Context: an optimization exercise on an open-source flow, tuned for small area, a short achievable clock period and few clock cycles. The choices shown serve that exercise and are no tape-out recipe.
At most, simulation tests tie the RTL to the original design; equivalence was not proved.
Not every run is shown, and edits may drop behaviour that the tests do not exercise.
Function not checked in runs 1 to 3: the RTL went through the layout flow alone.
With no activity given, the tool overestimates toggling in this design, so its power and IR-drop figures are unreliable.

**Run 1: supply network**

Pins as bars on the die edge. Tap cells in gray.
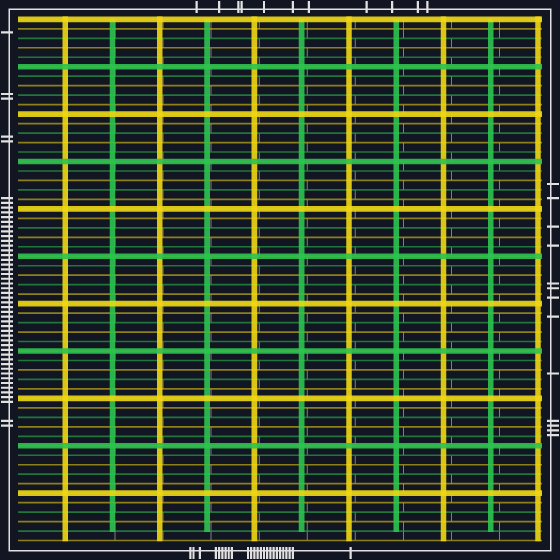
**Run 1: cell classes on the final placement**

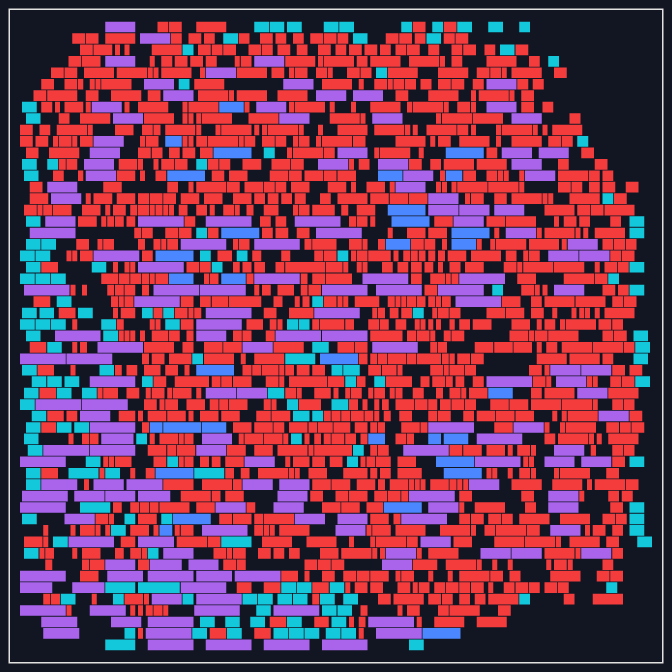
**Run 1: clock network drawn from the DEF**

Scale bar: 50 µm.
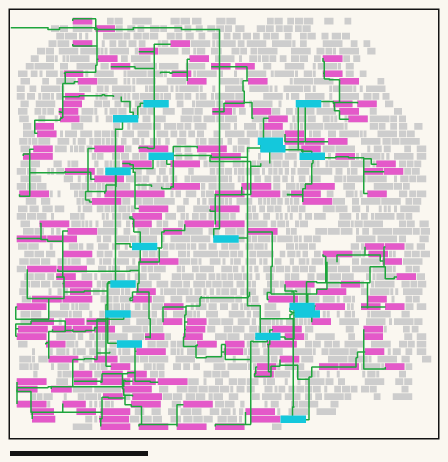
`flow/run.sh`:
```
#!/bin/bash
# synth_recipe.tcl (not shown) runs the flow's synth.tcl, then flattens the netlist and writes it again
# the make line also repeats each setting of config.mk as NAME=value (left out here)
make -C /OpenROAD-flow-scripts/flow DESIGN_CONFIG=/design/flow/config.mk WORK_HOME=/design/flow/orfs CLKGATE_MAP_FILE= SYNTH_SCRIPT=/design/flow/synth_recipe.tcl finish
```
`flow/config.mk`:
```
export PLATFORM = sky130hd
export DESIGN_NAME = booth_mul
export DESIGN_NICKNAME = booth_mul
export VERILOG_FILES = /design/flow/design.v
export SDC_FILE = /design/flow/constraint.sdc
export NUM_CORES = 4
export LEC_CHECK = 0
export CAP_MARGIN = 20
export CORE_MARGIN = 2
export CORE_UTILIZATION = 60
export PLACE_DENSITY = 0.75
export SETUP_SLACK_MARGIN = 2.0
export SLEW_MARGIN = 20
```
`flow/design.v`:
```
module booth_mul(clk, rst, start, data_in, done, product);
  input clk, rst, start;
  input [31:0] data_in;
  output done;
  output [63:0] product;
  reg [31:0] M;              
  reg [31:0] Q;              
  reg [33:0] AS, AC;         
  reg [7:0] L1, L2;          
  reg [3:0] ONE, TWO, NEG;   
  reg        NGL;            
  reg [1:0]  cl;             
  reg        s_lm, s_lq, s_st, s_f1, s_fin, s_dn;
  reg [1:0] cnt;
  assign done = s_dn;
  assign product = {M, Q};
  wire idle = ~(s_lm | s_lq | s_st | s_fin);
  wire [8:0] nx = s_lq ? {data_in[7:0], 1'b0} : Q[15:7];
  wire nb0_2 = nx[2], nb0_1 = nx[1], nb0_0 = nx[0];
  wire nb1_2 = nx[4], nb1_1 = nx[3], nb1_0 = nx[2];
  wire nb2_2 = nx[6], nb2_1 = nx[5], nb2_0 = nx[4];
  wire nb3_2 = nx[8], nb3_1 = nx[7], nb3_0 = nx[6];
  wire [3:0] n_one = {nb3_1 ^ nb3_0, nb2_1 ^ nb2_0, nb1_1 ^ nb1_0, nb0_1 ^ nb0_0};
  wire [3:0] n_two = {(nb3_2 & ~nb3_1 & ~nb3_0) | (~nb3_2 & nb3_1 & nb3_0), (nb2_2 & ~nb2_1 & ~nb2_0) | (~nb2_2 & nb2_1 & nb2_0), (nb1_2 & ~nb1_1 & ~nb1_0) | (~nb1_2 & nb1_1 & nb1_0), (nb0_2 & ~nb0_1 & ~nb0_0) | (~nb0_2 & nb0_1 & nb0_0)};
  wire [3:0] n_neg = {nb3_2 & ~(nb3_1 & nb3_0), nb2_2 & ~(nb2_1 & nb2_0), nb1_2 & ~(nb1_1 & nb1_0), nb0_2 & ~(nb0_1 & nb0_0)};
  wire [33:0] as_i = s_f1 ? {1'b1, 33'd0} : AS;
  wire [33:0] ac_i = s_f1 ? 34'd0 : AC;
  wire [32:0] x0 = {M[31], M} ^ {33{NEG[0]}};
  wire [33:0] pp0;
  assign pp0[32:0] = ({33{ONE[0]}} & x0) | ({33{TWO[0]}} & {x0[31:0], NEG[0]});
  assign pp0[33] = ~pp0[32];
  wire [32:0] x1 = {M[31], M} ^ {33{NEG[1]}};
  wire [33:0] pp1;
  assign pp1[32:0] = ({33{ONE[1]}} & x1) | ({33{TWO[1]}} & {x1[31:0], NEG[1]});
  assign pp1[33] = ~pp1[32];
  wire [32:0] x2 = {M[31], M} ^ {33{NEG[2]}};
  wire [33:0] pp2;
  assign pp2[32:0] = ({33{ONE[2]}} & x2) | ({33{TWO[2]}} & {x2[31:0], NEG[2]});
  assign pp2[33] = ~pp2[32];
  wire [32:0] x3 = {M[31], M} ^ {33{NEG[3]}};
  wire [33:0] pp3;
  assign pp3[32:0] = ({33{ONE[3]}} & x3) | ({33{TWO[3]}} & {x3[31:0], NEG[3]});
  assign pp3[33] = ~pp3[32];
  wire s1, k2, s3, k4, s5, k6, s7, k8, s9, k10, s11, k12, s13, k14, s15, k16, s17, k18, s19, k20, s21, k22, s23, k24, s25, k26, s27, k28, s29, k30, s31, k32, s33, k34, s35, k36, s37, k38, s39, k40, s41, k42, s43, k44, s45, k46, s47, k48, s49, k50, s51, k52, s53, k54, s55, k56, s57, k58, s59, k60, s61, k62, s63, k64, s65, k66, s67, k68, s69, k70, s71, k72, s73, k74, s75, k76, s77, k78, s79, k80, s81, k82, s83, k84, s85, k86, s87, k88, s89, k90, s91, k92, s93, k94, s95, k96, s97, k98, s99, k100, s101, k102, s103, k104, s105, k106, s107, k108, s109, k110, s111, k112, s113, k114, s115, k116, s117, k118, s119, k120, s121, k122, s123, k124, s125, k126, s127, k128, s129, k130, s131, k132, s133, k134, s135, k136, s137, k138, s139, k140, s141, k142, s143, k144, s145, k146, s147, k148, s149, k150, s151, k152, s153, k154, s155, k156, s157, k158, s159, k160, s161, k162, s163, k164, s165, k166, s167, k168, s169, k170, s171, k172, s173, k174, s175, k176, s177, k178, s179, k180, s181, k182, s183, k184, s185, k186, s187, k188, s189, k190, s191, k192, s193, k194, s195, k196, s197, k198, s199, k200, s201, k202, s203, k204, s205, k206, s207, k208, s209, k210, s211, k212, s213, k214, s215, k216, s217, k218, s219, k220, s221, k222, s223, k224, s225, k226, s227, k228, s229, k230, s231, k232, s233, k234, s235, k236, s237, k238, s239, k240, s241, k242, s243, k244, s245, k246, s247, k248, s249, k250, s251, k252, s253, k254, s255, k256, s257, k258, s259, k260, s261, k262, s263, k264, s265, k266, s267, k268, s269, k270, s271, k272, s273, k274, s275, k276, s277, k278;
  assign s1 = as_i[2] ^ ac_i[2];
  assign k2 = as_i[2] & ac_i[2];
  assign s3 = as_i[3] ^ ac_i[3];
  assign k4 = as_i[3] & ac_i[3];
  assign s5 = as_i[4] ^ ac_i[4] ^ pp0[4];
  assign k6 = (as_i[4] & ac_i[4]) | (as_i[4] & pp0[4]) | (ac_i[4] & pp0[4]);
  assign s7 = pp1[2] ^ pp2[0];
  assign k8 = pp1[2] & pp2[0];
  assign s9 = as_i[5] ^ ac_i[5] ^ pp0[5];
  assign k10 = (as_i[5] & ac_i[5]) | (as_i[5] & pp0[5]) | (ac_i[5] & pp0[5]);
  assign s11 = pp1[3] ^ pp2[1];
  assign k12 = pp1[3] & pp2[1];
  assign s13 = as_i[6] ^ ac_i[6] ^ pp0[6];
  assign k14 = (as_i[6] & ac_i[6]) | (as_i[6] & pp0[6]) | (ac_i[6] & pp0[6]);
  assign s15 = pp1[4] ^ pp2[2] ^ pp3[0];
  assign k16 = (pp1[4] & pp2[2]) | (pp1[4] & pp3[0]) | (pp2[2] & pp3[0]);
  assign s17 = as_i[7] ^ ac_i[7] ^ pp0[7];
  assign k18 = (as_i[7] & ac_i[7]) | (as_i[7] & pp0[7]) | (ac_i[7] & pp0[7]);
  assign s19 = pp1[5] ^ pp2[3] ^ pp3[1];
  assign k20 = (pp1[5] & pp2[3]) | (pp1[5] & pp3[1]) | (pp2[3] & pp3[1]);
  assign s21 = as_i[8] ^ ac_i[8] ^ pp0[8];
  assign k22 = (as_i[8] & ac_i[8]) | (as_i[8] & pp0[8]) | (ac_i[8] & pp0[8]);
  assign s23 = pp1[6] ^ pp2[4] ^ pp3[2];
  assign k24 = (pp1[6] & pp2[4]) | (pp1[6] & pp3[2]) | (pp2[4] & pp3[2]);
  assign s25 = as_i[9] ^ ac_i[9] ^ pp0[9];
  assign k26 = (as_i[9] & ac_i[9]) | (as_i[9] & pp0[9]) | (ac_i[9] & pp0[9]);
  assign s27 = pp1[7] ^ pp2[5] ^ pp3[3];
  assign k28 = (pp1[7] & pp2[5]) | (pp1[7] & pp3[3]) | (pp2[5] & pp3[3]);
  assign s29 = as_i[10] ^ ac_i[10] ^ pp0[10];
  assign k30 = (as_i[10] & ac_i[10]) | (as_i[10] & pp0[10]) | (ac_i[10] & pp0[10]);
  assign s31 = pp1[8] ^ pp2[6] ^ pp3[4];
  assign k32 = (pp1[8] & pp2[6]) | (pp1[8] & pp3[4]) | (pp2[6] & pp3[4]);
  assign s33 = as_i[11] ^ ac_i[11] ^ pp0[11];
  assign k34 = (as_i[11] & ac_i[11]) | (as_i[11] & pp0[11]) | (ac_i[11] & pp0[11]);
  assign s35 = pp1[9] ^ pp2[7] ^ pp3[5];
  assign k36 = (pp1[9] & pp2[7]) | (pp1[9] & pp3[5]) | (pp2[7] & pp3[5]);
  assign s37 = as_i[12] ^ ac_i[12] ^ pp0[12];
  assign k38 = (as_i[12] & ac_i[12]) | (as_i[12] & pp0[12]) | (ac_i[12] & pp0[12]);
  assign s39 = pp1[10] ^ pp2[8] ^ pp3[6];
  assign k40 = (pp1[10] & pp2[8]) | (pp1[10] & pp3[6]) | (pp2[8] & pp3[6]);
  assign s41 = as_i[13] ^ ac_i[13] ^ pp0[13];
  assign k42 = (as_i[13] & ac_i[13]) | (as_i[13] & pp0[13]) | (ac_i[13] & pp0[13]);
  assign s43 = pp1[11] ^ pp2[9] ^ pp3[7];
  assign k44 = (pp1[11] & pp2[9]) | (pp1[11] & pp3[7]) | (pp2[9] & pp3[7]);
  assign s45 = as_i[14] ^ ac_i[14] ^ pp0[14];
  assign k46 = (as_i[14] & ac_i[14]) | (as_i[14] & pp0[14]) | (ac_i[14] & pp0[14]);
  assign s47 = pp1[12] ^ pp2[10] ^ pp3[8];
  assign k48 = (pp1[12] & pp2[10]) | (pp1[12] & pp3[8]) | (pp2[10] & pp3[8]);
  assign s49 = as_i[15] ^ ac_i[15] ^ pp0[15];
  assign k50 = (as_i[15] & ac_i[15]) | (as_i[15] & pp0[15]) | (ac_i[15] & pp0[15]);
  assign s51 = pp1[13] ^ pp2[11] ^ pp3[9];
  assign k52 = (pp1[13] & pp2[11]) | (pp1[13] & pp3[9]) | (pp2[11] & pp3[9]);
  assign s53 = as_i[16] ^ ac_i[16] ^ pp0[16];
  assign k54 = (as_i[16] & ac_i[16]) | (as_i[16] & pp0[16]) | (ac_i[16] & pp0[16]);
  assign s55 = pp1[14] ^ pp2[12] ^ pp3[10];
  assign k56 = (pp1[14] & pp2[12]) | (pp1[14] & pp3[10]) | (pp2[12] & pp3[10]);
  assign s57 = as_i[17] ^ ac_i[17] ^ pp0[17];
  assign k58 = (as_i[17] & ac_i[17]) | (as_i[17] & pp0[17]) | (ac_i[17] & pp0[17]);
  assign s59 = pp1[15] ^ pp2[13] ^ pp3[11];
  assign k60 = (pp1[15] & pp2[13]) | (pp1[15] & pp3[11]) | (pp2[13] & pp3[11]);
  assign s61 = as_i[18] ^ ac_i[18] ^ pp0[18];
  assign k62 = (as_i[18] & ac_i[18]) | (as_i[18] & pp0[18]) | (ac_i[18] & pp0[18]);
  assign s63 = pp1[16] ^ pp2[14] ^ pp3[12];
  assign k64 = (pp1[16] & pp2[14]) | (pp1[16] & pp3[12]) | (pp2[14] & pp3[12]);
  assign s65 = as_i[19] ^ ac_i[19] ^ pp0[19];
  assign k66 = (as_i[19] & ac_i[19]) | (as_i[19] & pp0[19]) | (ac_i[19] & pp0[19]);
  assign s67 = pp1[17] ^ pp2[15] ^ pp3[13];
  assign k68 = (pp1[17] & pp2[15]) | (pp1[17] & pp3[13]) | (pp2[15] & pp3[13]);
  assign s69 = as_i[20] ^ ac_i[20] ^ pp0[20];
  assign k70 = (as_i[20] & ac_i[20]) | (as_i[20] & pp0[20]) | (ac_i[20] & pp0[20]);
  assign s71 = pp1[18] ^ pp2[16] ^ pp3[14];
  assign k72 = (pp1[18] & pp2[16]) | (pp1[18] & pp3[14]) | (pp2[16] & pp3[14]);
  assign s73 = as_i[21] ^ ac_i[21] ^ pp0[21];
  assign k74 = (as_i[21] & ac_i[21]) | (as_i[21] & pp0[21]) | (ac_i[21] & pp0[21]);
  assign s75 = pp1[19] ^ pp2[17] ^ pp3[15];
  assign k76 = (pp1[19] & pp2[17]) | (pp1[19] & pp3[15]) | (pp2[17] & pp3[15]);
  assign s77 = as_i[22] ^ ac_i[22] ^ pp0[22];
  assign k78 = (as_i[22] & ac_i[22]) | (as_i[22] & pp0[22]) | (ac_i[22] & pp0[22]);
  assign s79 = pp1[20] ^ pp2[18] ^ pp3[16];
  assign k80 = (pp1[20] & pp2[18]) | (pp1[20] & pp3[16]) | (pp2[18] & pp3[16]);
  assign s81 = as_i[23] ^ ac_i[23] ^ pp0[23];
  assign k82 = (as_i[23] & ac_i[23]) | (as_i[23] & pp0[23]) | (ac_i[23] & pp0[23]);
  assign s83 = pp1[21] ^ pp2[19] ^ pp3[17];
  assign k84 = (pp1[21] & pp2[19]) | (pp1[21] & pp3[17]) | (pp2[19] & pp3[17]);
  assign s85 = as_i[24] ^ ac_i[24] ^ pp0[24];
  assign k86 = (as_i[24] & ac_i[24]) | (as_i[24] & pp0[24]) | (ac_i[24] & pp0[24]);
  assign s87 = pp1[22] ^ pp2[20] ^ pp3[18];
  assign k88 = (pp1[22] & pp2[20]) | (pp1[22] & pp3[18]) | (pp2[20] & pp3[18]);
  assign s89 = as_i[25] ^ ac_i[25] ^ pp0[25];
  assign k90 = (as_i[25] & ac_i[25]) | (as_i[25] & pp0[25]) | (ac_i[25] & pp0[25]);
  assign s91 = pp1[23] ^ pp2[21] ^ pp3[19];
  assign k92 = (pp1[23] & pp2[21]) | (pp1[23] & pp3[19]) | (pp2[21] & pp3[19]);
  assign s93 = as_i[26] ^ ac_i[26] ^ pp0[26];
  assign k94 = (as_i[26] & ac_i[26]) | (as_i[26] & pp0[26]) | (ac_i[26] & pp0[26]);
  assign s95 = pp1[24] ^ pp2[22] ^ pp3[20];
  assign k96 = (pp1[24] & pp2[22]) | (pp1[24] & pp3[20]) | (pp2[22] & pp3[20]);
  assign s97 = as_i[27] ^ ac_i[27] ^ pp0[27];
  assign k98 = (as_i[27] & ac_i[27]) | (as_i[27] & pp0[27]) | (ac_i[27] & pp0[27]);
  assign s99 = pp1[25] ^ pp2[23] ^ pp3[21];
  assign k100 = (pp1[25] & pp2[23]) | (pp1[25] & pp3[21]) | (pp2[23] & pp3[21]);
  assign s101 = as_i[28] ^ ac_i[28] ^ pp0[28];
  assign k102 = (as_i[28] & ac_i[28]) | (as_i[28] & pp0[28]) | (ac_i[28] & pp0[28]);
  assign s103 = pp1[26] ^ pp2[24] ^ pp3[22];
  assign k104 = (pp1[26] & pp2[24]) | (pp1[26] & pp3[22]) | (pp2[24] & pp3[22]);
  assign s105 = as_i[29] ^ ac_i[29] ^ pp0[29];
  assign k106 = (as_i[29] & ac_i[29]) | (as_i[29] & pp0[29]) | (ac_i[29] & pp0[29]);
  assign s107 = pp1[27] ^ pp2[25] ^ pp3[23];
  assign k108 = (pp1[27] & pp2[25]) | (pp1[27] & pp3[23]) | (pp2[25] & pp3[23]);
  assign s109 = as_i[30] ^ ac_i[30] ^ pp0[30];
  assign k110 = (as_i[30] & ac_i[30]) | (as_i[30] & pp0[30]) | (ac_i[30] & pp0[30]);
  assign s111 = pp1[28] ^ pp2[26] ^ pp3[24];
  assign k112 = (pp1[28] & pp2[26]) | (pp1[28] & pp3[24]) | (pp2[26] & pp3[24]);
  assign s113 = as_i[31] ^ ac_i[31] ^ pp0[31];
  assign k114 = (as_i[31] & ac_i[31]) | (as_i[31] & pp0[31]) | (ac_i[31] & pp0[31]);
  assign s115 = pp1[29] ^ pp2[27] ^ pp3[25];
  assign k116 = (pp1[29] & pp2[27]) | (pp1[29] & pp3[25]) | (pp2[27] & pp3[25]);
  assign s117 = as_i[32] ^ pp0[32] ^ pp1[30];
  assign k118 = (as_i[32] & pp0[32]) | (as_i[32] & pp1[30]) | (pp0[32] & pp1[30]);
  assign s119 = pp2[28] ^ pp3[26];
  assign k120 = pp2[28] & pp3[26];
  assign s121 = as_i[33] ^ pp0[33] ^ pp1[31];
  assign k122 = (as_i[33] & pp0[33]) | (as_i[33] & pp1[31]) | (pp0[33] & pp1[31]);
  assign s123 = pp2[29] ^ pp3[27];
  assign k124 = pp2[29] & pp3[27];
  assign s125 = 1'b1 ^ pp1[32] ^ pp2[30];
  assign k126 = (1'b1 & pp1[32]) | (1'b1 & pp2[30]) | (pp1[32] & pp2[30]);
  assign s127 = as_i[0] ^ ac_i[0];
  assign k128 = as_i[0] & ac_i[0];
  assign s129 = as_i[1] ^ ac_i[1];
  assign k130 = as_i[1] & ac_i[1];
  assign s131 = pp0[2] ^ pp1[0] ^ NEG[1];
  assign k132 = (pp0[2] & pp1[0]) | (pp0[2] & NEG[1]) | (pp1[0] & NEG[1]);
  assign s133 = pp0[3] ^ pp1[1] ^ s3;
  assign k134 = (pp0[3] & pp1[1]) | (pp0[3] & s3) | (pp1[1] & s3);
  assign s135 = NEG[2] ^ s5 ^ s7;
  assign k136 = (NEG[2] & s5) | (NEG[2] & s7) | (s5 & s7);
  assign s137 = s9 ^ s11 ^ k6;
  assign k138 = (s9 & s11) | (s9 & k6) | (s11 & k6);
  assign s139 = s13 ^ s15 ^ k10;
  assign k140 = (s13 & s15) | (s13 & k10) | (s15 & k10);
  assign s141 = s17 ^ s19 ^ k14;
  assign k142 = (s17 & s19) | (s17 & k14) | (s19 & k14);
  assign s143 = s21 ^ s23 ^ k18;
  assign k144 = (s21 & s23) | (s21 & k18) | (s23 & k18);
  assign s145 = s25 ^ s27 ^ k22;
  assign k146 = (s25 & s27) | (s25 & k22) | (s27 & k22);
  assign s147 = s29 ^ s31 ^ k26;
  assign k148 = (s29 & s31) | (s29 & k26) | (s31 & k26);
  assign s149 = s33 ^ s35 ^ k30;
  assign k150 = (s33 & s35) | (s33 & k30) | (s35 & k30);
  assign s151 = s37 ^ s39 ^ k34;
  assign k152 = (s37 & s39) | (s37 & k34) | (s39 & k34);
  assign s153 = s41 ^ s43 ^ k38;
  assign k154 = (s41 & s43) | (s41 & k38) | (s43 & k38);
  assign s155 = s45 ^ s47 ^ k42;
  assign k156 = (s45 & s47) | (s45 & k42) | (s47 & k42);
  assign s157 = s49 ^ s51 ^ k46;
  assign k158 = (s49 & s51) | (s49 & k46) | (s51 & k46);
  assign s159 = s53 ^ s55 ^ k50;
  assign k160 = (s53 & s55) | (s53 & k50) | (s55 & k50);
  assign s161 = s57 ^ s59 ^ k54;
  assign k162 = (s57 & s59) | (s57 & k54) | (s59 & k54);
  assign s163 = s61 ^ s63 ^ k58;
  assign k164 = (s61 & s63) | (s61 & k58) | (s63 & k58);
  assign s165 = s65 ^ s67 ^ k62;
  assign k166 = (s65 & s67) | (s65 & k62) | (s67 & k62);
  assign s167 = s69 ^ s71 ^ k66;
  assign k168 = (s69 & s71) | (s69 & k66) | (s71 & k66);
  assign s169 = s73 ^ s75 ^ k70;
  assign k170 = (s73 & s75) | (s73 & k70) | (s75 & k70);
  assign s171 = s77 ^ s79 ^ k74;
  assign k172 = (s77 & s79) | (s77 & k74) | (s79 & k74);
  assign s173 = s81 ^ s83 ^ k78;
  assign k174 = (s81 & s83) | (s81 & k78) | (s83 & k78);
  assign s175 = s85 ^ s87 ^ k82;
  assign k176 = (s85 & s87) | (s85 & k82) | (s87 & k82);
  assign s177 = s89 ^ s91 ^ k86;
  assign k178 = (s89 & s91) | (s89 & k86) | (s91 & k86);
  assign s179 = s93 ^ s95 ^ k90;
  assign k180 = (s93 & s95) | (s93 & k90) | (s95 & k90);
  assign s181 = s97 ^ s99 ^ k94;
  assign k182 = (s97 & s99) | (s97 & k94) | (s99 & k94);
  assign s183 = s101 ^ s103 ^ k98;
  assign k184 = (s101 & s103) | (s101 & k98) | (s103 & k98);
  assign s185 = s105 ^ s107 ^ k102;
  assign k186 = (s105 & s107) | (s105 & k102) | (s107 & k102);
  assign s187 = s109 ^ s111 ^ k106;
  assign k188 = (s109 & s111) | (s109 & k106) | (s111 & k106);
  assign s189 = s113 ^ s115 ^ k110;
  assign k190 = (s113 & s115) | (s113 & k110) | (s115 & k110);
  assign s191 = s117 ^ s119 ^ k114;
  assign k192 = (s117 & s119) | (s117 & k114) | (s119 & k114);
  assign s193 = s121 ^ s123 ^ k118;
  assign k194 = (s121 & s123) | (s121 & k118) | (s123 & k118);
  assign s195 = pp3[28] ^ s125 ^ k122;
  assign k196 = (pp3[28] & s125) | (pp3[28] & k122) | (s125 & k122);
  assign s197 = pp1[33] ^ pp2[31] ^ pp3[29];
  assign k198 = (pp1[33] & pp2[31]) | (pp1[33] & pp3[29]) | (pp2[31] & pp3[29]);
  assign s199 = 1'b1 ^ pp2[32];
  assign k200 = 1'b1 & pp2[32];
  assign s201 = pp0[0] ^ NEG[0];
  assign k202 = pp0[0] & NEG[0];
  assign s203 = pp0[1] ^ s129 ^ k128;
  assign k204 = (pp0[1] & s129) | (pp0[1] & k128) | (s129 & k128);
  assign s205 = s1 ^ s131 ^ k130;
  assign k206 = (s1 & s131) | (s1 & k130) | (s131 & k130);
  assign s207 = k2 ^ s133 ^ k132;
  assign k208 = (k2 & s133) | (k2 & k132) | (s133 & k132);
  assign s209 = k4 ^ s135 ^ k134;
  assign k210 = (k4 & s135) | (k4 & k134) | (s135 & k134);
  assign s211 = k8 ^ s137 ^ k136;
  assign k212 = (k8 & s137) | (k8 & k136) | (s137 & k136);
  assign s213 = k12 ^ s139 ^ k138;
  assign k214 = (k12 & s139) | (k12 & k138) | (s139 & k138);
  assign s215 = k16 ^ s141 ^ k140;
  assign k216 = (k16 & s141) | (k16 & k140) | (s141 & k140);
  assign s217 = k20 ^ s143 ^ k142;
  assign k218 = (k20 & s143) | (k20 & k142) | (s143 & k142);
  assign s219 = k24 ^ s145 ^ k144;
  assign k220 = (k24 & s145) | (k24 & k144) | (s145 & k144);
  assign s221 = k28 ^ s147 ^ k146;
  assign k222 = (k28 & s147) | (k28 & k146) | (s147 & k146);
  assign s223 = k32 ^ s149 ^ k148;
  assign k224 = (k32 & s149) | (k32 & k148) | (s149 & k148);
  assign s225 = k36 ^ s151 ^ k150;
  assign k226 = (k36 & s151) | (k36 & k150) | (s151 & k150);
  assign s227 = k40 ^ s153 ^ k152;
  assign k228 = (k40 & s153) | (k40 & k152) | (s153 & k152);
  assign s229 = k44 ^ s155 ^ k154;
  assign k230 = (k44 & s155) | (k44 & k154) | (s155 & k154);
  assign s231 = k48 ^ s157 ^ k156;
  assign k232 = (k48 & s157) | (k48 & k156) | (s157 & k156);
  assign s233 = k52 ^ s159 ^ k158;
  assign k234 = (k52 & s159) | (k52 & k158) | (s159 & k158);
  assign s235 = k56 ^ s161 ^ k160;
  assign k236 = (k56 & s161) | (k56 & k160) | (s161 & k160);
  assign s237 = k60 ^ s163 ^ k162;
  assign k238 = (k60 & s163) | (k60 & k162) | (s163 & k162);
  assign s239 = k64 ^ s165 ^ k164;
  assign k240 = (k64 & s165) | (k64 & k164) | (s165 & k164);
  assign s241 = k68 ^ s167 ^ k166;
  assign k242 = (k68 & s167) | (k68 & k166) | (s167 & k166);
  assign s243 = k72 ^ s169 ^ k168;
  assign k244 = (k72 & s169) | (k72 & k168) | (s169 & k168);
  assign s245 = k76 ^ s171 ^ k170;
  assign k246 = (k76 & s171) | (k76 & k170) | (s171 & k170);
  assign s247 = k80 ^ s173 ^ k172;
  assign k248 = (k80 & s173) | (k80 & k172) | (s173 & k172);
  assign s249 = k84 ^ s175 ^ k174;
  assign k250 = (k84 & s175) | (k84 & k174) | (s175 & k174);
  assign s251 = k88 ^ s177 ^ k176;
  assign k252 = (k88 & s177) | (k88 & k176) | (s177 & k176);
  assign s253 = k92 ^ s179 ^ k178;
  assign k254 = (k92 & s179) | (k92 & k178) | (s179 & k178);
  assign s255 = k96 ^ s181 ^ k180;
  assign k256 = (k96 & s181) | (k96 & k180) | (s181 & k180);
  assign s257 = k100 ^ s183 ^ k182;
  assign k258 = (k100 & s183) | (k100 & k182) | (s183 & k182);
  assign s259 = k104 ^ s185 ^ k184;
  assign k260 = (k104 & s185) | (k104 & k184) | (s185 & k184);
  assign s261 = k108 ^ s187 ^ k186;
  assign k262 = (k108 & s187) | (k108 & k186) | (s187 & k186);
  assign s263 = k112 ^ s189 ^ k188;
  assign k264 = (k112 & s189) | (k112 & k188) | (s189 & k188);
  assign s265 = k116 ^ s191 ^ k190;
  assign k266 = (k116 & s191) | (k116 & k190) | (s191 & k190);
  assign s267 = k120 ^ s193 ^ k192;
  assign k268 = (k120 & s193) | (k120 & k192) | (s193 & k192);
  assign s269 = k124 ^ s195 ^ k194;
  assign k270 = (k124 & s195) | (k124 & k194) | (s195 & k194);
  assign s271 = k126 ^ s197 ^ k196;
  assign k272 = (k126 & s197) | (k126 & k196) | (s197 & k196);
  assign s273 = pp3[30] ^ s199 ^ k198;
  assign k274 = (pp3[30] & s199) | (pp3[30] & k198) | (s199 & k198);
  assign s275 = pp2[33] ^ pp3[31] ^ k200;
  assign k276 = (pp2[33] & pp3[31]) | (pp2[33] & k200) | (pp3[31] & k200);
  assign s277 = 1'b1 ^ pp3[32];
  assign k278 = 1'b1 & pp3[32];
  wire [7:0] t_l1 = {s215, s213, s211, s209, s207, s205, s203, s127};
  wire [7:0] t_l2 = {k214, k212, k210, k208, k206, k204, k202, s201};
  wire [33:0] t_h1 = {1'b0, 1'b1, pp3[33], s277, s275, s273, s271, s269, s267, s265, s263, s261, s259, s257, s255, s253, s251, s249, s247, s245, s243, s241, s239, s237, s235, s233, s231, s229, s227, s225, s223, s221, s219, s217};
  wire [33:0] t_h2 = {1'b0, 1'b0, k278, k276, k274, k272, k270, k268, k266, k264, k262, k260, k258, k256, k254, k252, k250, k248, k246, k244, k242, k240, k238, k236, k234, k232, k230, k228, k226, k224, k222, k220, k218, k216};
  wire [7:0] l1 = s_f1 ? 8'd0 : L1;
  wire [7:0] l2 = s_f1 ? 8'd0 : L2;
  wire [7:0] spr = s_f1 ? 8'd0 : {1'b0, NGL, 1'b0, 1'b0, 1'b0, 1'b0, cl[1], 1'b0};
  wire cl0 = ~s_f1 & cl[0];
  wire [9:0] lo = l1 + l2 + spr + {9'd0, cl0};
  wire [39:0] fin = {AS[31:0], L1} + {AC[31:0], L2} + {32'd0, spr} + {39'd0, cl0};
  wire [31:0] phi = fin[39:8];
  always @(posedge clk) begin
    if (rst) begin
      s_lm <= 1'b0; s_lq <= 1'b0; s_st <= 1'b0; s_f1 <= 1'b0; s_fin <= 1'b0; s_dn <= 1'b0;
    end else begin
      s_lm <= idle & start;
      s_lq <= s_lm;
      s_st <= s_lq | (s_st & (cnt != 2'd3));
      s_f1 <= s_lq;
      s_fin <= s_st & (cnt == 2'd3);
      if (idle & start) s_dn <= 1'b0;
      else if (s_fin) s_dn <= 1'b1;
    end
  end
  always @(posedge clk) begin
    if (s_lq) cnt <= 2'd0;
    else if (s_st) cnt <= cnt + 2'd1;
  end
  always @(posedge clk) begin
    ONE <= n_one; TWO <= n_two; NEG <= n_neg;
    NGL <= NEG[3];
    AS <= t_h1; AC <= t_h2;
    L1 <= t_l1; L2 <= t_l2;
    cl <= lo[9:8];
  end
  always @(posedge clk) begin
    if (s_lm) M <= data_in;
    else if (s_fin) M <= phi;
  end
  always @(posedge clk) begin
    if (s_lq) Q <= data_in;
    else if (s_st | s_fin) Q <= {lo[7:0], Q[31:8]};
  end
endmodule
```
`flow/constraint.sdc`:
```
create_clock -name core_clock -period 5.0 [get_ports {clk}]
set_input_delay 1.0000 -clock core_clock [delete_from_list [all_inputs] [get_ports {clk}]]
set_output_delay 1.0000 -clock core_clock [all_outputs]
set_load 0.01 [all_outputs]
```
==> qor.txt, run 1 <==
Outcome: complete, no violations
GR Overflow Total: 0
Multiplexer area fraction after synthesis: 2.54%
Worst path required time: 5280 ps
Final nets: 1714
TAP cells: 285
CTS root buffer: clkbuf_16
Slew headroom: 32.8%
Port Buffers: 99
Synth cell count leaders: xor2_1 (141), fa_1 (132), inv_1 (131)
Compound-Gate Fraction of Synth Area: 15.2%
Syn. warnings: 1
Fin cells: 1742
Synth Net Count: 1610
Worst path top cell family by delay: compound AO/OA/AOI/OAI gates
Count leader, synth: xor2_1
Proportion of cell area occupied by registers: 24.6%
DRC errors left: 0
Crit path capture: M[29]$_DFFE_PP_
Endpoints failing setup: 0
Area Growth Syn to Fin: 19.0%
Non-Clock Buffer Count: 157
Main synth FF type: dfxtp_1
Post-synth top area share: 19.3%
Multi-input gate count: 967
Synth top area cells: fa_1 (19%), dfxtp_1 (15%), edfxtp_1 (14%)
Final non-clock buffer share: 9.54%
Sink Count: 166
Routed Antenna Nets: 0
Syn Area/Cell: 10.2 µm²
Largest net degree at the start of global routing: 44
# hold bufs at CTS: 0
Asr flop ratio synth: 0%
CTS tree: built
Critical Path Slowest Stage Cell: fa_1
GRT Util Overall: 34.4%
Seq Cell Count: 166
Min-Delay Endpoint: cnt[1]$_SDFFE_PP0P_
Design Area, Final: 16300 µm²
Share of cells above drive strength 1: 13.0%
Worst r2r src: s_f1$_SDFF_PP0_
Final period utilization: 68.9%
Inverters: 135
About 'supply network':
VDD -> green
VSS -> yellow
met4 straps = 11
met1 rails = 56
met5 straps = 11
rows = 55
tap cells = 285

About 'cell classes on the final placement':
other buffers and delay cells -> cyan  # cells 157, share of their area 9.8%
all other logic -> red  # cells 1102, share of their area 61%
flip-flops -> purple  # cells 166, share of their area 25%
clock drivers and dummy loads -> blue  # cells 32, share of their area 4.0%

About 'clock network drawn from the DEF':
flip-flops -> magenta  # count 166
cells driving clock nets -> cyan  # count 17
clock wires -> green  # length 2350 µm
routed clock nets = 18

--- run 2 (diff from run 1) ---
--- a/flow/design.v
+++ b/flow/design.v
@@ -330,4 +330,5 @@
   wire cl0 = ~s_f1 & cl[0];
+  wire [7:0] spf = {1'b0, NGL, 1'b0, 1'b0, 1'b0, 1'b0, cl[1], 1'b0};
   wire [9:0] lo = l1 + l2 + spr + {9'd0, cl0};
-  wire [39:0] fin = {AS[31:0], L1} + {AC[31:0], L2} + {32'd0, spr} + {39'd0, cl0};
+  wire [39:0] fin = {AS[31:0], L1} + {AC[31:0], L2} + {32'd0, spf} + {39'd0, cl[0]};
   wire [31:0] phi = fin[39:8];
==> flow/flow/run.sh (new file) <==
#!/bin/bash
# Own layout flow: the standard layout (standard.sh), with the input and
# output ports buffered by sky130_fd_sc_hd__buf_2 instead of the cell
# buffer_ports picks by default. Everything else is the standard flow.
# Runs in the standard flow's work folder; each tool's output goes to a log file here.
set -euo pipefail
work=$(pwd)
cp config.mk flow_config.mk
echo "export BUFFER_PORTS_ARGS = -buffer_cell sky130_fd_sc_hd__buf_2" >> flow_config.mk
sed "s#${work}/config.mk#${work}/flow_config.mk#g; s#DESIGN_CONFIG=config.mk#DESIGN_CONFIG=${work}/flow_config.mk#g" standard.sh > flow_standard.sh
grep -q flow_config.mk flow_standard.sh
bash flow_standard.sh > flow_standard.log 2>&1
==> flow/standard.sh (new file) <==
#!/bin/bash
# synth_recipe.tcl (not shown) runs the flow's synth.tcl, then flattens the netlist and writes it again
# the make line also repeats each setting of config.mk as NAME=value (left out here)
make -C /OpenROAD-flow-scripts/flow DESIGN_CONFIG=/design/flow/config.mk WORK_HOME=/design/flow/orfs CLKGATE_MAP_FILE= SYNTH_SCRIPT=/design/flow/synth_recipe.tcl "${@:-finish}"
removed: flow/run.sh
**Run 2: IR drop map**

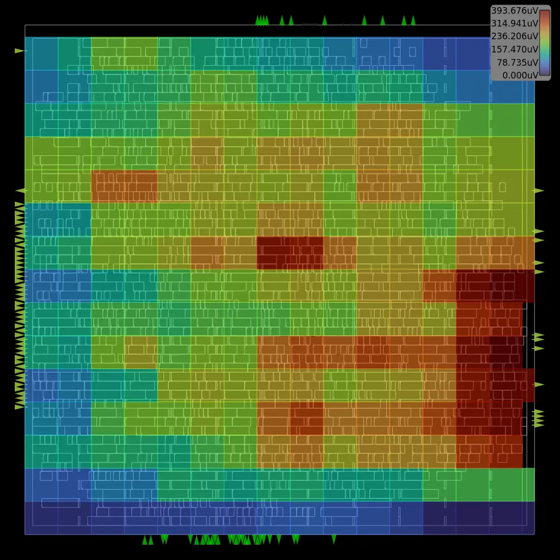

**Run 2: supply network**

Pins as bars on the die edge. Tap cells in gray.
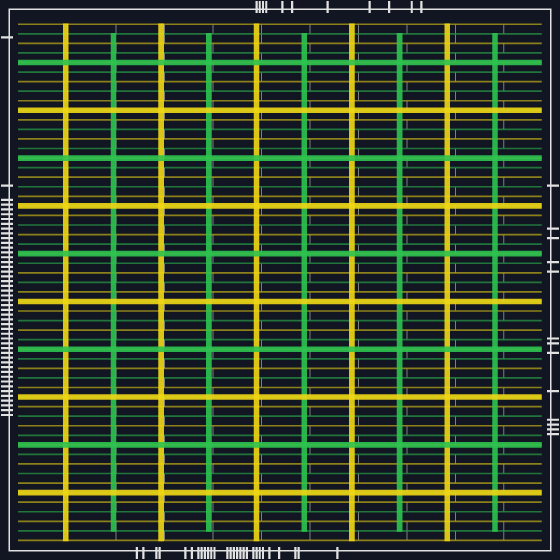
VDD -> green
VSS -> yellow
met4 straps = 10
met1 rails = 55

==> run 2 against run 1 <==
Core utilization shrank 3.2 points. Die area shrank 1.7%.
==> qor.txt, run 2 <==
Drt total wl: 37.4 mm
Critical Path Slowest Stage Cell: fa_1
Compound-Gate Fraction of Synth Area: 14.4% (-0.84 points)
Non-Clock Buffer Count: 128 (-18%)
Inst Count DP: 1630
GP Congestion: 0.945
Multi-input gate count: 934 (-3.4%)
Synth Net Count: 1582 (-1.7%)
Worst path required time: 5190 ps (-90 ps)
Placed instance area: 14100 µm²
Endpoints failing setup: 0 (unchanged)
CTS tree: built
Clock Pin Slew Worst Setup and Hold Paths: 80 ps
Main synth FF type: dfxtp_1
Final period utilization: 62.5% (-6.4 points)
Die Ht: 154 µm
Hold Crit Depth: 2
Vias: 10300
Final non-clock buffer share: 5.46% (-4.1 points)
Syn. warnings: 1 (unchanged)
Share of cells above drive strength 1: 16.3% (+3.3 points)
Worst r2r src: L1[1]$_DFF_P_
Outcome: complete, no violations
# hold bufs at CTS: 0 (unchanged)
Final nets: 1658 (-3.3%)
Crit path depth: 12
Die X: 154 µm
Largest net degree at the start of global routing: 44 (unchanged)
Ant diodes: 1
TAP cells: 280 (-1.8%)
Core ar.: 21900 µm²
Area Growth Syn to Fin: 12.7%
Seq Cell Count: 166 (unchanged)
M3 GR Usage: 5.98%
Cell Chain, Critical Path: inv_1 -> fa_1 -> inv_1 -> ha_1 -> nand4b_1 -> o22ai_1 -> a211oi_2 -> o31a_1 -> o21bai_1 -> a21oi_1 -> xor2_1 -> o21ai_0
Worst setup path startpoint: L1[1]$_DFF_P_
Inverters: 141 (+4.4%)
Multi-input gate share of total cell area: 58.1%
Asr flop ratio synth: 0% (unchanged)
Register bit total from synthesis: 166
Sink Count: 166 (unchanged)
Die Footprint: 23600 µm²
Synth cell count leaders: inv_1 (139), xor2_1 (138), fa_1 (132)
Port Buffers: 99 (unchanged)
Worst path top cell family by delay: compound AO/OA/AOI/OAI gates
# rows: 54
Slew headroom: 34.4% (+1.6 points)
Design Area, Final: 15100 µm² (-7.0%)
Min-Delay Endpoint: s_dn$_SDFFE_PP0P_
Hold Worst Slack: 501 ps
DR vias/cell: 6.11
Crit path capture: M[8]$_DFFE_PP_
Routed Antenna Nets: 0 (unchanged)
WL met2: 16.8 mm
GRT Util Overall: 31.9% (-2.5 points)
Initial Utilization: 61.4%
Fin cells: 1682 (-3.4%)
Post-synth top area share: 19.7% (+0.35 points)
Post-DR wirelength/cell: 22.2 µm
Proportion of cell area occupied by registers: 26.4% (+1.8 points)
Setup Fix Bufs, Post-CTS: 10
Multiplexer area fraction after synthesis: 2.60% (+0.055 points)
CP startpoint kind: flip-flop
Syn Area/Cell: 10.2 µm² (+0.31%)
Final core utilization: 69.2%
DRC errors left: 0 (unchanged)
Synth top area cells: fa_1 (20%), dfxtp_1 (15%), edfxtp_1 (14%)
CTS root buffer: clkbuf_16
Count leader, synth: inv_1
GR Overflow Total: 0 (unchanged)
Top flop regs: AC x32, M x32, Q x32
Reg2reg path depth: 12
Reg-to-Reg End: M[8]$_DFFE_PP_
**Run 2: cell classes on the final placement**

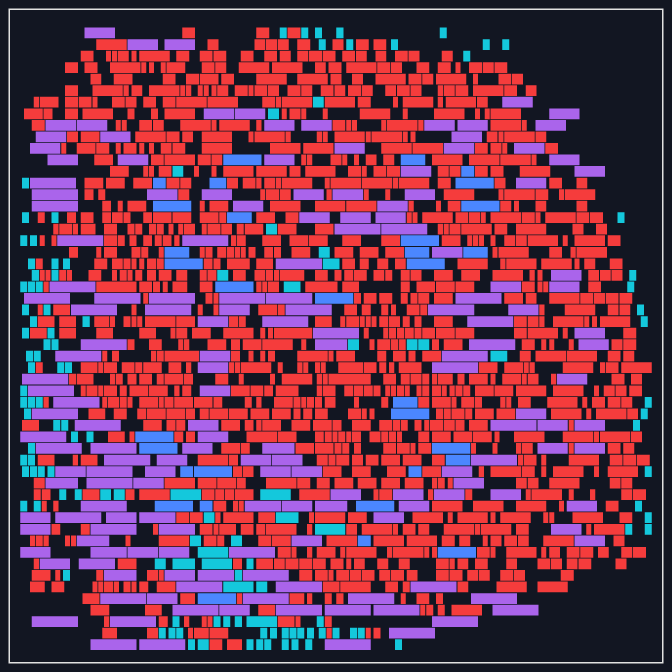
all other logic -> red  # cells 1075, share of their area 63%
other buffers and delay cells -> cyan  # cells 128, share of their area 5.6%
flip-flops -> purple  # cells 166, share of their area 27%
clock drivers and dummy loads -> blue  # cells 32, share of their area 4.2%

## Run 3: files that changed since run 2, shown whole
==> flow/design.v <==
module booth_mul(clk, rst, start, data_in, done, product);
  input clk, rst, start;
  input [31:0] data_in;
  output done;
  output [63:0] product;
  reg [31:0] M;              
  reg [31:0] Q;              
  reg [33:0] AS, AC;         
  reg [7:0] L1, L2;          
  reg [3:0] ONE, TWO, NEG;   
  reg        s_lm, s_lq, s_st, s_f1, s_fin, s_dn;
  reg [1:0] cnt;
  assign done = s_dn;
  assign product = {M, Q};
  wire idle = ~(s_lm | s_lq | s_st | s_fin);
  wire [8:0] nx = s_lm ? {data_in[7:0], 1'b0} : Q[15:7];
  wire nb0_2 = nx[2], nb0_1 = nx[1], nb0_0 = nx[0];
  wire nb1_2 = nx[4], nb1_1 = nx[3], nb1_0 = nx[2];
  wire nb2_2 = nx[6], nb2_1 = nx[5], nb2_0 = nx[4];
  wire nb3_2 = nx[8], nb3_1 = nx[7], nb3_0 = nx[6];
  wire [3:0] n_one = {nb3_1 ^ nb3_0, nb2_1 ^ nb2_0, nb1_1 ^ nb1_0, nb0_1 ^ nb0_0};
  wire [3:0] n_two = {(nb3_2 & ~nb3_1 & ~nb3_0) | (~nb3_2 & nb3_1 & nb3_0), (nb2_2 & ~nb2_1 & ~nb2_0) | (~nb2_2 & nb2_1 & nb2_0), (nb1_2 & ~nb1_1 & ~nb1_0) | (~nb1_2 & nb1_1 & nb1_0), (nb0_2 & ~nb0_1 & ~nb0_0) | (~nb0_2 & nb0_1 & nb0_0)};
  wire [3:0] n_neg = {nb3_2 & ~(nb3_1 & nb3_0), nb2_2 & ~(nb2_1 & nb2_0), nb1_2 & ~(nb1_1 & nb1_0), nb0_2 & ~(nb0_1 & nb0_0)};
  wire [33:0] as_i = s_f1 ? {1'b1, 33'd0} : AS;
  wire [33:0] ac_i = s_f1 ? 34'd0 : AC;
  wire [8:0] lo = s_f1 ? 9'd0 : L1 + L2;
  wire loc = lo[8];
  wire [31:0] mx = s_f1 ? data_in : M;
  wire [32:0] x0 = {mx[31], mx} ^ {33{NEG[0]}};
  wire [33:0] pp0;
  assign pp0[32:0] = ({33{ONE[0]}} & x0) | ({33{TWO[0]}} & {x0[31:0], NEG[0]});
  assign pp0[33] = ~pp0[32];
  wire [32:0] x1 = {mx[31], mx} ^ {33{NEG[1]}};
  wire [33:0] pp1;
  assign pp1[32:0] = ({33{ONE[1]}} & x1) | ({33{TWO[1]}} & {x1[31:0], NEG[1]});
  assign pp1[33] = ~pp1[32];
  wire [32:0] x2 = {mx[31], mx} ^ {33{NEG[2]}};
  wire [33:0] pp2;
  assign pp2[32:0] = ({33{ONE[2]}} & x2) | ({33{TWO[2]}} & {x2[31:0], NEG[2]});
  assign pp2[33] = ~pp2[32];
  wire [32:0] x3 = {mx[31], mx} ^ {33{NEG[3]}};
  wire [33:0] pp3;
  assign pp3[32:0] = ({33{ONE[3]}} & x3) | ({33{TWO[3]}} & {x3[31:0], NEG[3]});
  assign pp3[33] = ~pp3[32];
  wire s1, k2, s3, k4, s5, k6, s7, k8, s9, k10, s11, k12, s13, k14, s15, k16, s17, k18, s19, k20, s21, k22, s23, k24, s25, k26, s27, k28, s29, k30, s31, k32, s33, k34, s35, k36, s37, k38, s39, k40, s41, k42, s43, k44, s45, k46, s47, k48, s49, k50, s51, k52, s53, k54, s55, k56, s57, k58, s59, k60, s61, k62, s63, k64, s65, k66, s67, k68, s69, k70, s71, k72, s73, k74, s75, k76, s77, k78, s79, k80, s81, k82, s83, k84, s85, k86, s87, k88, s89, k90, s91, k92, s93, k94, s95, k96, s97, k98, s99, k100, s101, k102, s103, k104, s105, k106, s107, k108, s109, k110, s111, k112, s113, k114, s115, k116, s117, k118, s119, k120, s121, k122, s123, k124, s125, k126, s127, k128, s129, k130, s131, k132, s133, k134, s135, k136, s137, k138, s139, k140, s141, k142, s143, k144, s145, k146, s147, k148, s149, k150, s151, k152, s153, k154, s155, k156, s157, k158, s159, k160, s161, k162, s163, k164, s165, k166, s167, k168, s169, k170, s171, k172, s173, k174, s175, k176, s177, k178, s179, k180, s181, k182, s183, k184, s185, k186, s187, k188, s189, k190, s191, k192, s193, k194, s195, k196, s197, k198, s199, k200, s201, k202, s203, k204, s205, k206, s207, k208, s209, k210, s211, k212, s213, k214, s215, k216, s217, k218, s219, k220, s221, k222, s223, k224, s225, k226, s227, k228, s229, k230, s231, k232, s233, k234, s235, k236, s237, k238, s239, k240, s241, k242, s243, k244, s245, k246, s247, k248, s249, k250, s251, k252, s253, k254, s255, k256, s257, k258, s259, k260, s261, k262, s263, k264, s265, k266, s267, k268, s269, k270, s271, k272, s273, k274, s275, k276, s277, k278, s279, k280, s281, k282, s283, k284, s285, k286, s287, k288, s289, k290, s291, k292, s293, k294, s295, k296, s297, k298, s299, k300, s301, k302, s303, k304, s305, k306, s307, k308, s309, k310, s311, k312, s313, k314, s315, k316, s317, k318, s319, k320, s321, k322, s323, k324, s325, k326, s327, k328, s329, k330, s331, k332;
  assign s1 = ac_i[6] ^ as_i[6];
  assign k2 = ac_i[6] & as_i[6];
  assign s3 = ac_i[7] ^ as_i[7];
  assign k4 = ac_i[7] & as_i[7];
  assign s5 = ac_i[8] ^ as_i[8];
  assign k6 = ac_i[8] & as_i[8];
  assign s7 = ac_i[9] ^ as_i[9];
  assign k8 = ac_i[9] & as_i[9];
  assign s9 = ac_i[10] ^ as_i[10];
  assign k10 = ac_i[10] & as_i[10];
  assign s11 = ac_i[11] ^ as_i[11];
  assign k12 = ac_i[11] & as_i[11];
  assign s13 = ac_i[12] ^ as_i[12];
  assign k14 = ac_i[12] & as_i[12];
  assign s15 = ac_i[13] ^ as_i[13];
  assign k16 = ac_i[13] & as_i[13];
  assign s17 = ac_i[14] ^ as_i[14];
  assign k18 = ac_i[14] & as_i[14];
  assign s19 = ac_i[15] ^ as_i[15];
  assign k20 = ac_i[15] & as_i[15];
  assign s21 = ac_i[16] ^ as_i[16];
  assign k22 = ac_i[16] & as_i[16];
  assign s23 = ac_i[17] ^ as_i[17];
  assign k24 = ac_i[17] & as_i[17];
  assign s25 = ac_i[18] ^ as_i[18];
  assign k26 = ac_i[18] & as_i[18];
  assign s27 = ac_i[19] ^ as_i[19];
  assign k28 = ac_i[19] & as_i[19];
  assign s29 = ac_i[20] ^ as_i[20];
  assign k30 = ac_i[20] & as_i[20];
  assign s31 = ac_i[21] ^ as_i[21];
  assign k32 = ac_i[21] & as_i[21];
  assign s33 = ac_i[22] ^ as_i[22];
  assign k34 = ac_i[22] & as_i[22];
  assign s35 = ac_i[23] ^ as_i[23];
  assign k36 = ac_i[23] & as_i[23];
  assign s37 = ac_i[24] ^ as_i[24];
  assign k38 = ac_i[24] & as_i[24];
  assign s39 = ac_i[25] ^ as_i[25];
  assign k40 = ac_i[25] & as_i[25];
  assign s41 = ac_i[26] ^ as_i[26];
  assign k42 = ac_i[26] & as_i[26];
  assign s43 = ac_i[27] ^ as_i[27];
  assign k44 = ac_i[27] & as_i[27];
  assign s45 = ac_i[28] ^ as_i[28];
  assign k46 = ac_i[28] & as_i[28];
  assign s47 = ac_i[29] ^ as_i[29];
  assign k48 = ac_i[29] & as_i[29];
  assign s49 = ac_i[30] ^ as_i[30];
  assign k50 = ac_i[30] & as_i[30];
  assign s51 = ac_i[31] ^ as_i[31];
  assign k52 = ac_i[31] & as_i[31];
  assign s53 = ac_i[0] ^ as_i[0];
  assign k54 = ac_i[0] & as_i[0];
  assign s55 = ac_i[2] ^ as_i[2];
  assign k56 = ac_i[2] & as_i[2];
  assign s57 = ac_i[3] ^ as_i[3];
  assign k58 = ac_i[3] & as_i[3];
  assign s59 = ac_i[4] ^ as_i[4] ^ NEG[2];
  assign k60 = (ac_i[4] & as_i[4]) | (ac_i[4] & NEG[2]) | (as_i[4] & NEG[2]);
  assign s61 = pp0[4] ^ pp1[2];
  assign k62 = pp0[4] & pp1[2];
  assign s63 = ac_i[5] ^ as_i[5] ^ pp0[5];
  assign k64 = (ac_i[5] & as_i[5]) | (ac_i[5] & pp0[5]) | (as_i[5] & pp0[5]);
  assign s65 = pp1[3] ^ pp2[1];
  assign k66 = pp1[3] & pp2[1];
  assign s67 = NEG[3] ^ s1 ^ pp0[6];
  assign k68 = (NEG[3] & s1) | (NEG[3] & pp0[6]) | (s1 & pp0[6]);
  assign s69 = pp1[4] ^ pp2[2] ^ pp3[0];
  assign k70 = (pp1[4] & pp2[2]) | (pp1[4] & pp3[0]) | (pp2[2] & pp3[0]);
  assign s71 = k2 ^ s3 ^ pp0[7];
  assign k72 = (k2 & s3) | (k2 & pp0[7]) | (s3 & pp0[7]);
  assign s73 = pp1[5] ^ pp2[3] ^ pp3[1];
  assign k74 = (pp1[5] & pp2[3]) | (pp1[5] & pp3[1]) | (pp2[3] & pp3[1]);
  assign s75 = k4 ^ s5 ^ pp0[8];
  assign k76 = (k4 & s5) | (k4 & pp0[8]) | (s5 & pp0[8]);
  assign s77 = pp1[6] ^ pp2[4] ^ pp3[2];
  assign k78 = (pp1[6] & pp2[4]) | (pp1[6] & pp3[2]) | (pp2[4] & pp3[2]);
  assign s79 = k6 ^ s7 ^ pp0[9];
  assign k80 = (k6 & s7) | (k6 & pp0[9]) | (s7 & pp0[9]);
  assign s81 = pp1[7] ^ pp2[5] ^ pp3[3];
  assign k82 = (pp1[7] & pp2[5]) | (pp1[7] & pp3[3]) | (pp2[5] & pp3[3]);
  assign s83 = k8 ^ s9 ^ pp0[10];
  assign k84 = (k8 & s9) | (k8 & pp0[10]) | (s9 & pp0[10]);
  assign s85 = pp1[8] ^ pp2[6] ^ pp3[4];
  assign k86 = (pp1[8] & pp2[6]) | (pp1[8] & pp3[4]) | (pp2[6] & pp3[4]);
  assign s87 = k10 ^ s11 ^ pp0[11];
  assign k88 = (k10 & s11) | (k10 & pp0[11]) | (s11 & pp0[11]);
  assign s89 = pp1[9] ^ pp2[7] ^ pp3[5];
  assign k90 = (pp1[9] & pp2[7]) | (pp1[9] & pp3[5]) | (pp2[7] & pp3[5]);
  assign s91 = k12 ^ s13 ^ pp0[12];
  assign k92 = (k12 & s13) | (k12 & pp0[12]) | (s13 & pp0[12]);
  assign s93 = pp1[10] ^ pp2[8] ^ pp3[6];
  assign k94 = (pp1[10] & pp2[8]) | (pp1[10] & pp3[6]) | (pp2[8] & pp3[6]);
  assign s95 = k14 ^ s15 ^ pp0[13];
  assign k96 = (k14 & s15) | (k14 & pp0[13]) | (s15 & pp0[13]);
  assign s97 = pp1[11] ^ pp2[9] ^ pp3[7];
  assign k98 = (pp1[11] & pp2[9]) | (pp1[11] & pp3[7]) | (pp2[9] & pp3[7]);
  assign s99 = k16 ^ s17 ^ pp0[14];
  assign k100 = (k16 & s17) | (k16 & pp0[14]) | (s17 & pp0[14]);
  assign s101 = pp1[12] ^ pp2[10] ^ pp3[8];
  assign k102 = (pp1[12] & pp2[10]) | (pp1[12] & pp3[8]) | (pp2[10] & pp3[8]);
  assign s103 = k18 ^ s19 ^ pp0[15];
  assign k104 = (k18 & s19) | (k18 & pp0[15]) | (s19 & pp0[15]);
  assign s105 = pp1[13] ^ pp2[11] ^ pp3[9];
  assign k106 = (pp1[13] & pp2[11]) | (pp1[13] & pp3[9]) | (pp2[11] & pp3[9]);
  assign s107 = k20 ^ s21 ^ pp0[16];
  assign k108 = (k20 & s21) | (k20 & pp0[16]) | (s21 & pp0[16]);
  assign s109 = pp1[14] ^ pp2[12] ^ pp3[10];
  assign k110 = (pp1[14] & pp2[12]) | (pp1[14] & pp3[10]) | (pp2[12] & pp3[10]);
  assign s111 = k22 ^ s23 ^ pp0[17];
  assign k112 = (k22 & s23) | (k22 & pp0[17]) | (s23 & pp0[17]);
  assign s113 = pp1[15] ^ pp2[13] ^ pp3[11];
  assign k114 = (pp1[15] & pp2[13]) | (pp1[15] & pp3[11]) | (pp2[13] & pp3[11]);
  assign s115 = k24 ^ s25 ^ pp0[18];
  assign k116 = (k24 & s25) | (k24 & pp0[18]) | (s25 & pp0[18]);
  assign s117 = pp1[16] ^ pp2[14] ^ pp3[12];
  assign k118 = (pp1[16] & pp2[14]) | (pp1[16] & pp3[12]) | (pp2[14] & pp3[12]);
  assign s119 = k26 ^ s27 ^ pp0[19];
  assign k120 = (k26 & s27) | (k26 & pp0[19]) | (s27 & pp0[19]);
  assign s121 = pp1[17] ^ pp2[15] ^ pp3[13];
  assign k122 = (pp1[17] & pp2[15]) | (pp1[17] & pp3[13]) | (pp2[15] & pp3[13]);
  assign s123 = k28 ^ s29 ^ pp0[20];
  assign k124 = (k28 & s29) | (k28 & pp0[20]) | (s29 & pp0[20]);
  assign s125 = pp1[18] ^ pp2[16] ^ pp3[14];
  assign k126 = (pp1[18] & pp2[16]) | (pp1[18] & pp3[14]) | (pp2[16] & pp3[14]);
  assign s127 = k30 ^ s31 ^ pp0[21];
  assign k128 = (k30 & s31) | (k30 & pp0[21]) | (s31 & pp0[21]);
  assign s129 = pp1[19] ^ pp2[17] ^ pp3[15];
  assign k130 = (pp1[19] & pp2[17]) | (pp1[19] & pp3[15]) | (pp2[17] & pp3[15]);
  assign s131 = k32 ^ s33 ^ pp0[22];
  assign k132 = (k32 & s33) | (k32 & pp0[22]) | (s33 & pp0[22]);
  assign s133 = pp1[20] ^ pp2[18] ^ pp3[16];
  assign k134 = (pp1[20] & pp2[18]) | (pp1[20] & pp3[16]) | (pp2[18] & pp3[16]);
  assign s135 = k34 ^ s35 ^ pp0[23];
  assign k136 = (k34 & s35) | (k34 & pp0[23]) | (s35 & pp0[23]);
  assign s137 = pp1[21] ^ pp2[19] ^ pp3[17];
  assign k138 = (pp1[21] & pp2[19]) | (pp1[21] & pp3[17]) | (pp2[19] & pp3[17]);
  assign s139 = k36 ^ s37 ^ pp0[24];
  assign k140 = (k36 & s37) | (k36 & pp0[24]) | (s37 & pp0[24]);
  assign s141 = pp1[22] ^ pp2[20] ^ pp3[18];
  assign k142 = (pp1[22] & pp2[20]) | (pp1[22] & pp3[18]) | (pp2[20] & pp3[18]);
  assign s143 = k38 ^ s39 ^ pp0[25];
  assign k144 = (k38 & s39) | (k38 & pp0[25]) | (s39 & pp0[25]);
  assign s145 = pp1[23] ^ pp2[21] ^ pp3[19];
  assign k146 = (pp1[23] & pp2[21]) | (pp1[23] & pp3[19]) | (pp2[21] & pp3[19]);
  assign s147 = k40 ^ s41 ^ pp0[26];
  assign k148 = (k40 & s41) | (k40 & pp0[26]) | (s41 & pp0[26]);
  assign s149 = pp1[24] ^ pp2[22] ^ pp3[20];
  assign k150 = (pp1[24] & pp2[22]) | (pp1[24] & pp3[20]) | (pp2[22] & pp3[20]);
  assign s151 = k42 ^ s43 ^ pp0[27];
  assign k152 = (k42 & s43) | (k42 & pp0[27]) | (s43 & pp0[27]);
  assign s153 = pp1[25] ^ pp2[23] ^ pp3[21];
  assign k154 = (pp1[25] & pp2[23]) | (pp1[25] & pp3[21]) | (pp2[23] & pp3[21]);
  assign s155 = k44 ^ s45 ^ pp0[28];
  assign k156 = (k44 & s45) | (k44 & pp0[28]) | (s45 & pp0[28]);
  assign s157 = pp1[26] ^ pp2[24] ^ pp3[22];
  assign k158 = (pp1[26] & pp2[24]) | (pp1[26] & pp3[22]) | (pp2[24] & pp3[22]);
  assign s159 = k46 ^ s47 ^ pp0[29];
  assign k160 = (k46 & s47) | (k46 & pp0[29]) | (s47 & pp0[29]);
  assign s161 = pp1[27] ^ pp2[25] ^ pp3[23];
  assign k162 = (pp1[27] & pp2[25]) | (pp1[27] & pp3[23]) | (pp2[25] & pp3[23]);
  assign s163 = k48 ^ s49 ^ pp0[30];
  assign k164 = (k48 & s49) | (k48 & pp0[30]) | (s49 & pp0[30]);
  assign s165 = pp1[28] ^ pp2[26] ^ pp3[24];
  assign k166 = (pp1[28] & pp2[26]) | (pp1[28] & pp3[24]) | (pp2[26] & pp3[24]);
  assign s167 = k50 ^ s51 ^ pp0[31];
  assign k168 = (k50 & s51) | (k50 & pp0[31]) | (s51 & pp0[31]);
  assign s169 = pp1[29] ^ pp2[27] ^ pp3[25];
  assign k170 = (pp1[29] & pp2[27]) | (pp1[29] & pp3[25]) | (pp2[27] & pp3[25]);
  assign s171 = as_i[32] ^ k52 ^ pp0[32];
  assign k172 = (as_i[32] & k52) | (as_i[32] & pp0[32]) | (k52 & pp0[32]);
  assign s173 = pp1[30] ^ pp2[28] ^ pp3[26];
  assign k174 = (pp1[30] & pp2[28]) | (pp1[30] & pp3[26]) | (pp2[28] & pp3[26]);
  assign s175 = as_i[33] ^ pp0[33] ^ pp1[31];
  assign k176 = (as_i[33] & pp0[33]) | (as_i[33] & pp1[31]) | (pp0[33] & pp1[31]);
  assign s177 = pp2[29] ^ pp3[27];
  assign k178 = pp2[29] & pp3[27];
  assign s179 = 1'b1 ^ pp1[32] ^ pp2[30];
  assign k180 = (1'b1 & pp1[32]) | (1'b1 & pp2[30]) | (pp1[32] & pp2[30]);
  assign s181 = NEG[0] ^ s53;
  assign k182 = NEG[0] & s53;
  assign s183 = ac_i[1] ^ as_i[1] ^ k54;
  assign k184 = (ac_i[1] & as_i[1]) | (ac_i[1] & k54) | (as_i[1] & k54);
  assign s185 = NEG[1] ^ s55 ^ pp0[2];
  assign k186 = (NEG[1] & s55) | (NEG[1] & pp0[2]) | (s55 & pp0[2]);
  assign s187 = k56 ^ s57 ^ pp0[3];
  assign k188 = (k56 & s57) | (k56 & pp0[3]) | (s57 & pp0[3]);
  assign s189 = k58 ^ s59 ^ pp2[0];
  assign k190 = (k58 & s59) | (k58 & pp2[0]) | (s59 & pp2[0]);
  assign s191 = k60 ^ k62 ^ s65;
  assign k192 = (k60 & k62) | (k60 & s65) | (k62 & s65);
  assign s193 = k66 ^ k64 ^ s67;
  assign k194 = (k66 & k64) | (k66 & s67) | (k64 & s67);
  assign s195 = k68 ^ k70 ^ s71;
  assign k196 = (k68 & k70) | (k68 & s71) | (k70 & s71);
  assign s197 = k72 ^ k74 ^ s75;
  assign k198 = (k72 & k74) | (k72 & s75) | (k74 & s75);
  assign s199 = k76 ^ k78 ^ s79;
  assign k200 = (k76 & k78) | (k76 & s79) | (k78 & s79);
  assign s201 = k80 ^ k82 ^ s83;
  assign k202 = (k80 & k82) | (k80 & s83) | (k82 & s83);
  assign s203 = k84 ^ k86 ^ s87;
  assign k204 = (k84 & k86) | (k84 & s87) | (k86 & s87);
  assign s205 = k88 ^ k90 ^ s91;
  assign k206 = (k88 & k90) | (k88 & s91) | (k90 & s91);
  assign s207 = k92 ^ k94 ^ s95;
  assign k208 = (k92 & k94) | (k92 & s95) | (k94 & s95);
  assign s209 = k96 ^ k98 ^ s101;
  assign k210 = (k96 & k98) | (k96 & s101) | (k98 & s101);
  assign s211 = k100 ^ k102 ^ s103;
  assign k212 = (k100 & k102) | (k100 & s103) | (k102 & s103);
  assign s213 = k104 ^ k106 ^ s107;
  assign k214 = (k104 & k106) | (k104 & s107) | (k106 & s107);
  assign s215 = k108 ^ k110 ^ s111;
  assign k216 = (k108 & k110) | (k108 & s111) | (k110 & s111);
  assign s217 = k112 ^ k114 ^ s115;
  assign k218 = (k112 & k114) | (k112 & s115) | (k114 & s115);
  assign s219 = k116 ^ k118 ^ s119;
  assign k220 = (k116 & k118) | (k116 & s119) | (k118 & s119);
  assign s221 = k120 ^ k122 ^ s123;
  assign k222 = (k120 & k122) | (k120 & s123) | (k122 & s123);
  assign s223 = k124 ^ k126 ^ s127;
  assign k224 = (k124 & k126) | (k124 & s127) | (k126 & s127);
  assign s225 = k128 ^ k130 ^ s131;
  assign k226 = (k128 & k130) | (k128 & s131) | (k130 & s131);
  assign s227 = k132 ^ k134 ^ s135;
  assign k228 = (k132 & k134) | (k132 & s135) | (k134 & s135);
  assign s229 = k136 ^ k138 ^ s139;
  assign k230 = (k136 & k138) | (k136 & s139) | (k138 & s139);
  assign s231 = k140 ^ k142 ^ s143;
  assign k232 = (k140 & k142) | (k140 & s143) | (k142 & s143);
  assign s233 = k144 ^ k146 ^ s147;
  assign k234 = (k144 & k146) | (k144 & s147) | (k146 & s147);
  assign s235 = k148 ^ k150 ^ s151;
  assign k236 = (k148 & k150) | (k148 & s151) | (k150 & s151);
  assign s237 = k152 ^ k154 ^ s155;
  assign k238 = (k152 & k154) | (k152 & s155) | (k154 & s155);
  assign s239 = k156 ^ k158 ^ s159;
  assign k240 = (k156 & k158) | (k156 & s159) | (k158 & s159);
  assign s241 = k160 ^ k162 ^ s163;
  assign k242 = (k160 & k162) | (k160 & s163) | (k162 & s163);
  assign s243 = k164 ^ k166 ^ s167;
  assign k244 = (k164 & k166) | (k164 & s167) | (k166 & s167);
  assign s245 = k168 ^ k170 ^ s171;
  assign k246 = (k168 & k170) | (k168 & s171) | (k170 & s171);
  assign s247 = s177 ^ k172 ^ k174;
  assign k248 = (s177 & k172) | (s177 & k174) | (k172 & k174);
  assign s249 = pp3[28] ^ k178 ^ k176;
  assign k250 = (pp3[28] & k178) | (pp3[28] & k176) | (k178 & k176);
  assign s251 = pp1[33] ^ pp2[31] ^ pp3[29];
  assign k252 = (pp1[33] & pp2[31]) | (pp1[33] & pp3[29]) | (pp2[31] & pp3[29]);
  assign s253 = 1'b1 ^ pp2[32];
  assign k254 = 1'b1 & pp2[32];
  assign s255 = s181 ^ loc;
  assign k256 = s181 & loc;
  assign s257 = k182 ^ pp0[1] ^ s183;
  assign k258 = (k182 & pp0[1]) | (k182 & s183) | (pp0[1] & s183);
  assign s259 = k184 ^ pp1[0] ^ s185;
  assign k260 = (k184 & pp1[0]) | (k184 & s185) | (pp1[0] & s185);
  assign s261 = pp1[1] ^ k186 ^ s187;
  assign k262 = (pp1[1] & k186) | (pp1[1] & s187) | (k186 & s187);
  assign s263 = s61 ^ k188 ^ s189;
  assign k264 = (s61 & k188) | (s61 & s189) | (k188 & s189);
  assign s265 = k190 ^ s63 ^ s191;
  assign k266 = (k190 & s63) | (k190 & s191) | (s63 & s191);
  assign s267 = s69 ^ k192 ^ s193;
  assign k268 = (s69 & k192) | (s69 & s193) | (k192 & s193);
  assign s269 = s73 ^ k194 ^ s195;
  assign k270 = (s73 & k194) | (s73 & s195) | (k194 & s195);
  assign s271 = s77 ^ k196 ^ s197;
  assign k272 = (s77 & k196) | (s77 & s197) | (k196 & s197);
  assign s273 = s81 ^ k198 ^ s199;
  assign k274 = (s81 & k198) | (s81 & s199) | (k198 & s199);
  assign s275 = s85 ^ k200 ^ s201;
  assign k276 = (s85 & k200) | (s85 & s201) | (k200 & s201);
  assign s277 = s89 ^ k202 ^ s203;
  assign k278 = (s89 & k202) | (s89 & s203) | (k202 & s203);
  assign s279 = s93 ^ k204 ^ s205;
  assign k280 = (s93 & k204) | (s93 & s205) | (k204 & s205);
  assign s281 = s97 ^ k206 ^ s207;
  assign k282 = (s97 & k206) | (s97 & s207) | (k206 & s207);
  assign s283 = s99 ^ k208 ^ s209;
  assign k284 = (s99 & k208) | (s99 & s209) | (k208 & s209);
  assign s285 = s105 ^ k210 ^ s211;
  assign k286 = (s105 & k210) | (s105 & s211) | (k210 & s211);
  assign s287 = s109 ^ k212 ^ s213;
  assign k288 = (s109 & k212) | (s109 & s213) | (k212 & s213);
  assign s289 = s113 ^ k214 ^ s215;
  assign k290 = (s113 & k214) | (s113 & s215) | (k214 & s215);
  assign s291 = s117 ^ k216 ^ s217;
  assign k292 = (s117 & k216) | (s117 & s217) | (k216 & s217);
  assign s293 = s121 ^ k218 ^ s219;
  assign k294 = (s121 & k218) | (s121 & s219) | (k218 & s219);
  assign s295 = s125 ^ k220 ^ s221;
  assign k296 = (s125 & k220) | (s125 & s221) | (k220 & s221);
  assign s297 = s129 ^ k222 ^ s223;
  assign k298 = (s129 & k222) | (s129 & s223) | (k222 & s223);
  assign s299 = s133 ^ k224 ^ s225;
  assign k300 = (s133 & k224) | (s133 & s225) | (k224 & s225);
  assign s301 = s137 ^ k226 ^ s227;
  assign k302 = (s137 & k226) | (s137 & s227) | (k226 & s227);
  assign s303 = s141 ^ k228 ^ s229;
  assign k304 = (s141 & k228) | (s141 & s229) | (k228 & s229);
  assign s305 = s145 ^ k230 ^ s231;
  assign k306 = (s145 & k230) | (s145 & s231) | (k230 & s231);
  assign s307 = s149 ^ k232 ^ s233;
  assign k308 = (s149 & k232) | (s149 & s233) | (k232 & s233);
  assign s309 = s153 ^ k234 ^ s235;
  assign k310 = (s153 & k234) | (s153 & s235) | (k234 & s235);
  assign s311 = s157 ^ k236 ^ s237;
  assign k312 = (s157 & k236) | (s157 & s237) | (k236 & s237);
  assign s313 = s161 ^ k238 ^ s239;
  assign k314 = (s161 & k238) | (s161 & s239) | (k238 & s239);
  assign s315 = s165 ^ k240 ^ s241;
  assign k316 = (s165 & k240) | (s165 & s241) | (k240 & s241);
  assign s317 = s169 ^ k242 ^ s243;
  assign k318 = (s169 & k242) | (s169 & s243) | (k242 & s243);
  assign s319 = s173 ^ k244 ^ s245;
  assign k320 = (s173 & k244) | (s173 & s245) | (k244 & s245);
  assign s321 = s175 ^ k246 ^ s247;
  assign k322 = (s175 & k246) | (s175 & s247) | (k246 & s247);
  assign s323 = s179 ^ k248 ^ s249;
  assign k324 = (s179 & k248) | (s179 & s249) | (k248 & s249);
  assign s325 = k180 ^ s251 ^ k250;
  assign k326 = (k180 & s251) | (k180 & k250) | (s251 & k250);
  assign s327 = pp3[30] ^ s253 ^ k252;
  assign k328 = (pp3[30] & s253) | (pp3[30] & k252) | (s253 & k252);
  assign s329 = pp2[33] ^ pp3[31] ^ k254;
  assign k330 = (pp2[33] & pp3[31]) | (pp2[33] & k254) | (pp3[31] & k254);
  assign s331 = 1'b1 ^ pp3[32];
  assign k332 = 1'b1 & pp3[32];
  wire [7:0] t_l1 = {k268, k266, k264, k262, k260, k258, k256, pp0[0]};
  wire [7:0] t_l2 = {s269, s267, s265, s263, s261, s259, s257, s255};
  wire [33:0] t_h1 = {1'b0, 1'b1, pp3[33], s331, s329, s327, k324, k322, k320, k318, k316, k314, k312, k310, k308, k306, k304, k302, k300, k298, k296, k294, k292, k290, k288, k286, k284, k282, k280, k278, k276, k274, k272, k270};
  wire [33:0] t_h2 = {1'b0, 1'b0, k332, k330, k328, k326, s325, s323, s321, s319, s317, s315, s313, s311, s309, s307, s305, s303, s301, s299, s297, s295, s293, s291, s289, s287, s285, s283, s281, s279, s277, s275, s273, s271};
  wire [39:0] fsum;
  fadd u_fadd(.x({AS[31:0], L1}), .y({AC[31:0], L2}), .s(fsum));
  always @(posedge clk) begin
    if (rst) begin
      s_lm <= 1'b0; s_lq <= 1'b0; s_st <= 1'b0; s_f1 <= 1'b0; s_fin <= 1'b0; s_dn <= 1'b0;
    end else begin
      s_lm <= idle & start;
      s_lq <= 1'b0;
      s_st <= s_lm | (s_st & (cnt != 2'd3));
      s_f1 <= s_lm;
      s_fin <= s_st & (cnt == 2'd3);
      if (idle & start) s_dn <= 1'b0;
      else if (s_fin) s_dn <= 1'b1;
    end
  end
  always @(posedge clk) begin
    if (s_lm) cnt <= 2'd0;
    else if (s_st) cnt <= cnt + 2'd1;
  end
  always @(posedge clk) begin
    ONE <= n_one; TWO <= n_two; NEG <= n_neg;
    AS <= t_h1; AC <= t_h2;
    L1 <= t_l1; L2 <= t_l2;
  end
  always @(posedge clk) begin
    if (s_f1) M <= data_in;
    else if (s_fin) M <= fsum[39:8];
  end
  always @(posedge clk) begin
    if (s_lm) Q <= data_in;
    else if (s_st | s_fin) Q <= {lo[7:0], Q[31:8]};
  end
endmodule
module fadd_p(input [39:0] x, y, input cin, output [40:0] s);
  wire [39:0] g0 = x & y;
  wire [39:0] p0 = x ^ y;
  wire G1 = g0[0] | (p0[0] & cin);
  wire P1 = 1'b0;
  wire G2 = g0[2] | (p0[2] & g0[1]);
  wire P2 = p0[2] & p0[1];
  wire G3 = g0[4] | (p0[4] & g0[3]);
  wire P3 = p0[4] & p0[3];
  wire G4 = g0[6] | (p0[6] & g0[5]);
  wire P4 = p0[6] & p0[5];
  wire G5 = g0[8] | (p0[8] & g0[7]);
  wire P5 = p0[8] & p0[7];
  wire G6 = g0[10] | (p0[10] & g0[9]);
  wire P6 = p0[10] & p0[9];
  wire G7 = g0[12] | (p0[12] & g0[11]);
  wire P7 = p0[12] & p0[11];
  wire G8 = g0[14] | (p0[14] & g0[13]);
  wire P8 = p0[14] & p0[13];
  wire G9 = g0[16] | (p0[16] & g0[15]);
  wire P9 = p0[16] & p0[15];
  wire G10 = g0[18] | (p0[18] & g0[17]);
  wire P10 = p0[18] & p0[17];
  wire G11 = g0[20] | (p0[20] & g0[19]);
  wire P11 = p0[20] & p0[19];
  wire G12 = g0[22] | (p0[22] & g0[21]);
  wire P12 = p0[22] & p0[21];
  wire G13 = g0[24] | (p0[24] & g0[23]);
  wire P13 = p0[24] & p0[23];
  wire G14 = g0[26] | (p0[26] & g0[25]);
  wire P14 = p0[26] & p0[25];
  wire G15 = g0[28] | (p0[28] & g0[27]);
  wire P15 = p0[28] & p0[27];
  wire G16 = g0[30] | (p0[30] & g0[29]);
  wire P16 = p0[30] & p0[29];
  wire G17 = g0[32] | (p0[32] & g0[31]);
  wire P17 = p0[32] & p0[31];
  wire G18 = g0[34] | (p0[34] & g0[33]);
  wire P18 = p0[34] & p0[33];
  wire G19 = g0[36] | (p0[36] & g0[35]);
  wire P19 = p0[36] & p0[35];
  wire G20 = g0[38] | (p0[38] & g0[37]);
  wire P20 = p0[38] & p0[37];
  wire G21 = g0[1] | (p0[1] & G1);
  wire P21 = p0[1] & P1;
  wire G22 = G2 | (P2 & G1);
  wire P22 = P2 & P1;
  wire G23 = g0[5] | (p0[5] & G3);
  wire P23 = p0[5] & P3;
  wire G24 = G4 | (P4 & G3);
  wire P24 = P4 & P3;
  wire G25 = g0[9] | (p0[9] & G5);
  wire P25 = p0[9] & P5;
  wire G26 = G6 | (P6 & G5);
  wire P26 = P6 & P5;
  wire G27 = g0[13] | (p0[13] & G7);
  wire P27 = p0[13] & P7;
  wire G28 = G8 | (P8 & G7);
  wire P28 = P8 & P7;
  wire G29 = g0[17] | (p0[17] & G9);
  wire P29 = p0[17] & P9;
  wire G30 = G10 | (P10 & G9);
  wire P30 = P10 & P9;
  wire G31 = g0[21] | (p0[21] & G11);
  wire P31 = p0[21] & P11;
  wire G32 = G12 | (P12 & G11);
  wire P32 = P12 & P11;
  wire G33 = g0[25] | (p0[25] & G13);
  wire P33 = p0[25] & P13;
  wire G34 = G14 | (P14 & G13);
  wire P34 = P14 & P13;
  wire G35 = g0[29] | (p0[29] & G15);
  wire P35 = p0[29] & P15;
  wire G36 = G16 | (P16 & G15);
  wire P36 = P16 & P15;
  wire G37 = g0[33] | (p0[33] & G17);
  wire P37 = p0[33] & P17;
  wire G38 = G18 | (P18 & G17);
  wire P38 = P18 & P17;
  wire G39 = g0[37] | (p0[37] & G19);
  wire P39 = p0[37] & P19;
  wire G40 = G20 | (P20 & G19);
  wire P40 = P20 & P19;
  wire G41 = g0[3] | (p0[3] & G22);
  wire P41 = p0[3] & P22;
  wire G42 = G3 | (P3 & G22);
  wire P42 = P3 & P22;
  wire G43 = G23 | (P23 & G22);
  wire P43 = P23 & P22;
  wire G44 = G24 | (P24 & G22);
  wire P44 = P24 & P22;
  wire G45 = g0[11] | (p0[11] & G26);
  wire P45 = p0[11] & P26;
  wire G46 = G7 | (P7 & G26);
  wire P46 = P7 & P26;
  wire G47 = G27 | (P27 & G26);
  wire P47 = P27 & P26;
  wire G48 = G28 | (P28 & G26);
  wire P48 = P28 & P26;
  wire G49 = g0[19] | (p0[19] & G30);
  wire P49 = p0[19] & P30;
  wire G50 = G11 | (P11 & G30);
  wire P50 = P11 & P30;
  wire G51 = G31 | (P31 & G30);
  wire P51 = P31 & P30;
  wire G52 = G32 | (P32 & G30);
  wire P52 = P32 & P30;
  wire G53 = g0[27] | (p0[27] & G34);
  wire P53 = p0[27] & P34;
  wire G54 = G15 | (P15 & G34);
  wire P54 = P15 & P34;
  wire G55 = G35 | (P35 & G34);
  wire P55 = P35 & P34;
  wire G56 = G36 | (P36 & G34);
  wire P56 = P36 & P34;
  wire G57 = g0[35] | (p0[35] & G38);
  wire P57 = p0[35] & P38;
  wire G58 = G19 | (P19 & G38);
  wire P58 = P19 & P38;
  wire G59 = G39 | (P39 & G38);
  wire P59 = P39 & P38;
  wire G60 = G40 | (P40 & G38);
  wire P60 = P40 & P38;
  wire G61 = g0[7] | (p0[7] & G44);
  wire P61 = p0[7] & P44;
  wire G62 = G5 | (P5 & G44);
  wire P62 = P5 & P44;
  wire G63 = G25 | (P25 & G44);
  wire P63 = P25 & P44;
  wire G64 = G26 | (P26 & G44);
  wire P64 = P26 & P44;
  wire G65 = G45 | (P45 & G44);
  wire P65 = P45 & P44;
  wire G66 = G46 | (P46 & G44);
  wire P66 = P46 & P44;
  wire G67 = G47 | (P47 & G44);
  wire P67 = P47 & P44;
  wire G68 = G48 | (P48 & G44);
  wire P68 = P48 & P44;
  wire G69 = g0[23] | (p0[23] & G52);
  wire P69 = p0[23] & P52;
  wire G70 = G13 | (P13 & G52);
  wire P70 = P13 & P52;
  wire G71 = G33 | (P33 & G52);
  wire P71 = P33 & P52;
  wire G72 = G34 | (P34 & G52);
  wire P72 = P34 & P52;
  wire G73 = G53 | (P53 & G52);
  wire P73 = P53 & P52;
  wire G74 = G54 | (P54 & G52);
  wire P74 = P54 & P52;
  wire G75 = G55 | (P55 & G52);
  wire P75 = P55 & P52;
  wire G76 = G56 | (P56 & G52);
  wire P76 = P56 & P52;
  wire G77 = g0[39] | (p0[39] & G60);
  wire P77 = p0[39] & P60;
  wire G78 = g0[15] | (p0[15] & G68);
  wire P78 = p0[15] & P68;
  wire G79 = G9 | (P9 & G68);
  wire P79 = P9 & P68;
  wire G80 = G29 | (P29 & G68);
  wire P80 = P29 & P68;
  wire G81 = G30 | (P30 & G68);
  wire P81 = P30 & P68;
  wire G82 = G49 | (P49 & G68);
  wire P82 = P49 & P68;
  wire G83 = G50 | (P50 & G68);
  wire P83 = P50 & P68;
  wire G84 = G51 | (P51 & G68);
  wire P84 = P51 & P68;
  wire G85 = G52 | (P52 & G68);
  wire P85 = P52 & P68;
  wire G86 = G69 | (P69 & G68);
  wire P86 = P69 & P68;
  wire G87 = G70 | (P70 & G68);
  wire P87 = P70 & P68;
  wire G88 = G71 | (P71 & G68);
  wire P88 = P71 & P68;
  wire G89 = G72 | (P72 & G68);
  wire P89 = P72 & P68;
  wire G90 = G73 | (P73 & G68);
  wire P90 = P73 & P68;
  wire G91 = G74 | (P74 & G68);
  wire P91 = P74 & P68;
  wire G92 = G75 | (P75 & G68);
  wire P92 = P75 & P68;
  wire G93 = G76 | (P76 & G68);
  wire P93 = P76 & P68;
  wire G94 = g0[31] | (p0[31] & G93);
  wire P94 = p0[31] & P93;
  wire G95 = G17 | (P17 & G93);
  wire P95 = P17 & P93;
  wire G96 = G37 | (P37 & G93);
  wire P96 = P37 & P93;
  wire G97 = G38 | (P38 & G93);
  wire P97 = P38 & P93;
  wire G98 = G57 | (P57 & G93);
  wire P98 = P57 & P93;
  wire G99 = G58 | (P58 & G93);
  wire P99 = P58 & P93;
  wire G100 = G59 | (P59 & G93);
  wire P100 = P59 & P93;
  wire G101 = G60 | (P60 & G93);
  wire P101 = P60 & P93;
  wire G102 = G77 | (P77 & G93);
  wire P102 = P77 & P93;
  assign s = {G102, p0[39] ^ G101, p0[38] ^ G100, p0[37] ^ G99, p0[36] ^ G98, p0[35] ^ G97, p0[34] ^ G96, p0[33] ^ G95, p0[32] ^ G94, p0[31] ^ G93, p0[30] ^ G92, p0[29] ^ G91, p0[28] ^ G90, p0[27] ^ G89, p0[26] ^ G88, p0[25] ^ G87, p0[24] ^ G86, p0[23] ^ G85, p0[22] ^ G84, p0[21] ^ G83, p0[20] ^ G82, p0[19] ^ G81, p0[18] ^ G80, p0[17] ^ G79, p0[16] ^ G78, p0[15] ^ G68, p0[14] ^ G67, p0[13] ^ G66, p0[12] ^ G65, p0[11] ^ G64, p0[10] ^ G63, p0[9] ^ G62, p0[8] ^ G61, p0[7] ^ G44, p0[6] ^ G43, p0[5] ^ G42, p0[4] ^ G41, p0[3] ^ G22, p0[2] ^ G21, p0[1] ^ G1, p0[0] ^ cin};
endmodule
module fadd(x, y, s);
  input [39:0] x, y;
  output [39:0] s;
  wire [40:0] w;
  fadd_p u(.x(x), .y(y), .cin(1'b0), .s(w));
  assign s = w[39:0];
endmodule
**Run 3: IR drop map**

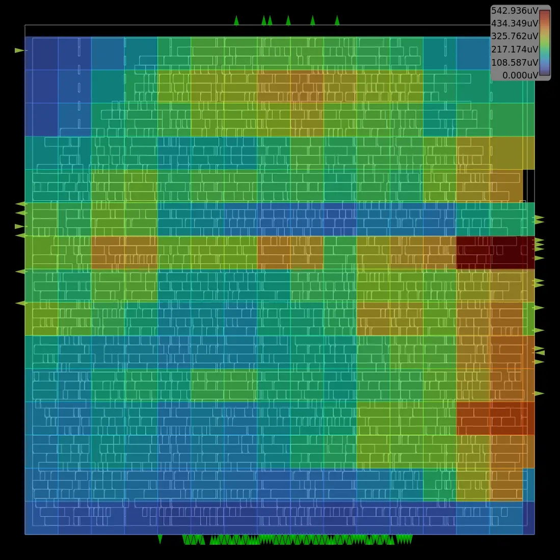

**Run 3: clock nets**

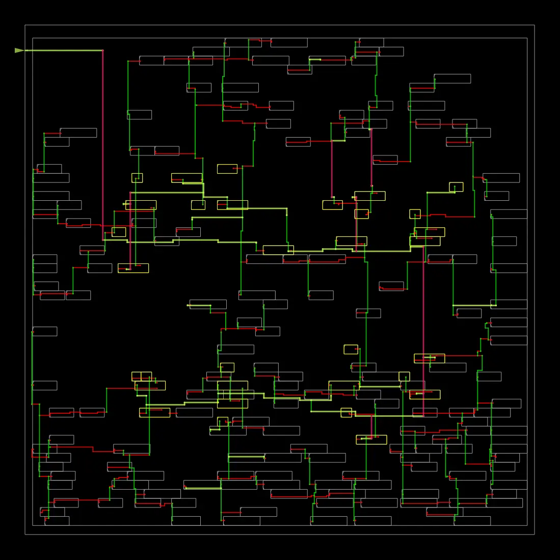
clock buffer count: 17
Sink Count: 162
CTS buffer count: 17
Worst-Skew Late Latency: 450 ps

==> run 3 against run 2 <==
Still clean on timing, DRC and antenna. Via count rose by 13%. Core utilization rose by 7.8 points. Sequential cell count fell by 4. Count of clock-buffer cells in the layout fell by 1. Clock skew fell by 1.6 ps. Critical path type unchanged.
==> qor.txt, run 3 <==
Design Area, Final: 16800 µm² (+11%)
Compound-Gate Fraction of Synth Area: 18.8% (+4.4 points)
Final nets: 1749 (+5.5%)
Synth unique cells: 63
Die Ht: 154 µm (about the same)
Inst Count DP: 1657 (+1.7%)
Initial Utilization: 61.3% (-0.097 points)
# rows: 54 (unchanged)
Final core utilization: 77.0% (+7.8 points)
First-pass GRT wire length: 64.9 mm
Slew headroom: 25.9% (-8.5 points)
Top Layer Used: met4
M3 GR Usage: 6.82% (+0.85 points)
Placed instance area: 14600 µm² (+3.8%)
CTS root buffer: clkbuf_16
CP startpoint kind: flip-flop
Synth top area cells: fa_1 (20%), dfxtp_1 (15%), edfxtp_1 (14%)
Port Buffers: 99 (unchanged)
Drt total wl: 44.2 mm (+18%)
GRT busiest layer: met2
Crit path depth: 11 (-1)
DR vias/cell: 6.47 (+5.8%)
Layout fillers: 1385
Multiplexer area fraction after synthesis: 2.27% (-0.33 points)
Share of cells above drive strength 1: 29.8% (+13 points)
CTS tree: built
Hold Worst Slack: 458 ps (-42.5 ps)
Clock buf/inv share: 3.48%
Largest net degree at the start of global routing: 40 (-9.1%)
WL met2: 20.7 mm (+23%)
Setup TNS: 0 ps
Post-Syn Area: 13400 µm²
Multi-input gate share of total cell area: 56.3% (-1.8 points)
CP peak stage delay: 510 ps
GP Congestion: 0.940 (-0.50%)
Worst path top cell family by delay: adder cells
Reg-to-Reg End: AC[24]$_DFF_P_
Min-Delay Endpoint: cnt[0]$_SDFFE_PP0P_
Final non-clock buffer share: 10.5% (+5.0 points)
Largest family of logic cells by synthesized area: adder cells
FMAX: 316 MHz
Syn. warnings: 1 (unchanged)
Area Growth Syn to Fin: 25.6%
# hold bufs at CTS: 0 (unchanged)
Min-Delay Startpoint: s_lm$_SDFF_PP0_
Cell Chain, Critical Path: buf_6 -> buf_6 -> nand2_4 -> a21boi_4 -> buf_4 -> xnor2_1 -> a22oi_1 -> fa_2 -> fa_1 -> inv_1 -> fa_2
Core ar.: 21900 µm² (unchanged)
WL met1: 15.9 mm
DRC errors left: 0 (unchanged)
Post-DR wirelength/cell: 24.6 µm (+11%)
GR Overflow Total: 0 (unchanged)
Hold Crit Depth: 1 (-1)
Crit path capture: AC[24]$_DFF_P_
Post-synth top area share: 19.7% (+0.031 points)
Multi-input gate count: 907 (-2.9%)
Reg2reg path depth: 11 (-1)
Top flop regs: AC x32, M x32, Q x32
CP Data Arrival Time: 3550 ps
Outcome: complete, no violations
Worst r2r src: s_f1$_SDFF_PP0_
Final period utilization: 63.3% (+0.85 points)
Die Footprint: 23600 µm² (-0.16%)
Worst setup path startpoint: s_f1$_SDFF_PP0_
Non-Clock Buffer Count: 223 (+74%)
Reg2reg setup slack: 1830 ps
Placement Setup Slack: 1280 ps
Worst path required time: 5390 ps (+200 ps)
Proportion of cell area occupied by registers: 23.2% (-3.2 points)
Count leader, synth: inv_1
Seq Cell Count: 162 (-2.4%)
Ant diodes: 0 (-1)
Post-synth EDFFs: 64
Fin cells: 1794 (+6.7%)
Endpoints failing setup: 0 (unchanged)
Main synth FF type: dfxtp_1
Max Cap Violations: 0
Critical Path Slowest Stage Cell: fa_1
Syn Area/Cell: 10.0 µm² (-2.0%)
TAP cells: 280 (unchanged)
Clock Pin Slew Worst Setup and Hold Paths: 80 ps (about the same)
GRT Util Overall: 35.9% (+4.1 points)
Peak fanout along the critical path: 8
Routed Antenna Nets: 0 (unchanged)
Setup Fix Bufs, Post-CTS: 59 (+49)
Synth Net Count: 1585 (+0.19%)
Most common cell after layout, fill and taps aside: inv_1
Drt first pass iters: 9
Die X: 154 µm (about the same)
Synth cell count leaders: inv_1 (186), fa_1 (132), xnor2_1 (109)
Clk buf depth: 2
Inverters: 190 (+35%)
Number of I/O pins: 100
Vias: 11600 (+13%)
Post-DP HPWL: 28.8 mm
Post-synthesis simple-gate area fraction: 7.51%
Asr flop ratio synth: 0% (unchanged)
Register bit total from synthesis: 162 (-2.4%)
Synth Area in XOR/XNOR: 7.77%
Area share of fa/ha/maj cells after synthesis: 27.2%
**Run 3: supply network**

Pins as bars on the die edge. Tap cells in gray.
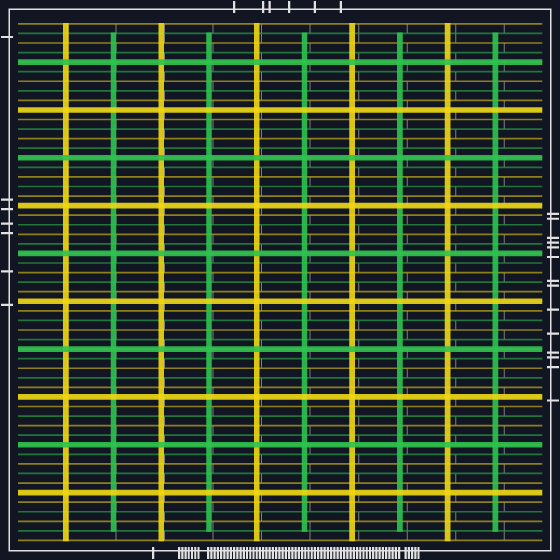
VSS -> yellow
VDD -> green
signal pins = 100
met5 straps = 10
tap cells = 280

--- run 4 (diff from run 3) ---
--- a/flow/design.v
+++ b/flow/design.v
@@ -15,3 +15,3 @@
   wire idle = ~(s_lm | s_lq | s_st | s_fin);
-  wire [8:0] nx = s_lm ? {data_in[7:0], 1'b0} : Q[15:7];
+  wire [8:0] nx = s_lq ? {data_in[7:0], 1'b0} : Q[15:7];
   wire nb0_2 = nx[2], nb0_1 = nx[1], nb0_0 = nx[0];
@@ -27,3 +27,3 @@
   wire loc = lo[8];
-  wire [31:0] mx = s_f1 ? data_in : M;
+  wire [31:0] mx = M;
   wire [32:0] x0 = {mx[31], mx} ^ {33{NEG[0]}};
@@ -388,5 +388,5 @@
       s_lm <= idle & start;
-      s_lq <= 1'b0;
-      s_st <= s_lm | (s_st & (cnt != 2'd3));
-      s_f1 <= s_lm;
+      s_lq <= s_lm;
+      s_st <= s_lq | (s_st & (cnt != 2'd3));
+      s_f1 <= s_lq;
       s_fin <= s_st & (cnt == 2'd3);
@@ -397,3 +397,3 @@
   always @(posedge clk) begin
-    if (s_lm) cnt <= 2'd0;
+    if (s_lq) cnt <= 2'd0;
     else if (s_st) cnt <= cnt + 2'd1;
@@ -406,3 +406,3 @@
   always @(posedge clk) begin
-    if (s_f1) M <= data_in;
+    if (s_lm) M <= data_in;
     else if (s_fin) M <= fsum[39:8];
@@ -410,3 +410,3 @@
   always @(posedge clk) begin
-    if (s_lm) Q <= data_in;
+    if (s_lq) Q <= data_in;
     else if (s_st | s_fin) Q <= {lo[7:0], Q[31:8]};
--- a/flow/config.mk
+++ b/flow/config.mk
@@ -9,5 +9,5 @@
 export CORE_MARGIN = 2
-export CORE_UTILIZATION = 60
-export PLACE_DENSITY = 0.75
-export SETUP_SLACK_MARGIN = 2.0
+export CORE_UTILIZATION = 50
+export PLACE_DENSITY = 0.7
+export SETUP_SLACK_MARGIN = 2.4
 export SLEW_MARGIN = 20
**Run 4: wiring by layer**

Two of the layers only.
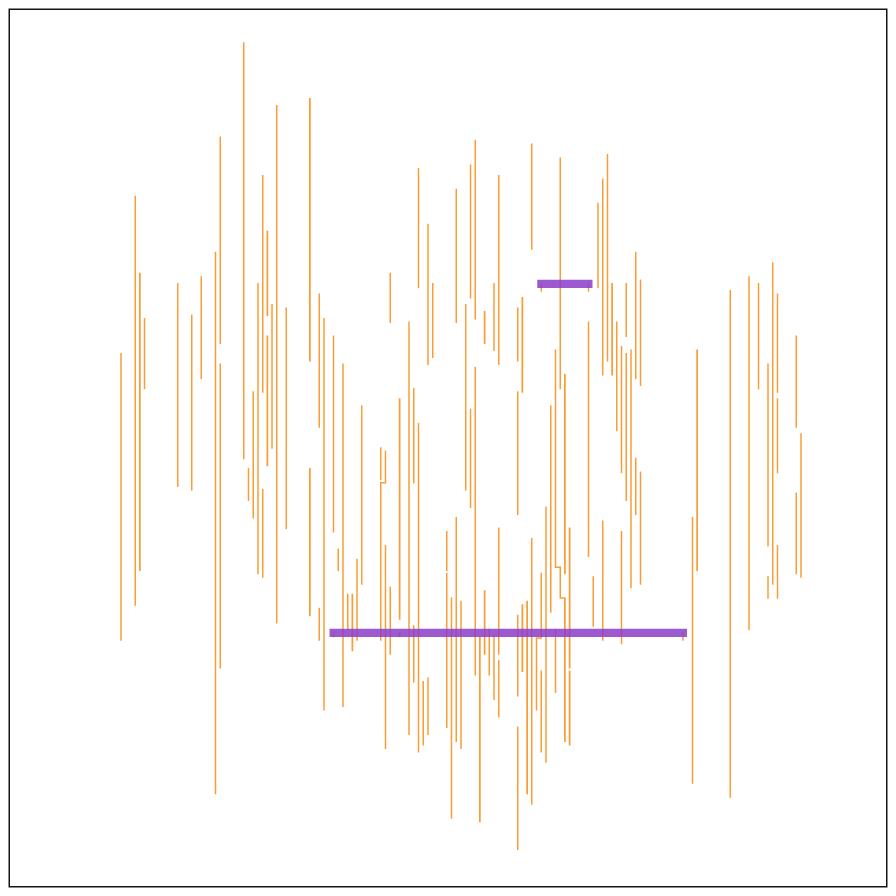
met5 -> purple  # wire length 77.3 µm
met4 -> orange  # wire length 3710 µm

**Run 4: clock nets**

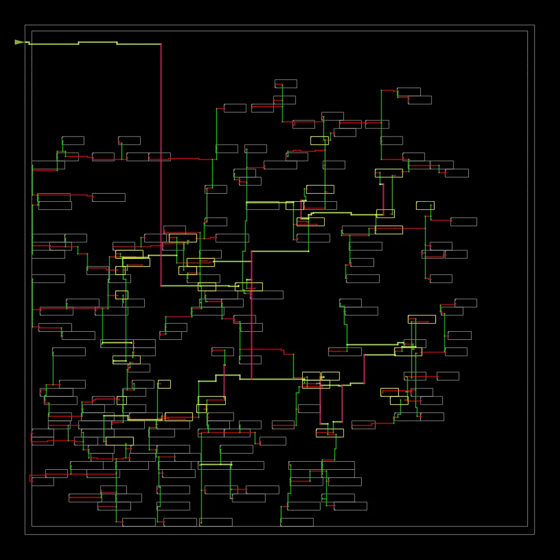
Seq Cell Count: 163
Sink Count: 163
Worst Skew: 15.7 ps

==> run 4 against run 3 <==
Area after synthesis increased by 3.5%. Critical path depth down 3. Final cell count is 9.8% higher. Core utilization shrank 12 points. Sequential cell count rose by 1. Via count up 10%. Largest cell class unchanged. Still clean on timing, DRC and antenna. Count of clock-buffer cells in the layout is the same. Register-to-register slack improved by 350 ps. Die area up 24%.
==> qor.txt, run 4 <==
Layout fillers: 2031 (+47%)
GP Congestion: 0.917 (-2.4%)
GRT busiest layer: met2
Non-Clock Buffer Count: 260 (+17%)
TAP cells: 378 (+35%)
# rows: 61 (+13%)
Die X: 171 µm (+11%)
Max Cap Violations: 0 (unchanged)
Min-Delay Endpoint: s_dn$_SDFFE_PP0P_
Top Layer Used: met5
CP startpoint kind: flip-flop
Port Buffers: 99 (unchanged)
Vias: 12800 (+10%)
Worst path top cell family by delay: adder cells
Die Ht: 171 µm (+11%)
Post-Syn Area: 13900 µm² (+3.5%)
Area Growth Syn to Fin: 28.7%
Count leader, synth: inv_1
Compound-Gate Fraction of Synth Area: 21.1% (+2.3 points)
Top flop regs: AC x32, M x32, Q x32
Hold Worst Slack: 500 ps (+41.5 ps)
Synth cell count leaders: inv_1 (190), fa_1 (132), nand2_1 (114)
Placement Setup Slack: 1430 ps (+153 ps)
Largest family of logic cells by synthesized area: adder cells
Syn. warnings: 1 (unchanged)
Final non-clock buffer share: 13.2% (+2.7 points)
Outcome: complete, no violations
Area share of fa/ha/maj cells after synthesis: 26.3% (-0.92 points)
Largest net degree at the start of global routing: 44 (+10%)
Worst path required time: 5390 ps (about the same)
Multi-input gate share of total cell area: 54.1% (-2.2 points)
Slew headroom: 35.1% (+9.2 points)
Die Footprint: 29100 µm² (+24%)
Worst-Skew Late Latency: 460 ps (about the same)
Share of cells above drive strength 1: 36.0% (+6.2 points)
Inverters: 192 (+1.1%)
First-pass GRT wire length: 71.4 mm (+10%)
Reg2reg path depth: 8 (-3)
Syn Area/Cell: 9.77 µm² (-2.7%)
Clock buf/inv share: 3.56% (+0.087 points)
Setup TNS: 0 ps (unchanged)
Multiplexer area fraction after synthesis: 2.19% (-0.077 points)
Proportion of cell area occupied by registers: 22.2% (-0.96 points)
Reg2reg setup slack: 2180 ps (+350 ps)
Peak fanout along the critical path: 27 (+19)
Number of I/O pins: 100 (unchanged)
Initial Utilization: 50.4% (-11 points)
Cell Chain, Critical Path: buf_8 -> o221a_2 -> nor2_2 -> fa_1 -> inv_2 -> fa_1 -> inv_2 -> fa_1
GRT Util Overall: 33.1% (-2.8 points)
Reg-to-Reg End: AC[10]$_DFF_P_
Fin cells: 1970 (+9.8%)
DRC errors left: 0 (unchanged)
WL met2: 23.2 mm (+12%)
Register bit total from synthesis: 163 (+0.62%)
Asr flop ratio synth: 0% (unchanged)
Main synth FF type: dfxtp_1
Core ar.: 27600 µm² (+26%)
Synth unique cells: 64 (+1.6%)
Post-DP HPWL: 29.2 mm (+1.4%)
Drt total wl: 51.2 mm (+16%)
Post-synth top area share: 19.0% (-0.67 points)
Synth Area in XOR/XNOR: 3.59% (-4.2 points)
Testbench counts for the RTL of run 4, summed over its fixed seeds: cycles 12,800.
**Run 4: IR drop map**

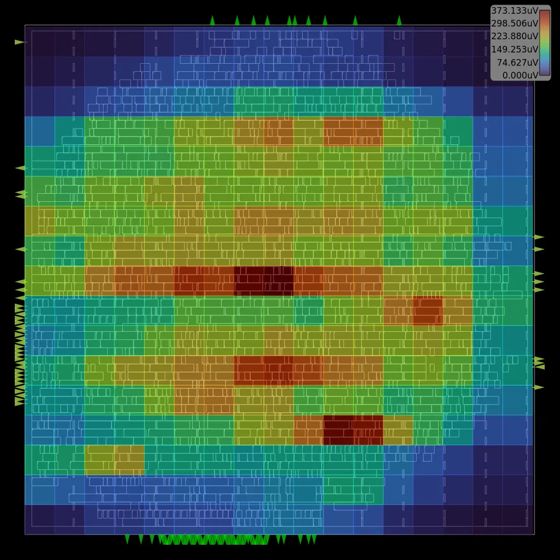

--- run 5 (diff from run 4) ---
--- a/flow/config.mk
+++ b/flow/config.mk
@@ -11,3 +11,3 @@
 export PLACE_DENSITY = 0.7
-export SETUP_SLACK_MARGIN = 2.4
+export SETUP_SLACK_MARGIN = 1.7
 export SLEW_MARGIN = 20
**Run 5: wiring by layer**

Two of the layers only.
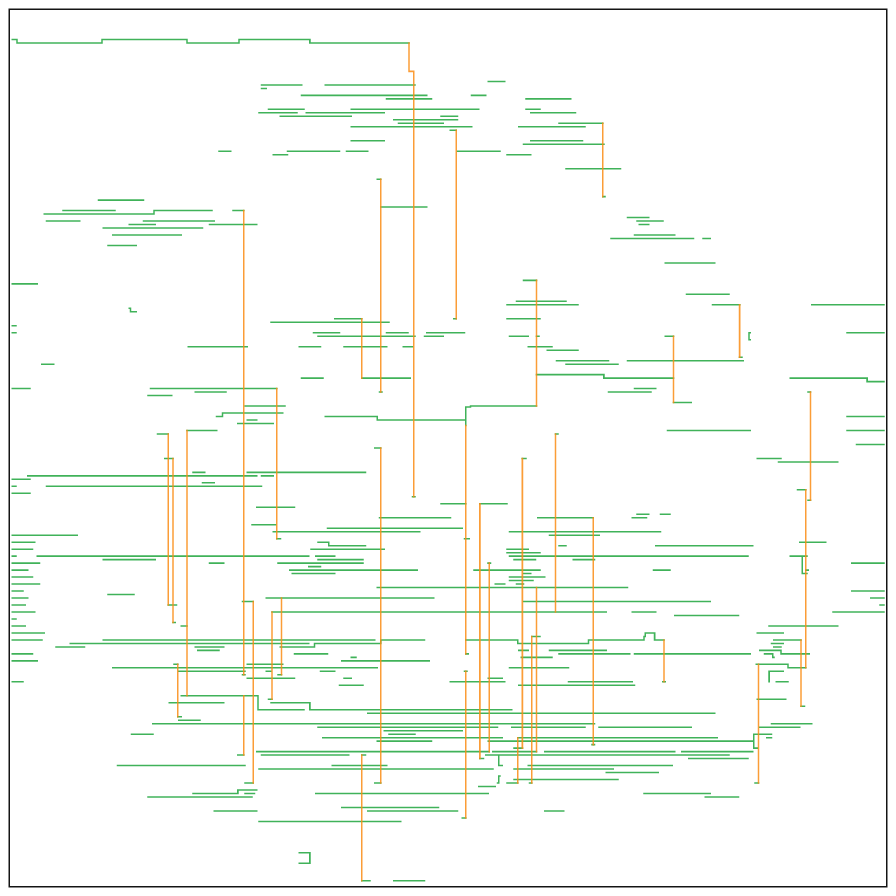
met3 -> green  # wire length 3430 µm
met4 -> orange  # wire length 1120 µm

**Run 5: clock network drawn from the DEF**

Scale bar: 50 µm.
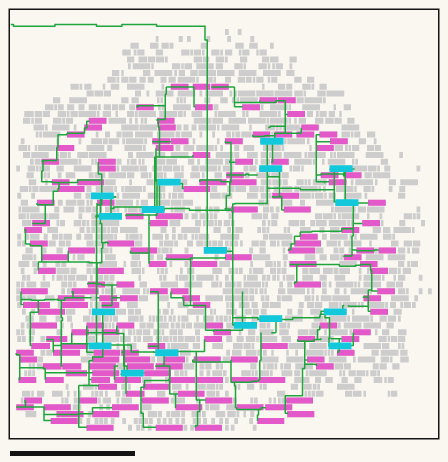
clock wires -> green  # length 2230 µm
cells driving clock nets -> cyan  # count 17
flip-flops -> magenta  # count 163
routed clock nets = 18
flops lie = widely spread

==> run 5 against run 4 <==
Highest routed layer is now met4. Still clean. Area after synthesis is the same. Synthesized cell count is the same. Count of clock-buffer cells in the layout is the same. Routed wire length shrank 21%. Core utilization shrank 9.6 points. Sequential share of layout area grew 3.6 points. Non-clock buffer count shrank 139. Sequential cell count is the same.
==> qor.txt, run 5 <==
Largest net degree at the start of global routing: 57 (+30%)
Final non-clock buffer share: 4.37% (-8.9 points)
Fin cells: 1829 (-7.2%)
Largest family of logic cells by synthesized area: adder cells
Outcome: complete, no violations
Critical Path Slowest Stage Cell: dfxtp_2
# rows: 61 (unchanged)
Synth cell count leaders: inv_1 (190), fa_1 (132), nand2_1 (114)
Fin. Hold Viols: 0
Worst r2r src: NEG[1]$_DFF_P_
Setup TNS: 0 ps (unchanged)
Compound-Gate Fraction of Synth Area: 21.1% (unchanged)
FF/Latch Area: 3930 µm²
Reg2reg path depth: 7 (-1)
Sequential fraction of the synthesis area: 28.1%
Multi-input gate share of total cell area: 57.9% (+3.7 points)
Drt total wl: 40.3 mm (-21%)
Register bit total from synthesis: 163 (unchanged)
Area Growth Syn to Fin: 9.60%
Reg2reg setup slack: 1820 ps (-360 ps)
Synth Area in XOR/XNOR: 3.59% (unchanged)
Die Footprint: 29100 µm² (unchanged)
Count leader, synth: inv_1
Layout fillers: 2373 (+17%)
Reg-to-Reg End: AC[22]$_DFF_P_
Crit path depth: 7
Seq Cell Count: 163 (unchanged)
Cell Chain, Critical Path: buf_4 -> a221o_1 -> nand2_1 -> fa_1 -> fa_1 -> inv_1 -> fa_1
Port Buffers: 99 (unchanged)
Die Ht: 171 µm (unchanged)
GRT Util Overall: 28.3% (-4.8 points)
GP Congestion: 0.920 (+0.25%)
Max Cap Violations: 0 (unchanged)
Synth unique cells: 64 (unchanged)
Syn. warnings: 1 (unchanged)
Vias: 11300 (-12%)
DRT iter0 DRCs: 1151
Asr flop ratio synth: 0% (unchanged)
Non-Clock Buffer Count: 121 (-53%)
Min-Delay Endpoint: s_dn$_SDFFE_PP0P_
Syn Area/Cell: 9.77 µm² (unchanged)
Min-Delay Startpoint: s_fin$_SDFF_PP0_
Number of I/O pins: 100 (unchanged)
Post-Syn Area: 13900 µm² (unchanged)
Worst path required time: 5310 ps (-80 ps)
Core ar.: 27600 µm² (unchanged)
Post-DP HPWL: 29.4 mm (+0.57%)
Peak fanout along the critical path: 40 (+48%)
Sink Count: 163 (unchanged)
Clock buf/inv share: 4.15% (+0.59 points)
Worst Skew: 18.0 ps (+2.26 ps)
Antenna violations before repair: 0
Clock buffer count: 17
WL met2: 19.4 mm (-17%)
Slew headroom: 35.8% (+0.65 points)
CP startpoint kind: flip-flop
Area share of fa/ha/maj cells after synthesis: 26.3% (unchanged)
GRT busiest layer: met2
Top flop regs: AC x32, M x32, Q x32
Proportion of cell area occupied by registers: 25.8% (+3.6 points)
Placement Setup Slack: 1640 ps (+204 ps)
Initial Utilization: 50.4% (unchanged)
Multiplexer area fraction after synthesis: 2.19% (unchanged)
Top Layer Used: met4
Worst-Skew Late Latency: 450 ps (about the same)
Worst path top cell family by delay: adder cells
First-pass GRT wire length: 62.5 mm (-12%)
M3 GR Usage: 4.97%
Post-synth top area share: 19.0% (unchanged)
Hold Worst Slack: 503 ps (+3.33 ps)
Share of cells above drive strength 1: 16.9% (-19 points)
TAP cells: 378 (unchanged)
Main synth FF type: dfxtp_1
Commonest non-fill, non-tap cells in the layout: inv_1 (188), fa_1 (132), nand2_1 (114), buf_2 (99), dfxtp_1 (88)
**Run 5: supply network**

Pins as bars on the die edge. Tap cells in gray.
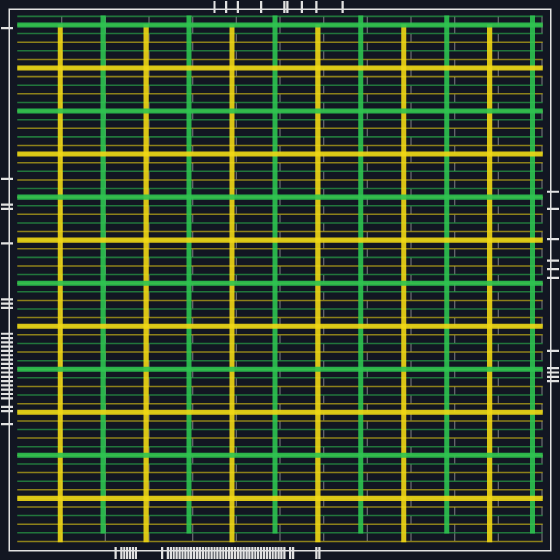
VSS -> yellow
VDD -> green
rows = 61
met5 straps = 12
signal pins = 100

--- run 6 (diff from run 5) ---
--- a/flow/config.mk
+++ b/flow/config.mk
@@ -11,3 +11,3 @@
 export PLACE_DENSITY = 0.7
-export SETUP_SLACK_MARGIN = 1.7
+export SETUP_SLACK_MARGIN = 2.0
 export SLEW_MARGIN = 20
**Run 6: clock nets**

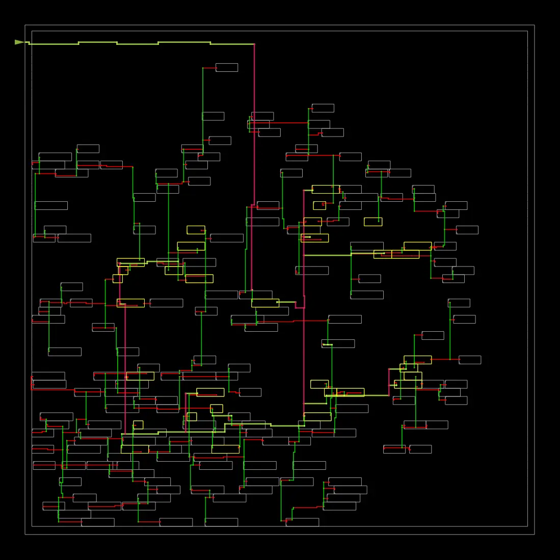
Worst Skew: 21.3 ps

**Run 6: clock network drawn from the DEF**

Scale bar: 50 µm.
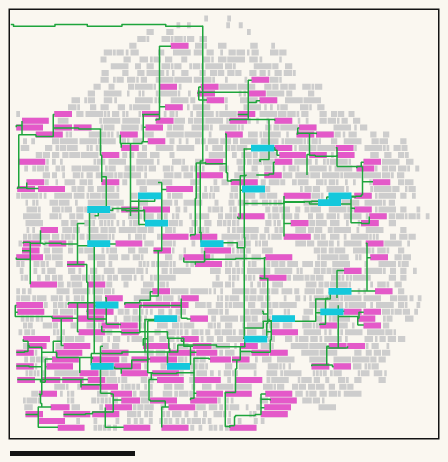
clock wires -> green  # length 2260 µm
flip-flops -> magenta  # count 163
cells driving clock nets -> cyan  # count 17
routed clock nets = 18
flops lie = widely spread

==> run 6 against run 5 <==
Still clean on timing, DRC and antenna. Register-to-register slack improved by 240 ps. Sequential share of layout area fell by 0.79 points. Synthesized cell count did not move. Worst setup slack improved by 240 ps. Sequential cell count did not move. Largest cell class unchanged.
==> qor.txt, run 6 <==
Placement Setup Slack: 1560 ps (-78.9 ps)
Worst r2r src: TWO[0]$_DFF_P_
Number of I/O pins: 100 (unchanged)
GRT busiest layer: met2
Outcome: complete, no violations
Post-Syn Area: 13900 µm² (unchanged)
First-pass GRT wire length: 64.1 mm (+2.5%)
Top flop regs: AC x32, M x32, Q x32
Worst path required time: 5330 ps (+20 ps)
Fin. Hold Viols: 0 (unchanged)
Port Buffers: 99 (unchanged)
Max Cap Violations: 0 (unchanged)
Share of cells above drive strength 1: 19.7% (+2.8 points)
Non-Clock Buffer Count: 164 (+36%)
Core ar.: 27600 µm² (unchanged)
Final non-clock buffer share: 7.31% (+2.9 points)
Die Ht: 171 µm (unchanged)
TAP cells: 378 (unchanged)
Slew headroom: 35.4% (-0.32 points)
Syn. warnings: 1 (unchanged)
Area Growth Syn to Fin: 13.2%
Multiplexer area fraction after synthesis: 2.19% (unchanged)
Reg2reg setup slack: 2060 ps (+240 ps)
Antenna violations before repair: 2 (+2)
Clock buf/inv share: 3.97% (-0.18 points)
FF/Latch Area: 3930 µm² (+0.16%)
Vias: 11600 (+2.8%)
CP startpoint kind: flip-flop
Count leader, synth: inv_1
WL met2: 20.3 mm (+4.8%)
Register bit total from synthesis: 163 (unchanged)
Reg2reg path depth: 10 (+3)
Largest net degree at the start of global routing: 67 (+18%)
Post-synth top area share: 19.0% (unchanged)
Compound-Gate Fraction of Synth Area: 21.1% (unchanged)
Area share of fa/ha/maj cells after synthesis: 26.3% (unchanged)
Layout fillers: 2389 (+0.67%)
Synth cell count leaders: inv_1 (190), fa_1 (132), nand2_1 (114)
Worst-Skew Late Latency: 450 ps (about the same)
Syn Area/Cell: 9.77 µm² (unchanged)
# rows: 61 (unchanged)
Die Footprint: 29100 µm² (unchanged)
Multi-input gate share of total cell area: 56.0% (-1.8 points)
Asr flop ratio synth: 0% (unchanged)
Fin cells: 1874 (+2.5%)
DRT iter0 DRCs: 1207 (+4.9%)
Main synth FF type: dfxtp_1
GP Congestion: 0.914 (-0.58%)
Top Layer Used: met5
Drt total wl: 43.2 mm (+7.2%)
Crit path depth: 10 (+3)
Largest family of logic cells by synthesized area: adder cells
**Run 6: wiring by layer**

Two of the layers only.
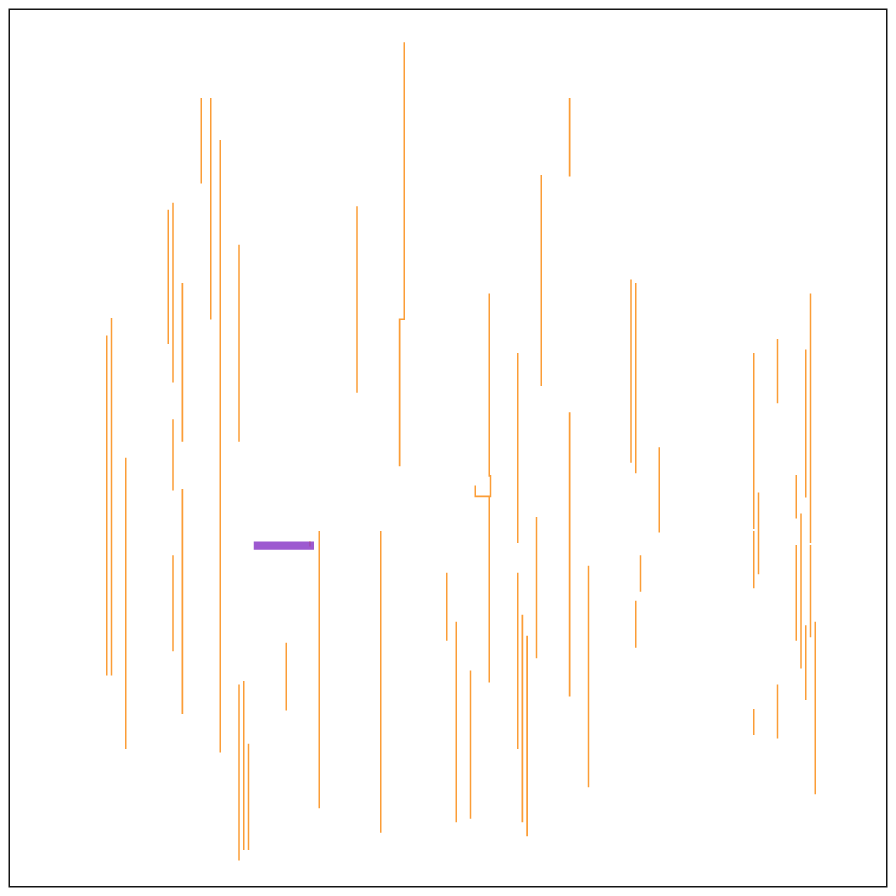
met5 -> purple  # wire length 10.1 µm
met4 -> orange  # wire length 1790 µm

--- run 7 (diff from run 6) ---
--- a/flow/config.mk
+++ b/flow/config.mk
@@ -10,2 +10,3 @@
 export CORE_UTILIZATION = 50
+export CTS_BUF_LIST = sky130_fd_sc_hd__clkbuf_4 sky130_fd_sc_hd__clkbuf_8
 export PLACE_DENSITY = 0.7
**Run 7: IR drop map**

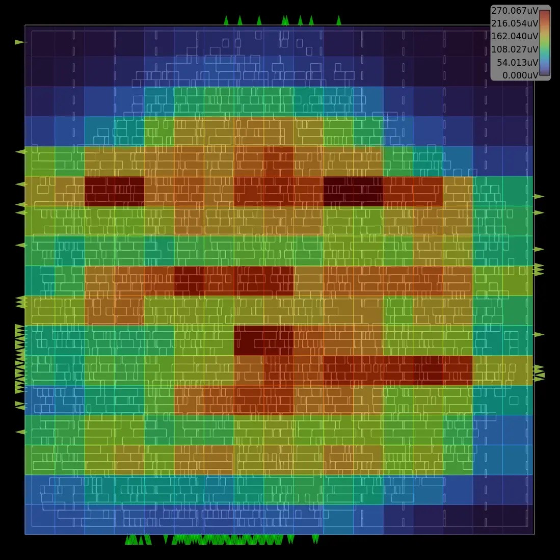

**Run 7: wiring by layer**

Two of the layers only.
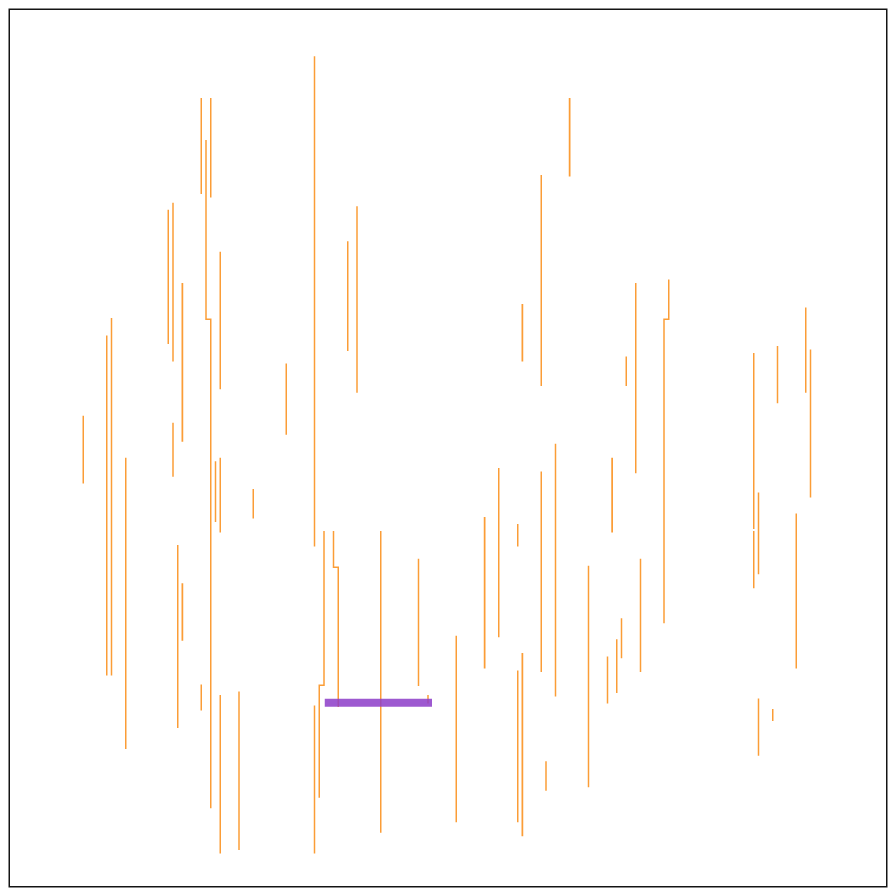
met5 -> purple  # wire length 19.3 µm
met4 -> orange  # wire length 1710 µm

==> run 7 against run 6 <==
Register-to-register slack worse by 30 ps. Critical path type unchanged. Critical path depth unchanged. Sequential share of layout area up 0.41 points. Still clean on timing, DRC and antenna.
==> qor.txt, run 7 <==
Final non-clock buffer share: 7.06% (-0.25 points)
FF/Latch Area: 3930 µm² (about the same)
Clock buf/inv share: 2.80% (-1.2 points)
# rows: 61 (unchanged)
CP startpoint kind: flip-flop
Worst r2r src: ONE[0]$_DFF_P_
Routed Antenna Nets: 0
Main synth FF type: dfxtp_1
DRC errors left: 0
Biggest Area Class: multi-input gates
Placement Setup Slack: 1560 ps (unchanged)
Reg2reg path depth: 10 (unchanged)
Outcome: complete, no violations
Clock Pin Slew Worst Setup and Hold Paths: 120 ps
WL met2: 20.2 mm (-0.69%)
Layout fillers: 2439 (+2.1%)
Compound-Gate Fraction of Synth Area: 21.1% (unchanged)
# hold bufs at CTS: 0
Worst setup path startpoint: ONE[0]$_DFF_P_
Asr flop ratio synth: 0% (unchanged)
GRT busiest layer: met2
Endpoints failing setup: 0
Vias: 11600 (+0.060%)
Multiplexer area fraction after synthesis: 2.19% (unchanged)
Metal3 WL: 4.34 mm
Non-Clock Buffer Count: 156 (-4.9%)
Multi-input gate share of total cell area: 56.9% (+0.89 points)
Slew @ Worst Pin: 961 ps
Area Growth Syn to Fin: 11.5%
Number of I/O pins: 100 (unchanged)
Die Footprint: 29100 µm² (unchanged)
Final period utilization: 59.4%
Drt first pass iters: 8
Syn Area/Cell: 9.77 µm² (unchanged)
Sink Count: 163
CP peak stage delay: 540 ps
Setup Fix Bufs, Post-CTS: 8
Sequential fraction of the synthesis area: 28.1%
Register bit total from synthesis: 163 (unchanged)
Synth top area cells: fa_1 (19%), dfxtp_1 (14%), edfxtp_1 (14%)
Ant diodes: 1
Largest net degree at the start of global routing: 67 (unchanged)
Die X: 171 µm
TAP cells: 378 (unchanged)
First-pass GRT wire length: 63.8 mm (-0.46%)
Post-Syn Area: 13900 µm² (unchanged)
Slew headroom: 35.9% (+0.47 points)
DR vias/cell: 6.23
Fin. Hold Viols: 0 (unchanged)
Synth cell count leaders: inv_1 (190), fa_1 (132), nand2_1 (114)
Max Cap Violations: 0 (unchanged)
CTS buffer count: 17
Port Buffers: 99 (unchanged)
Core ar.: 27600 µm² (unchanged)
Multi-input gate count: 945
Drt total wl: 43.0 mm (-0.49%)
Largest family of logic cells by synthesized area: adder cells
Share of cells above drive strength 1: 19.3% (-0.36 points)
Min-Delay Startpoint: s_st$_SDFF_PP0_
GP Congestion: 0.914 (unchanged)
Peak fanout along the critical path: 30
Reg2reg setup slack: 2030 ps (-30 ps)
Syn. warnings: 1 (unchanged)
CP Data Arrival Time: 3410 ps
Slew Limit Fails: 0
Post-synth top area share: 19.0% (unchanged)
Antenna violations before repair: 2 (unchanged)
Top flop regs: AC x32, M x32, Q x32
Crit path depth: 10 (unchanged)
Hold Worst Slack: 504 ps
FMAX: 337 MHz
DRT iter0 DRCs: 1281 (+6.1%)
Reg-to-Reg End: L2[7]$_DFF_P_
Final nets: 1722
Final core utilization: 56.2%
GR Util met2: 46.6%
Top Layer Used: met5
Worst path required time: 5440 ps (+110 ps)
Count leader, synth: inv_1
Clock buffer count: 17
Fin cells: 1866 (-0.43%)
Setup TNS: 0 ps
Area share of fa/ha/maj cells after synthesis: 26.3% (unchanged)
Die Ht: 171 µm (unchanged)
**Run 7: clock nets**

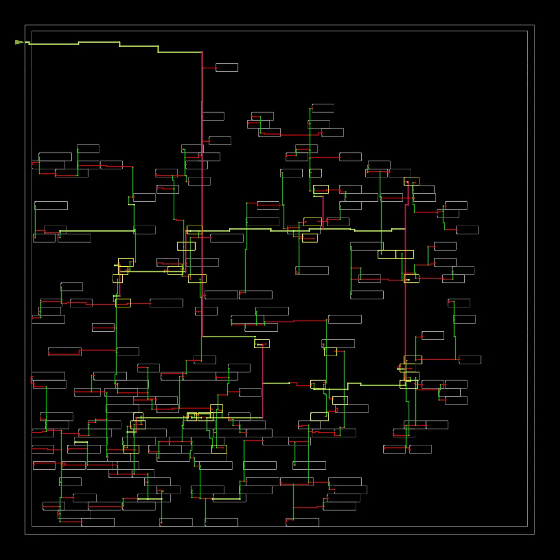
Worst-Skew Late Latency: 510 ps
Worst Skew: 19.1 ps


==> layout pictures side by side <==
Wiring by layer.
Two of the layers only.
panel A
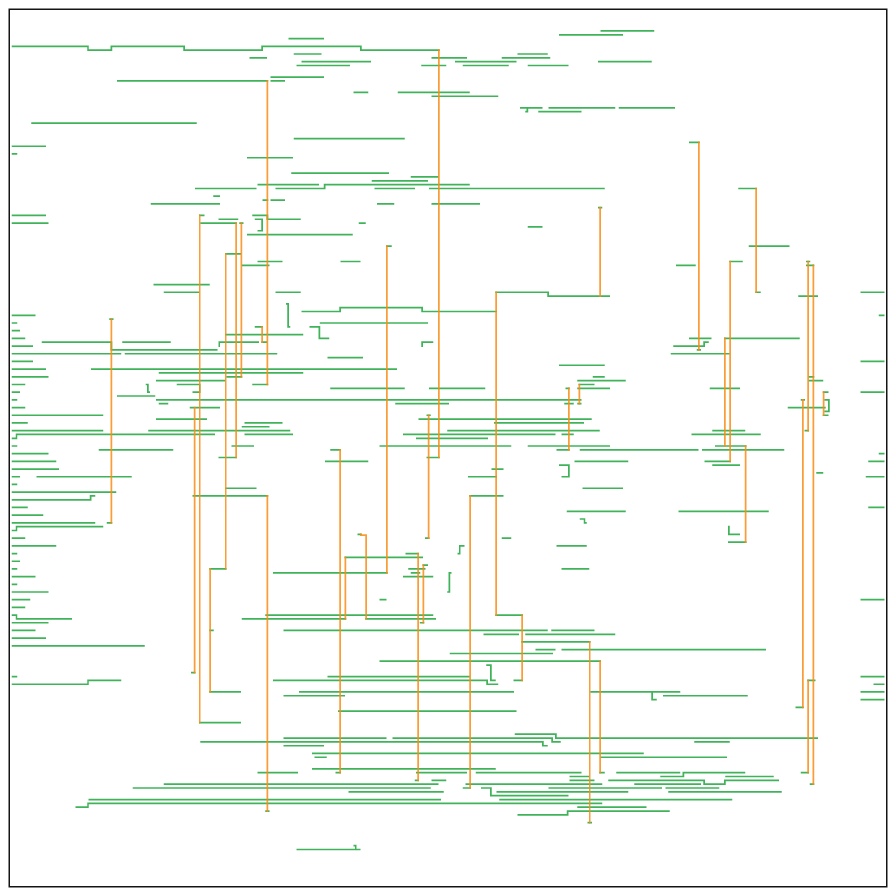
panel B
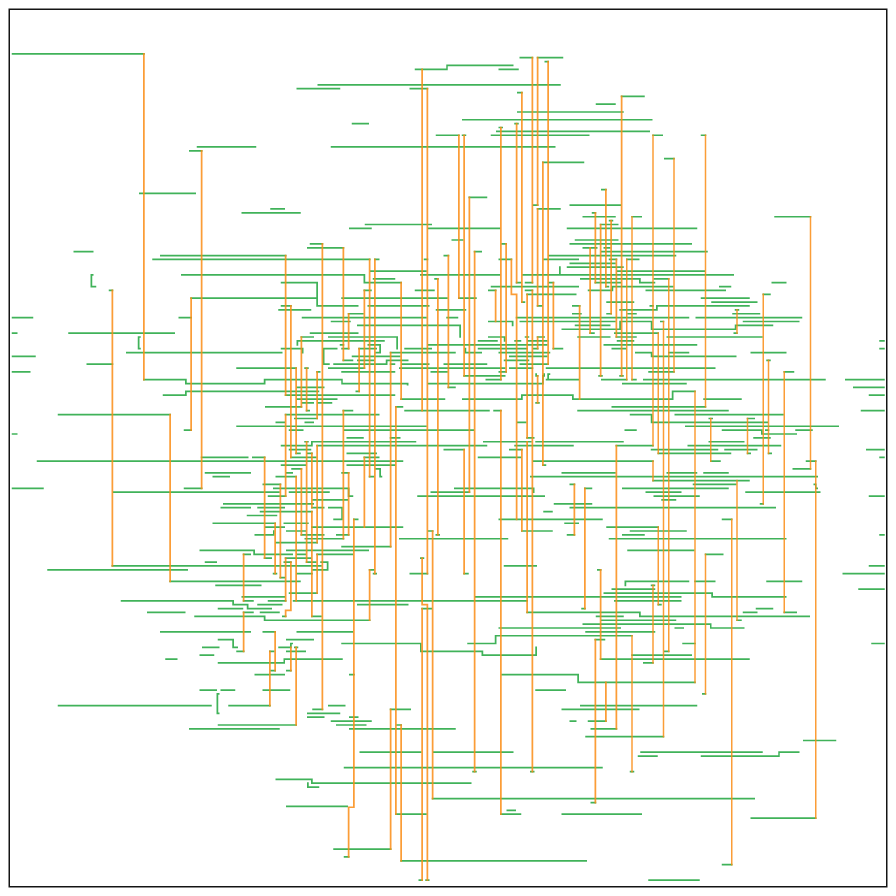
Run 3 is panel B.
Run 1 is panel A.

Key to panel A:
met4 -> orange  # wire length 1240 µm
met3 -> green  # wire length 3280 µm

[re-timing with driven ports]
The results above use ideal ports. As a check the final layouts listed here were re-extracted and re-timed, cells and wires unchanged. Step 1 (the two cells are an assumption about what drives the block):
set clk [get_ports {clk}]
set_driving_cell -lib_cell sky130_fd_sc_hd__clkbuf_16 $clk
set_driving_cell -lib_cell sky130_fd_sc_hd__buf_2 [delete_from_list [all_inputs] $clk]
Step 2 times the ports against the registers' clock, not the clock port: input delays grow and output delays shrink by t, the midpoint of the rising clock arrivals with the driver on. Slacks: ideal ports / drivers / drivers and shift; pairs: ideal ports / drivers.
run | t (ns) | setup WS [ns] | worst hold slack (ns) | slew at the worst register clock pin (ns) | cell pins on the clock port's net
run 1 | 0.495 | 1.557 / 1.557 / 1.557 | 0.510 / 0.510 / 0.510 | 0.09 / 0.09 | 1
run 2 | 0.492 | 1.877 / 1.877 / 1.877 | 0.501 / 0.501 / 0.501 | 0.08 / 0.08 | 1
run 3 | 0.488 | 1.834 / 1.834 / 1.364 | 0.458 / 0.458 / 0.458 | 0.08 / 0.08 | 1
run 4 | 0.502 | 2.181 / 2.181 / 2.181 | 0.500 / 0.500 / 0.500 | 0.08 / 0.08 | 1
run 5 | 0.493 | 1.821 / 1.821 / 1.821 | 0.503 / 0.503 / 0.503 | 0.08 / 0.08 | 1
run 6 | 0.495 | 2.060 / 2.060 / 2.060 | 0.499 / 0.499 / 0.499 | 0.09 / 0.09 | 1
run 7 | 0.548 | 2.031 / 2.031 / 2.031 | 0.504 / 0.504 / 0.504 | 0.12 / 0.12 | 1
After both steps every run listed still meets setup and hold. The setup slack of run 3, which loses most, moves by 0.000 ns with the drivers and by -0.470 ns with both steps.
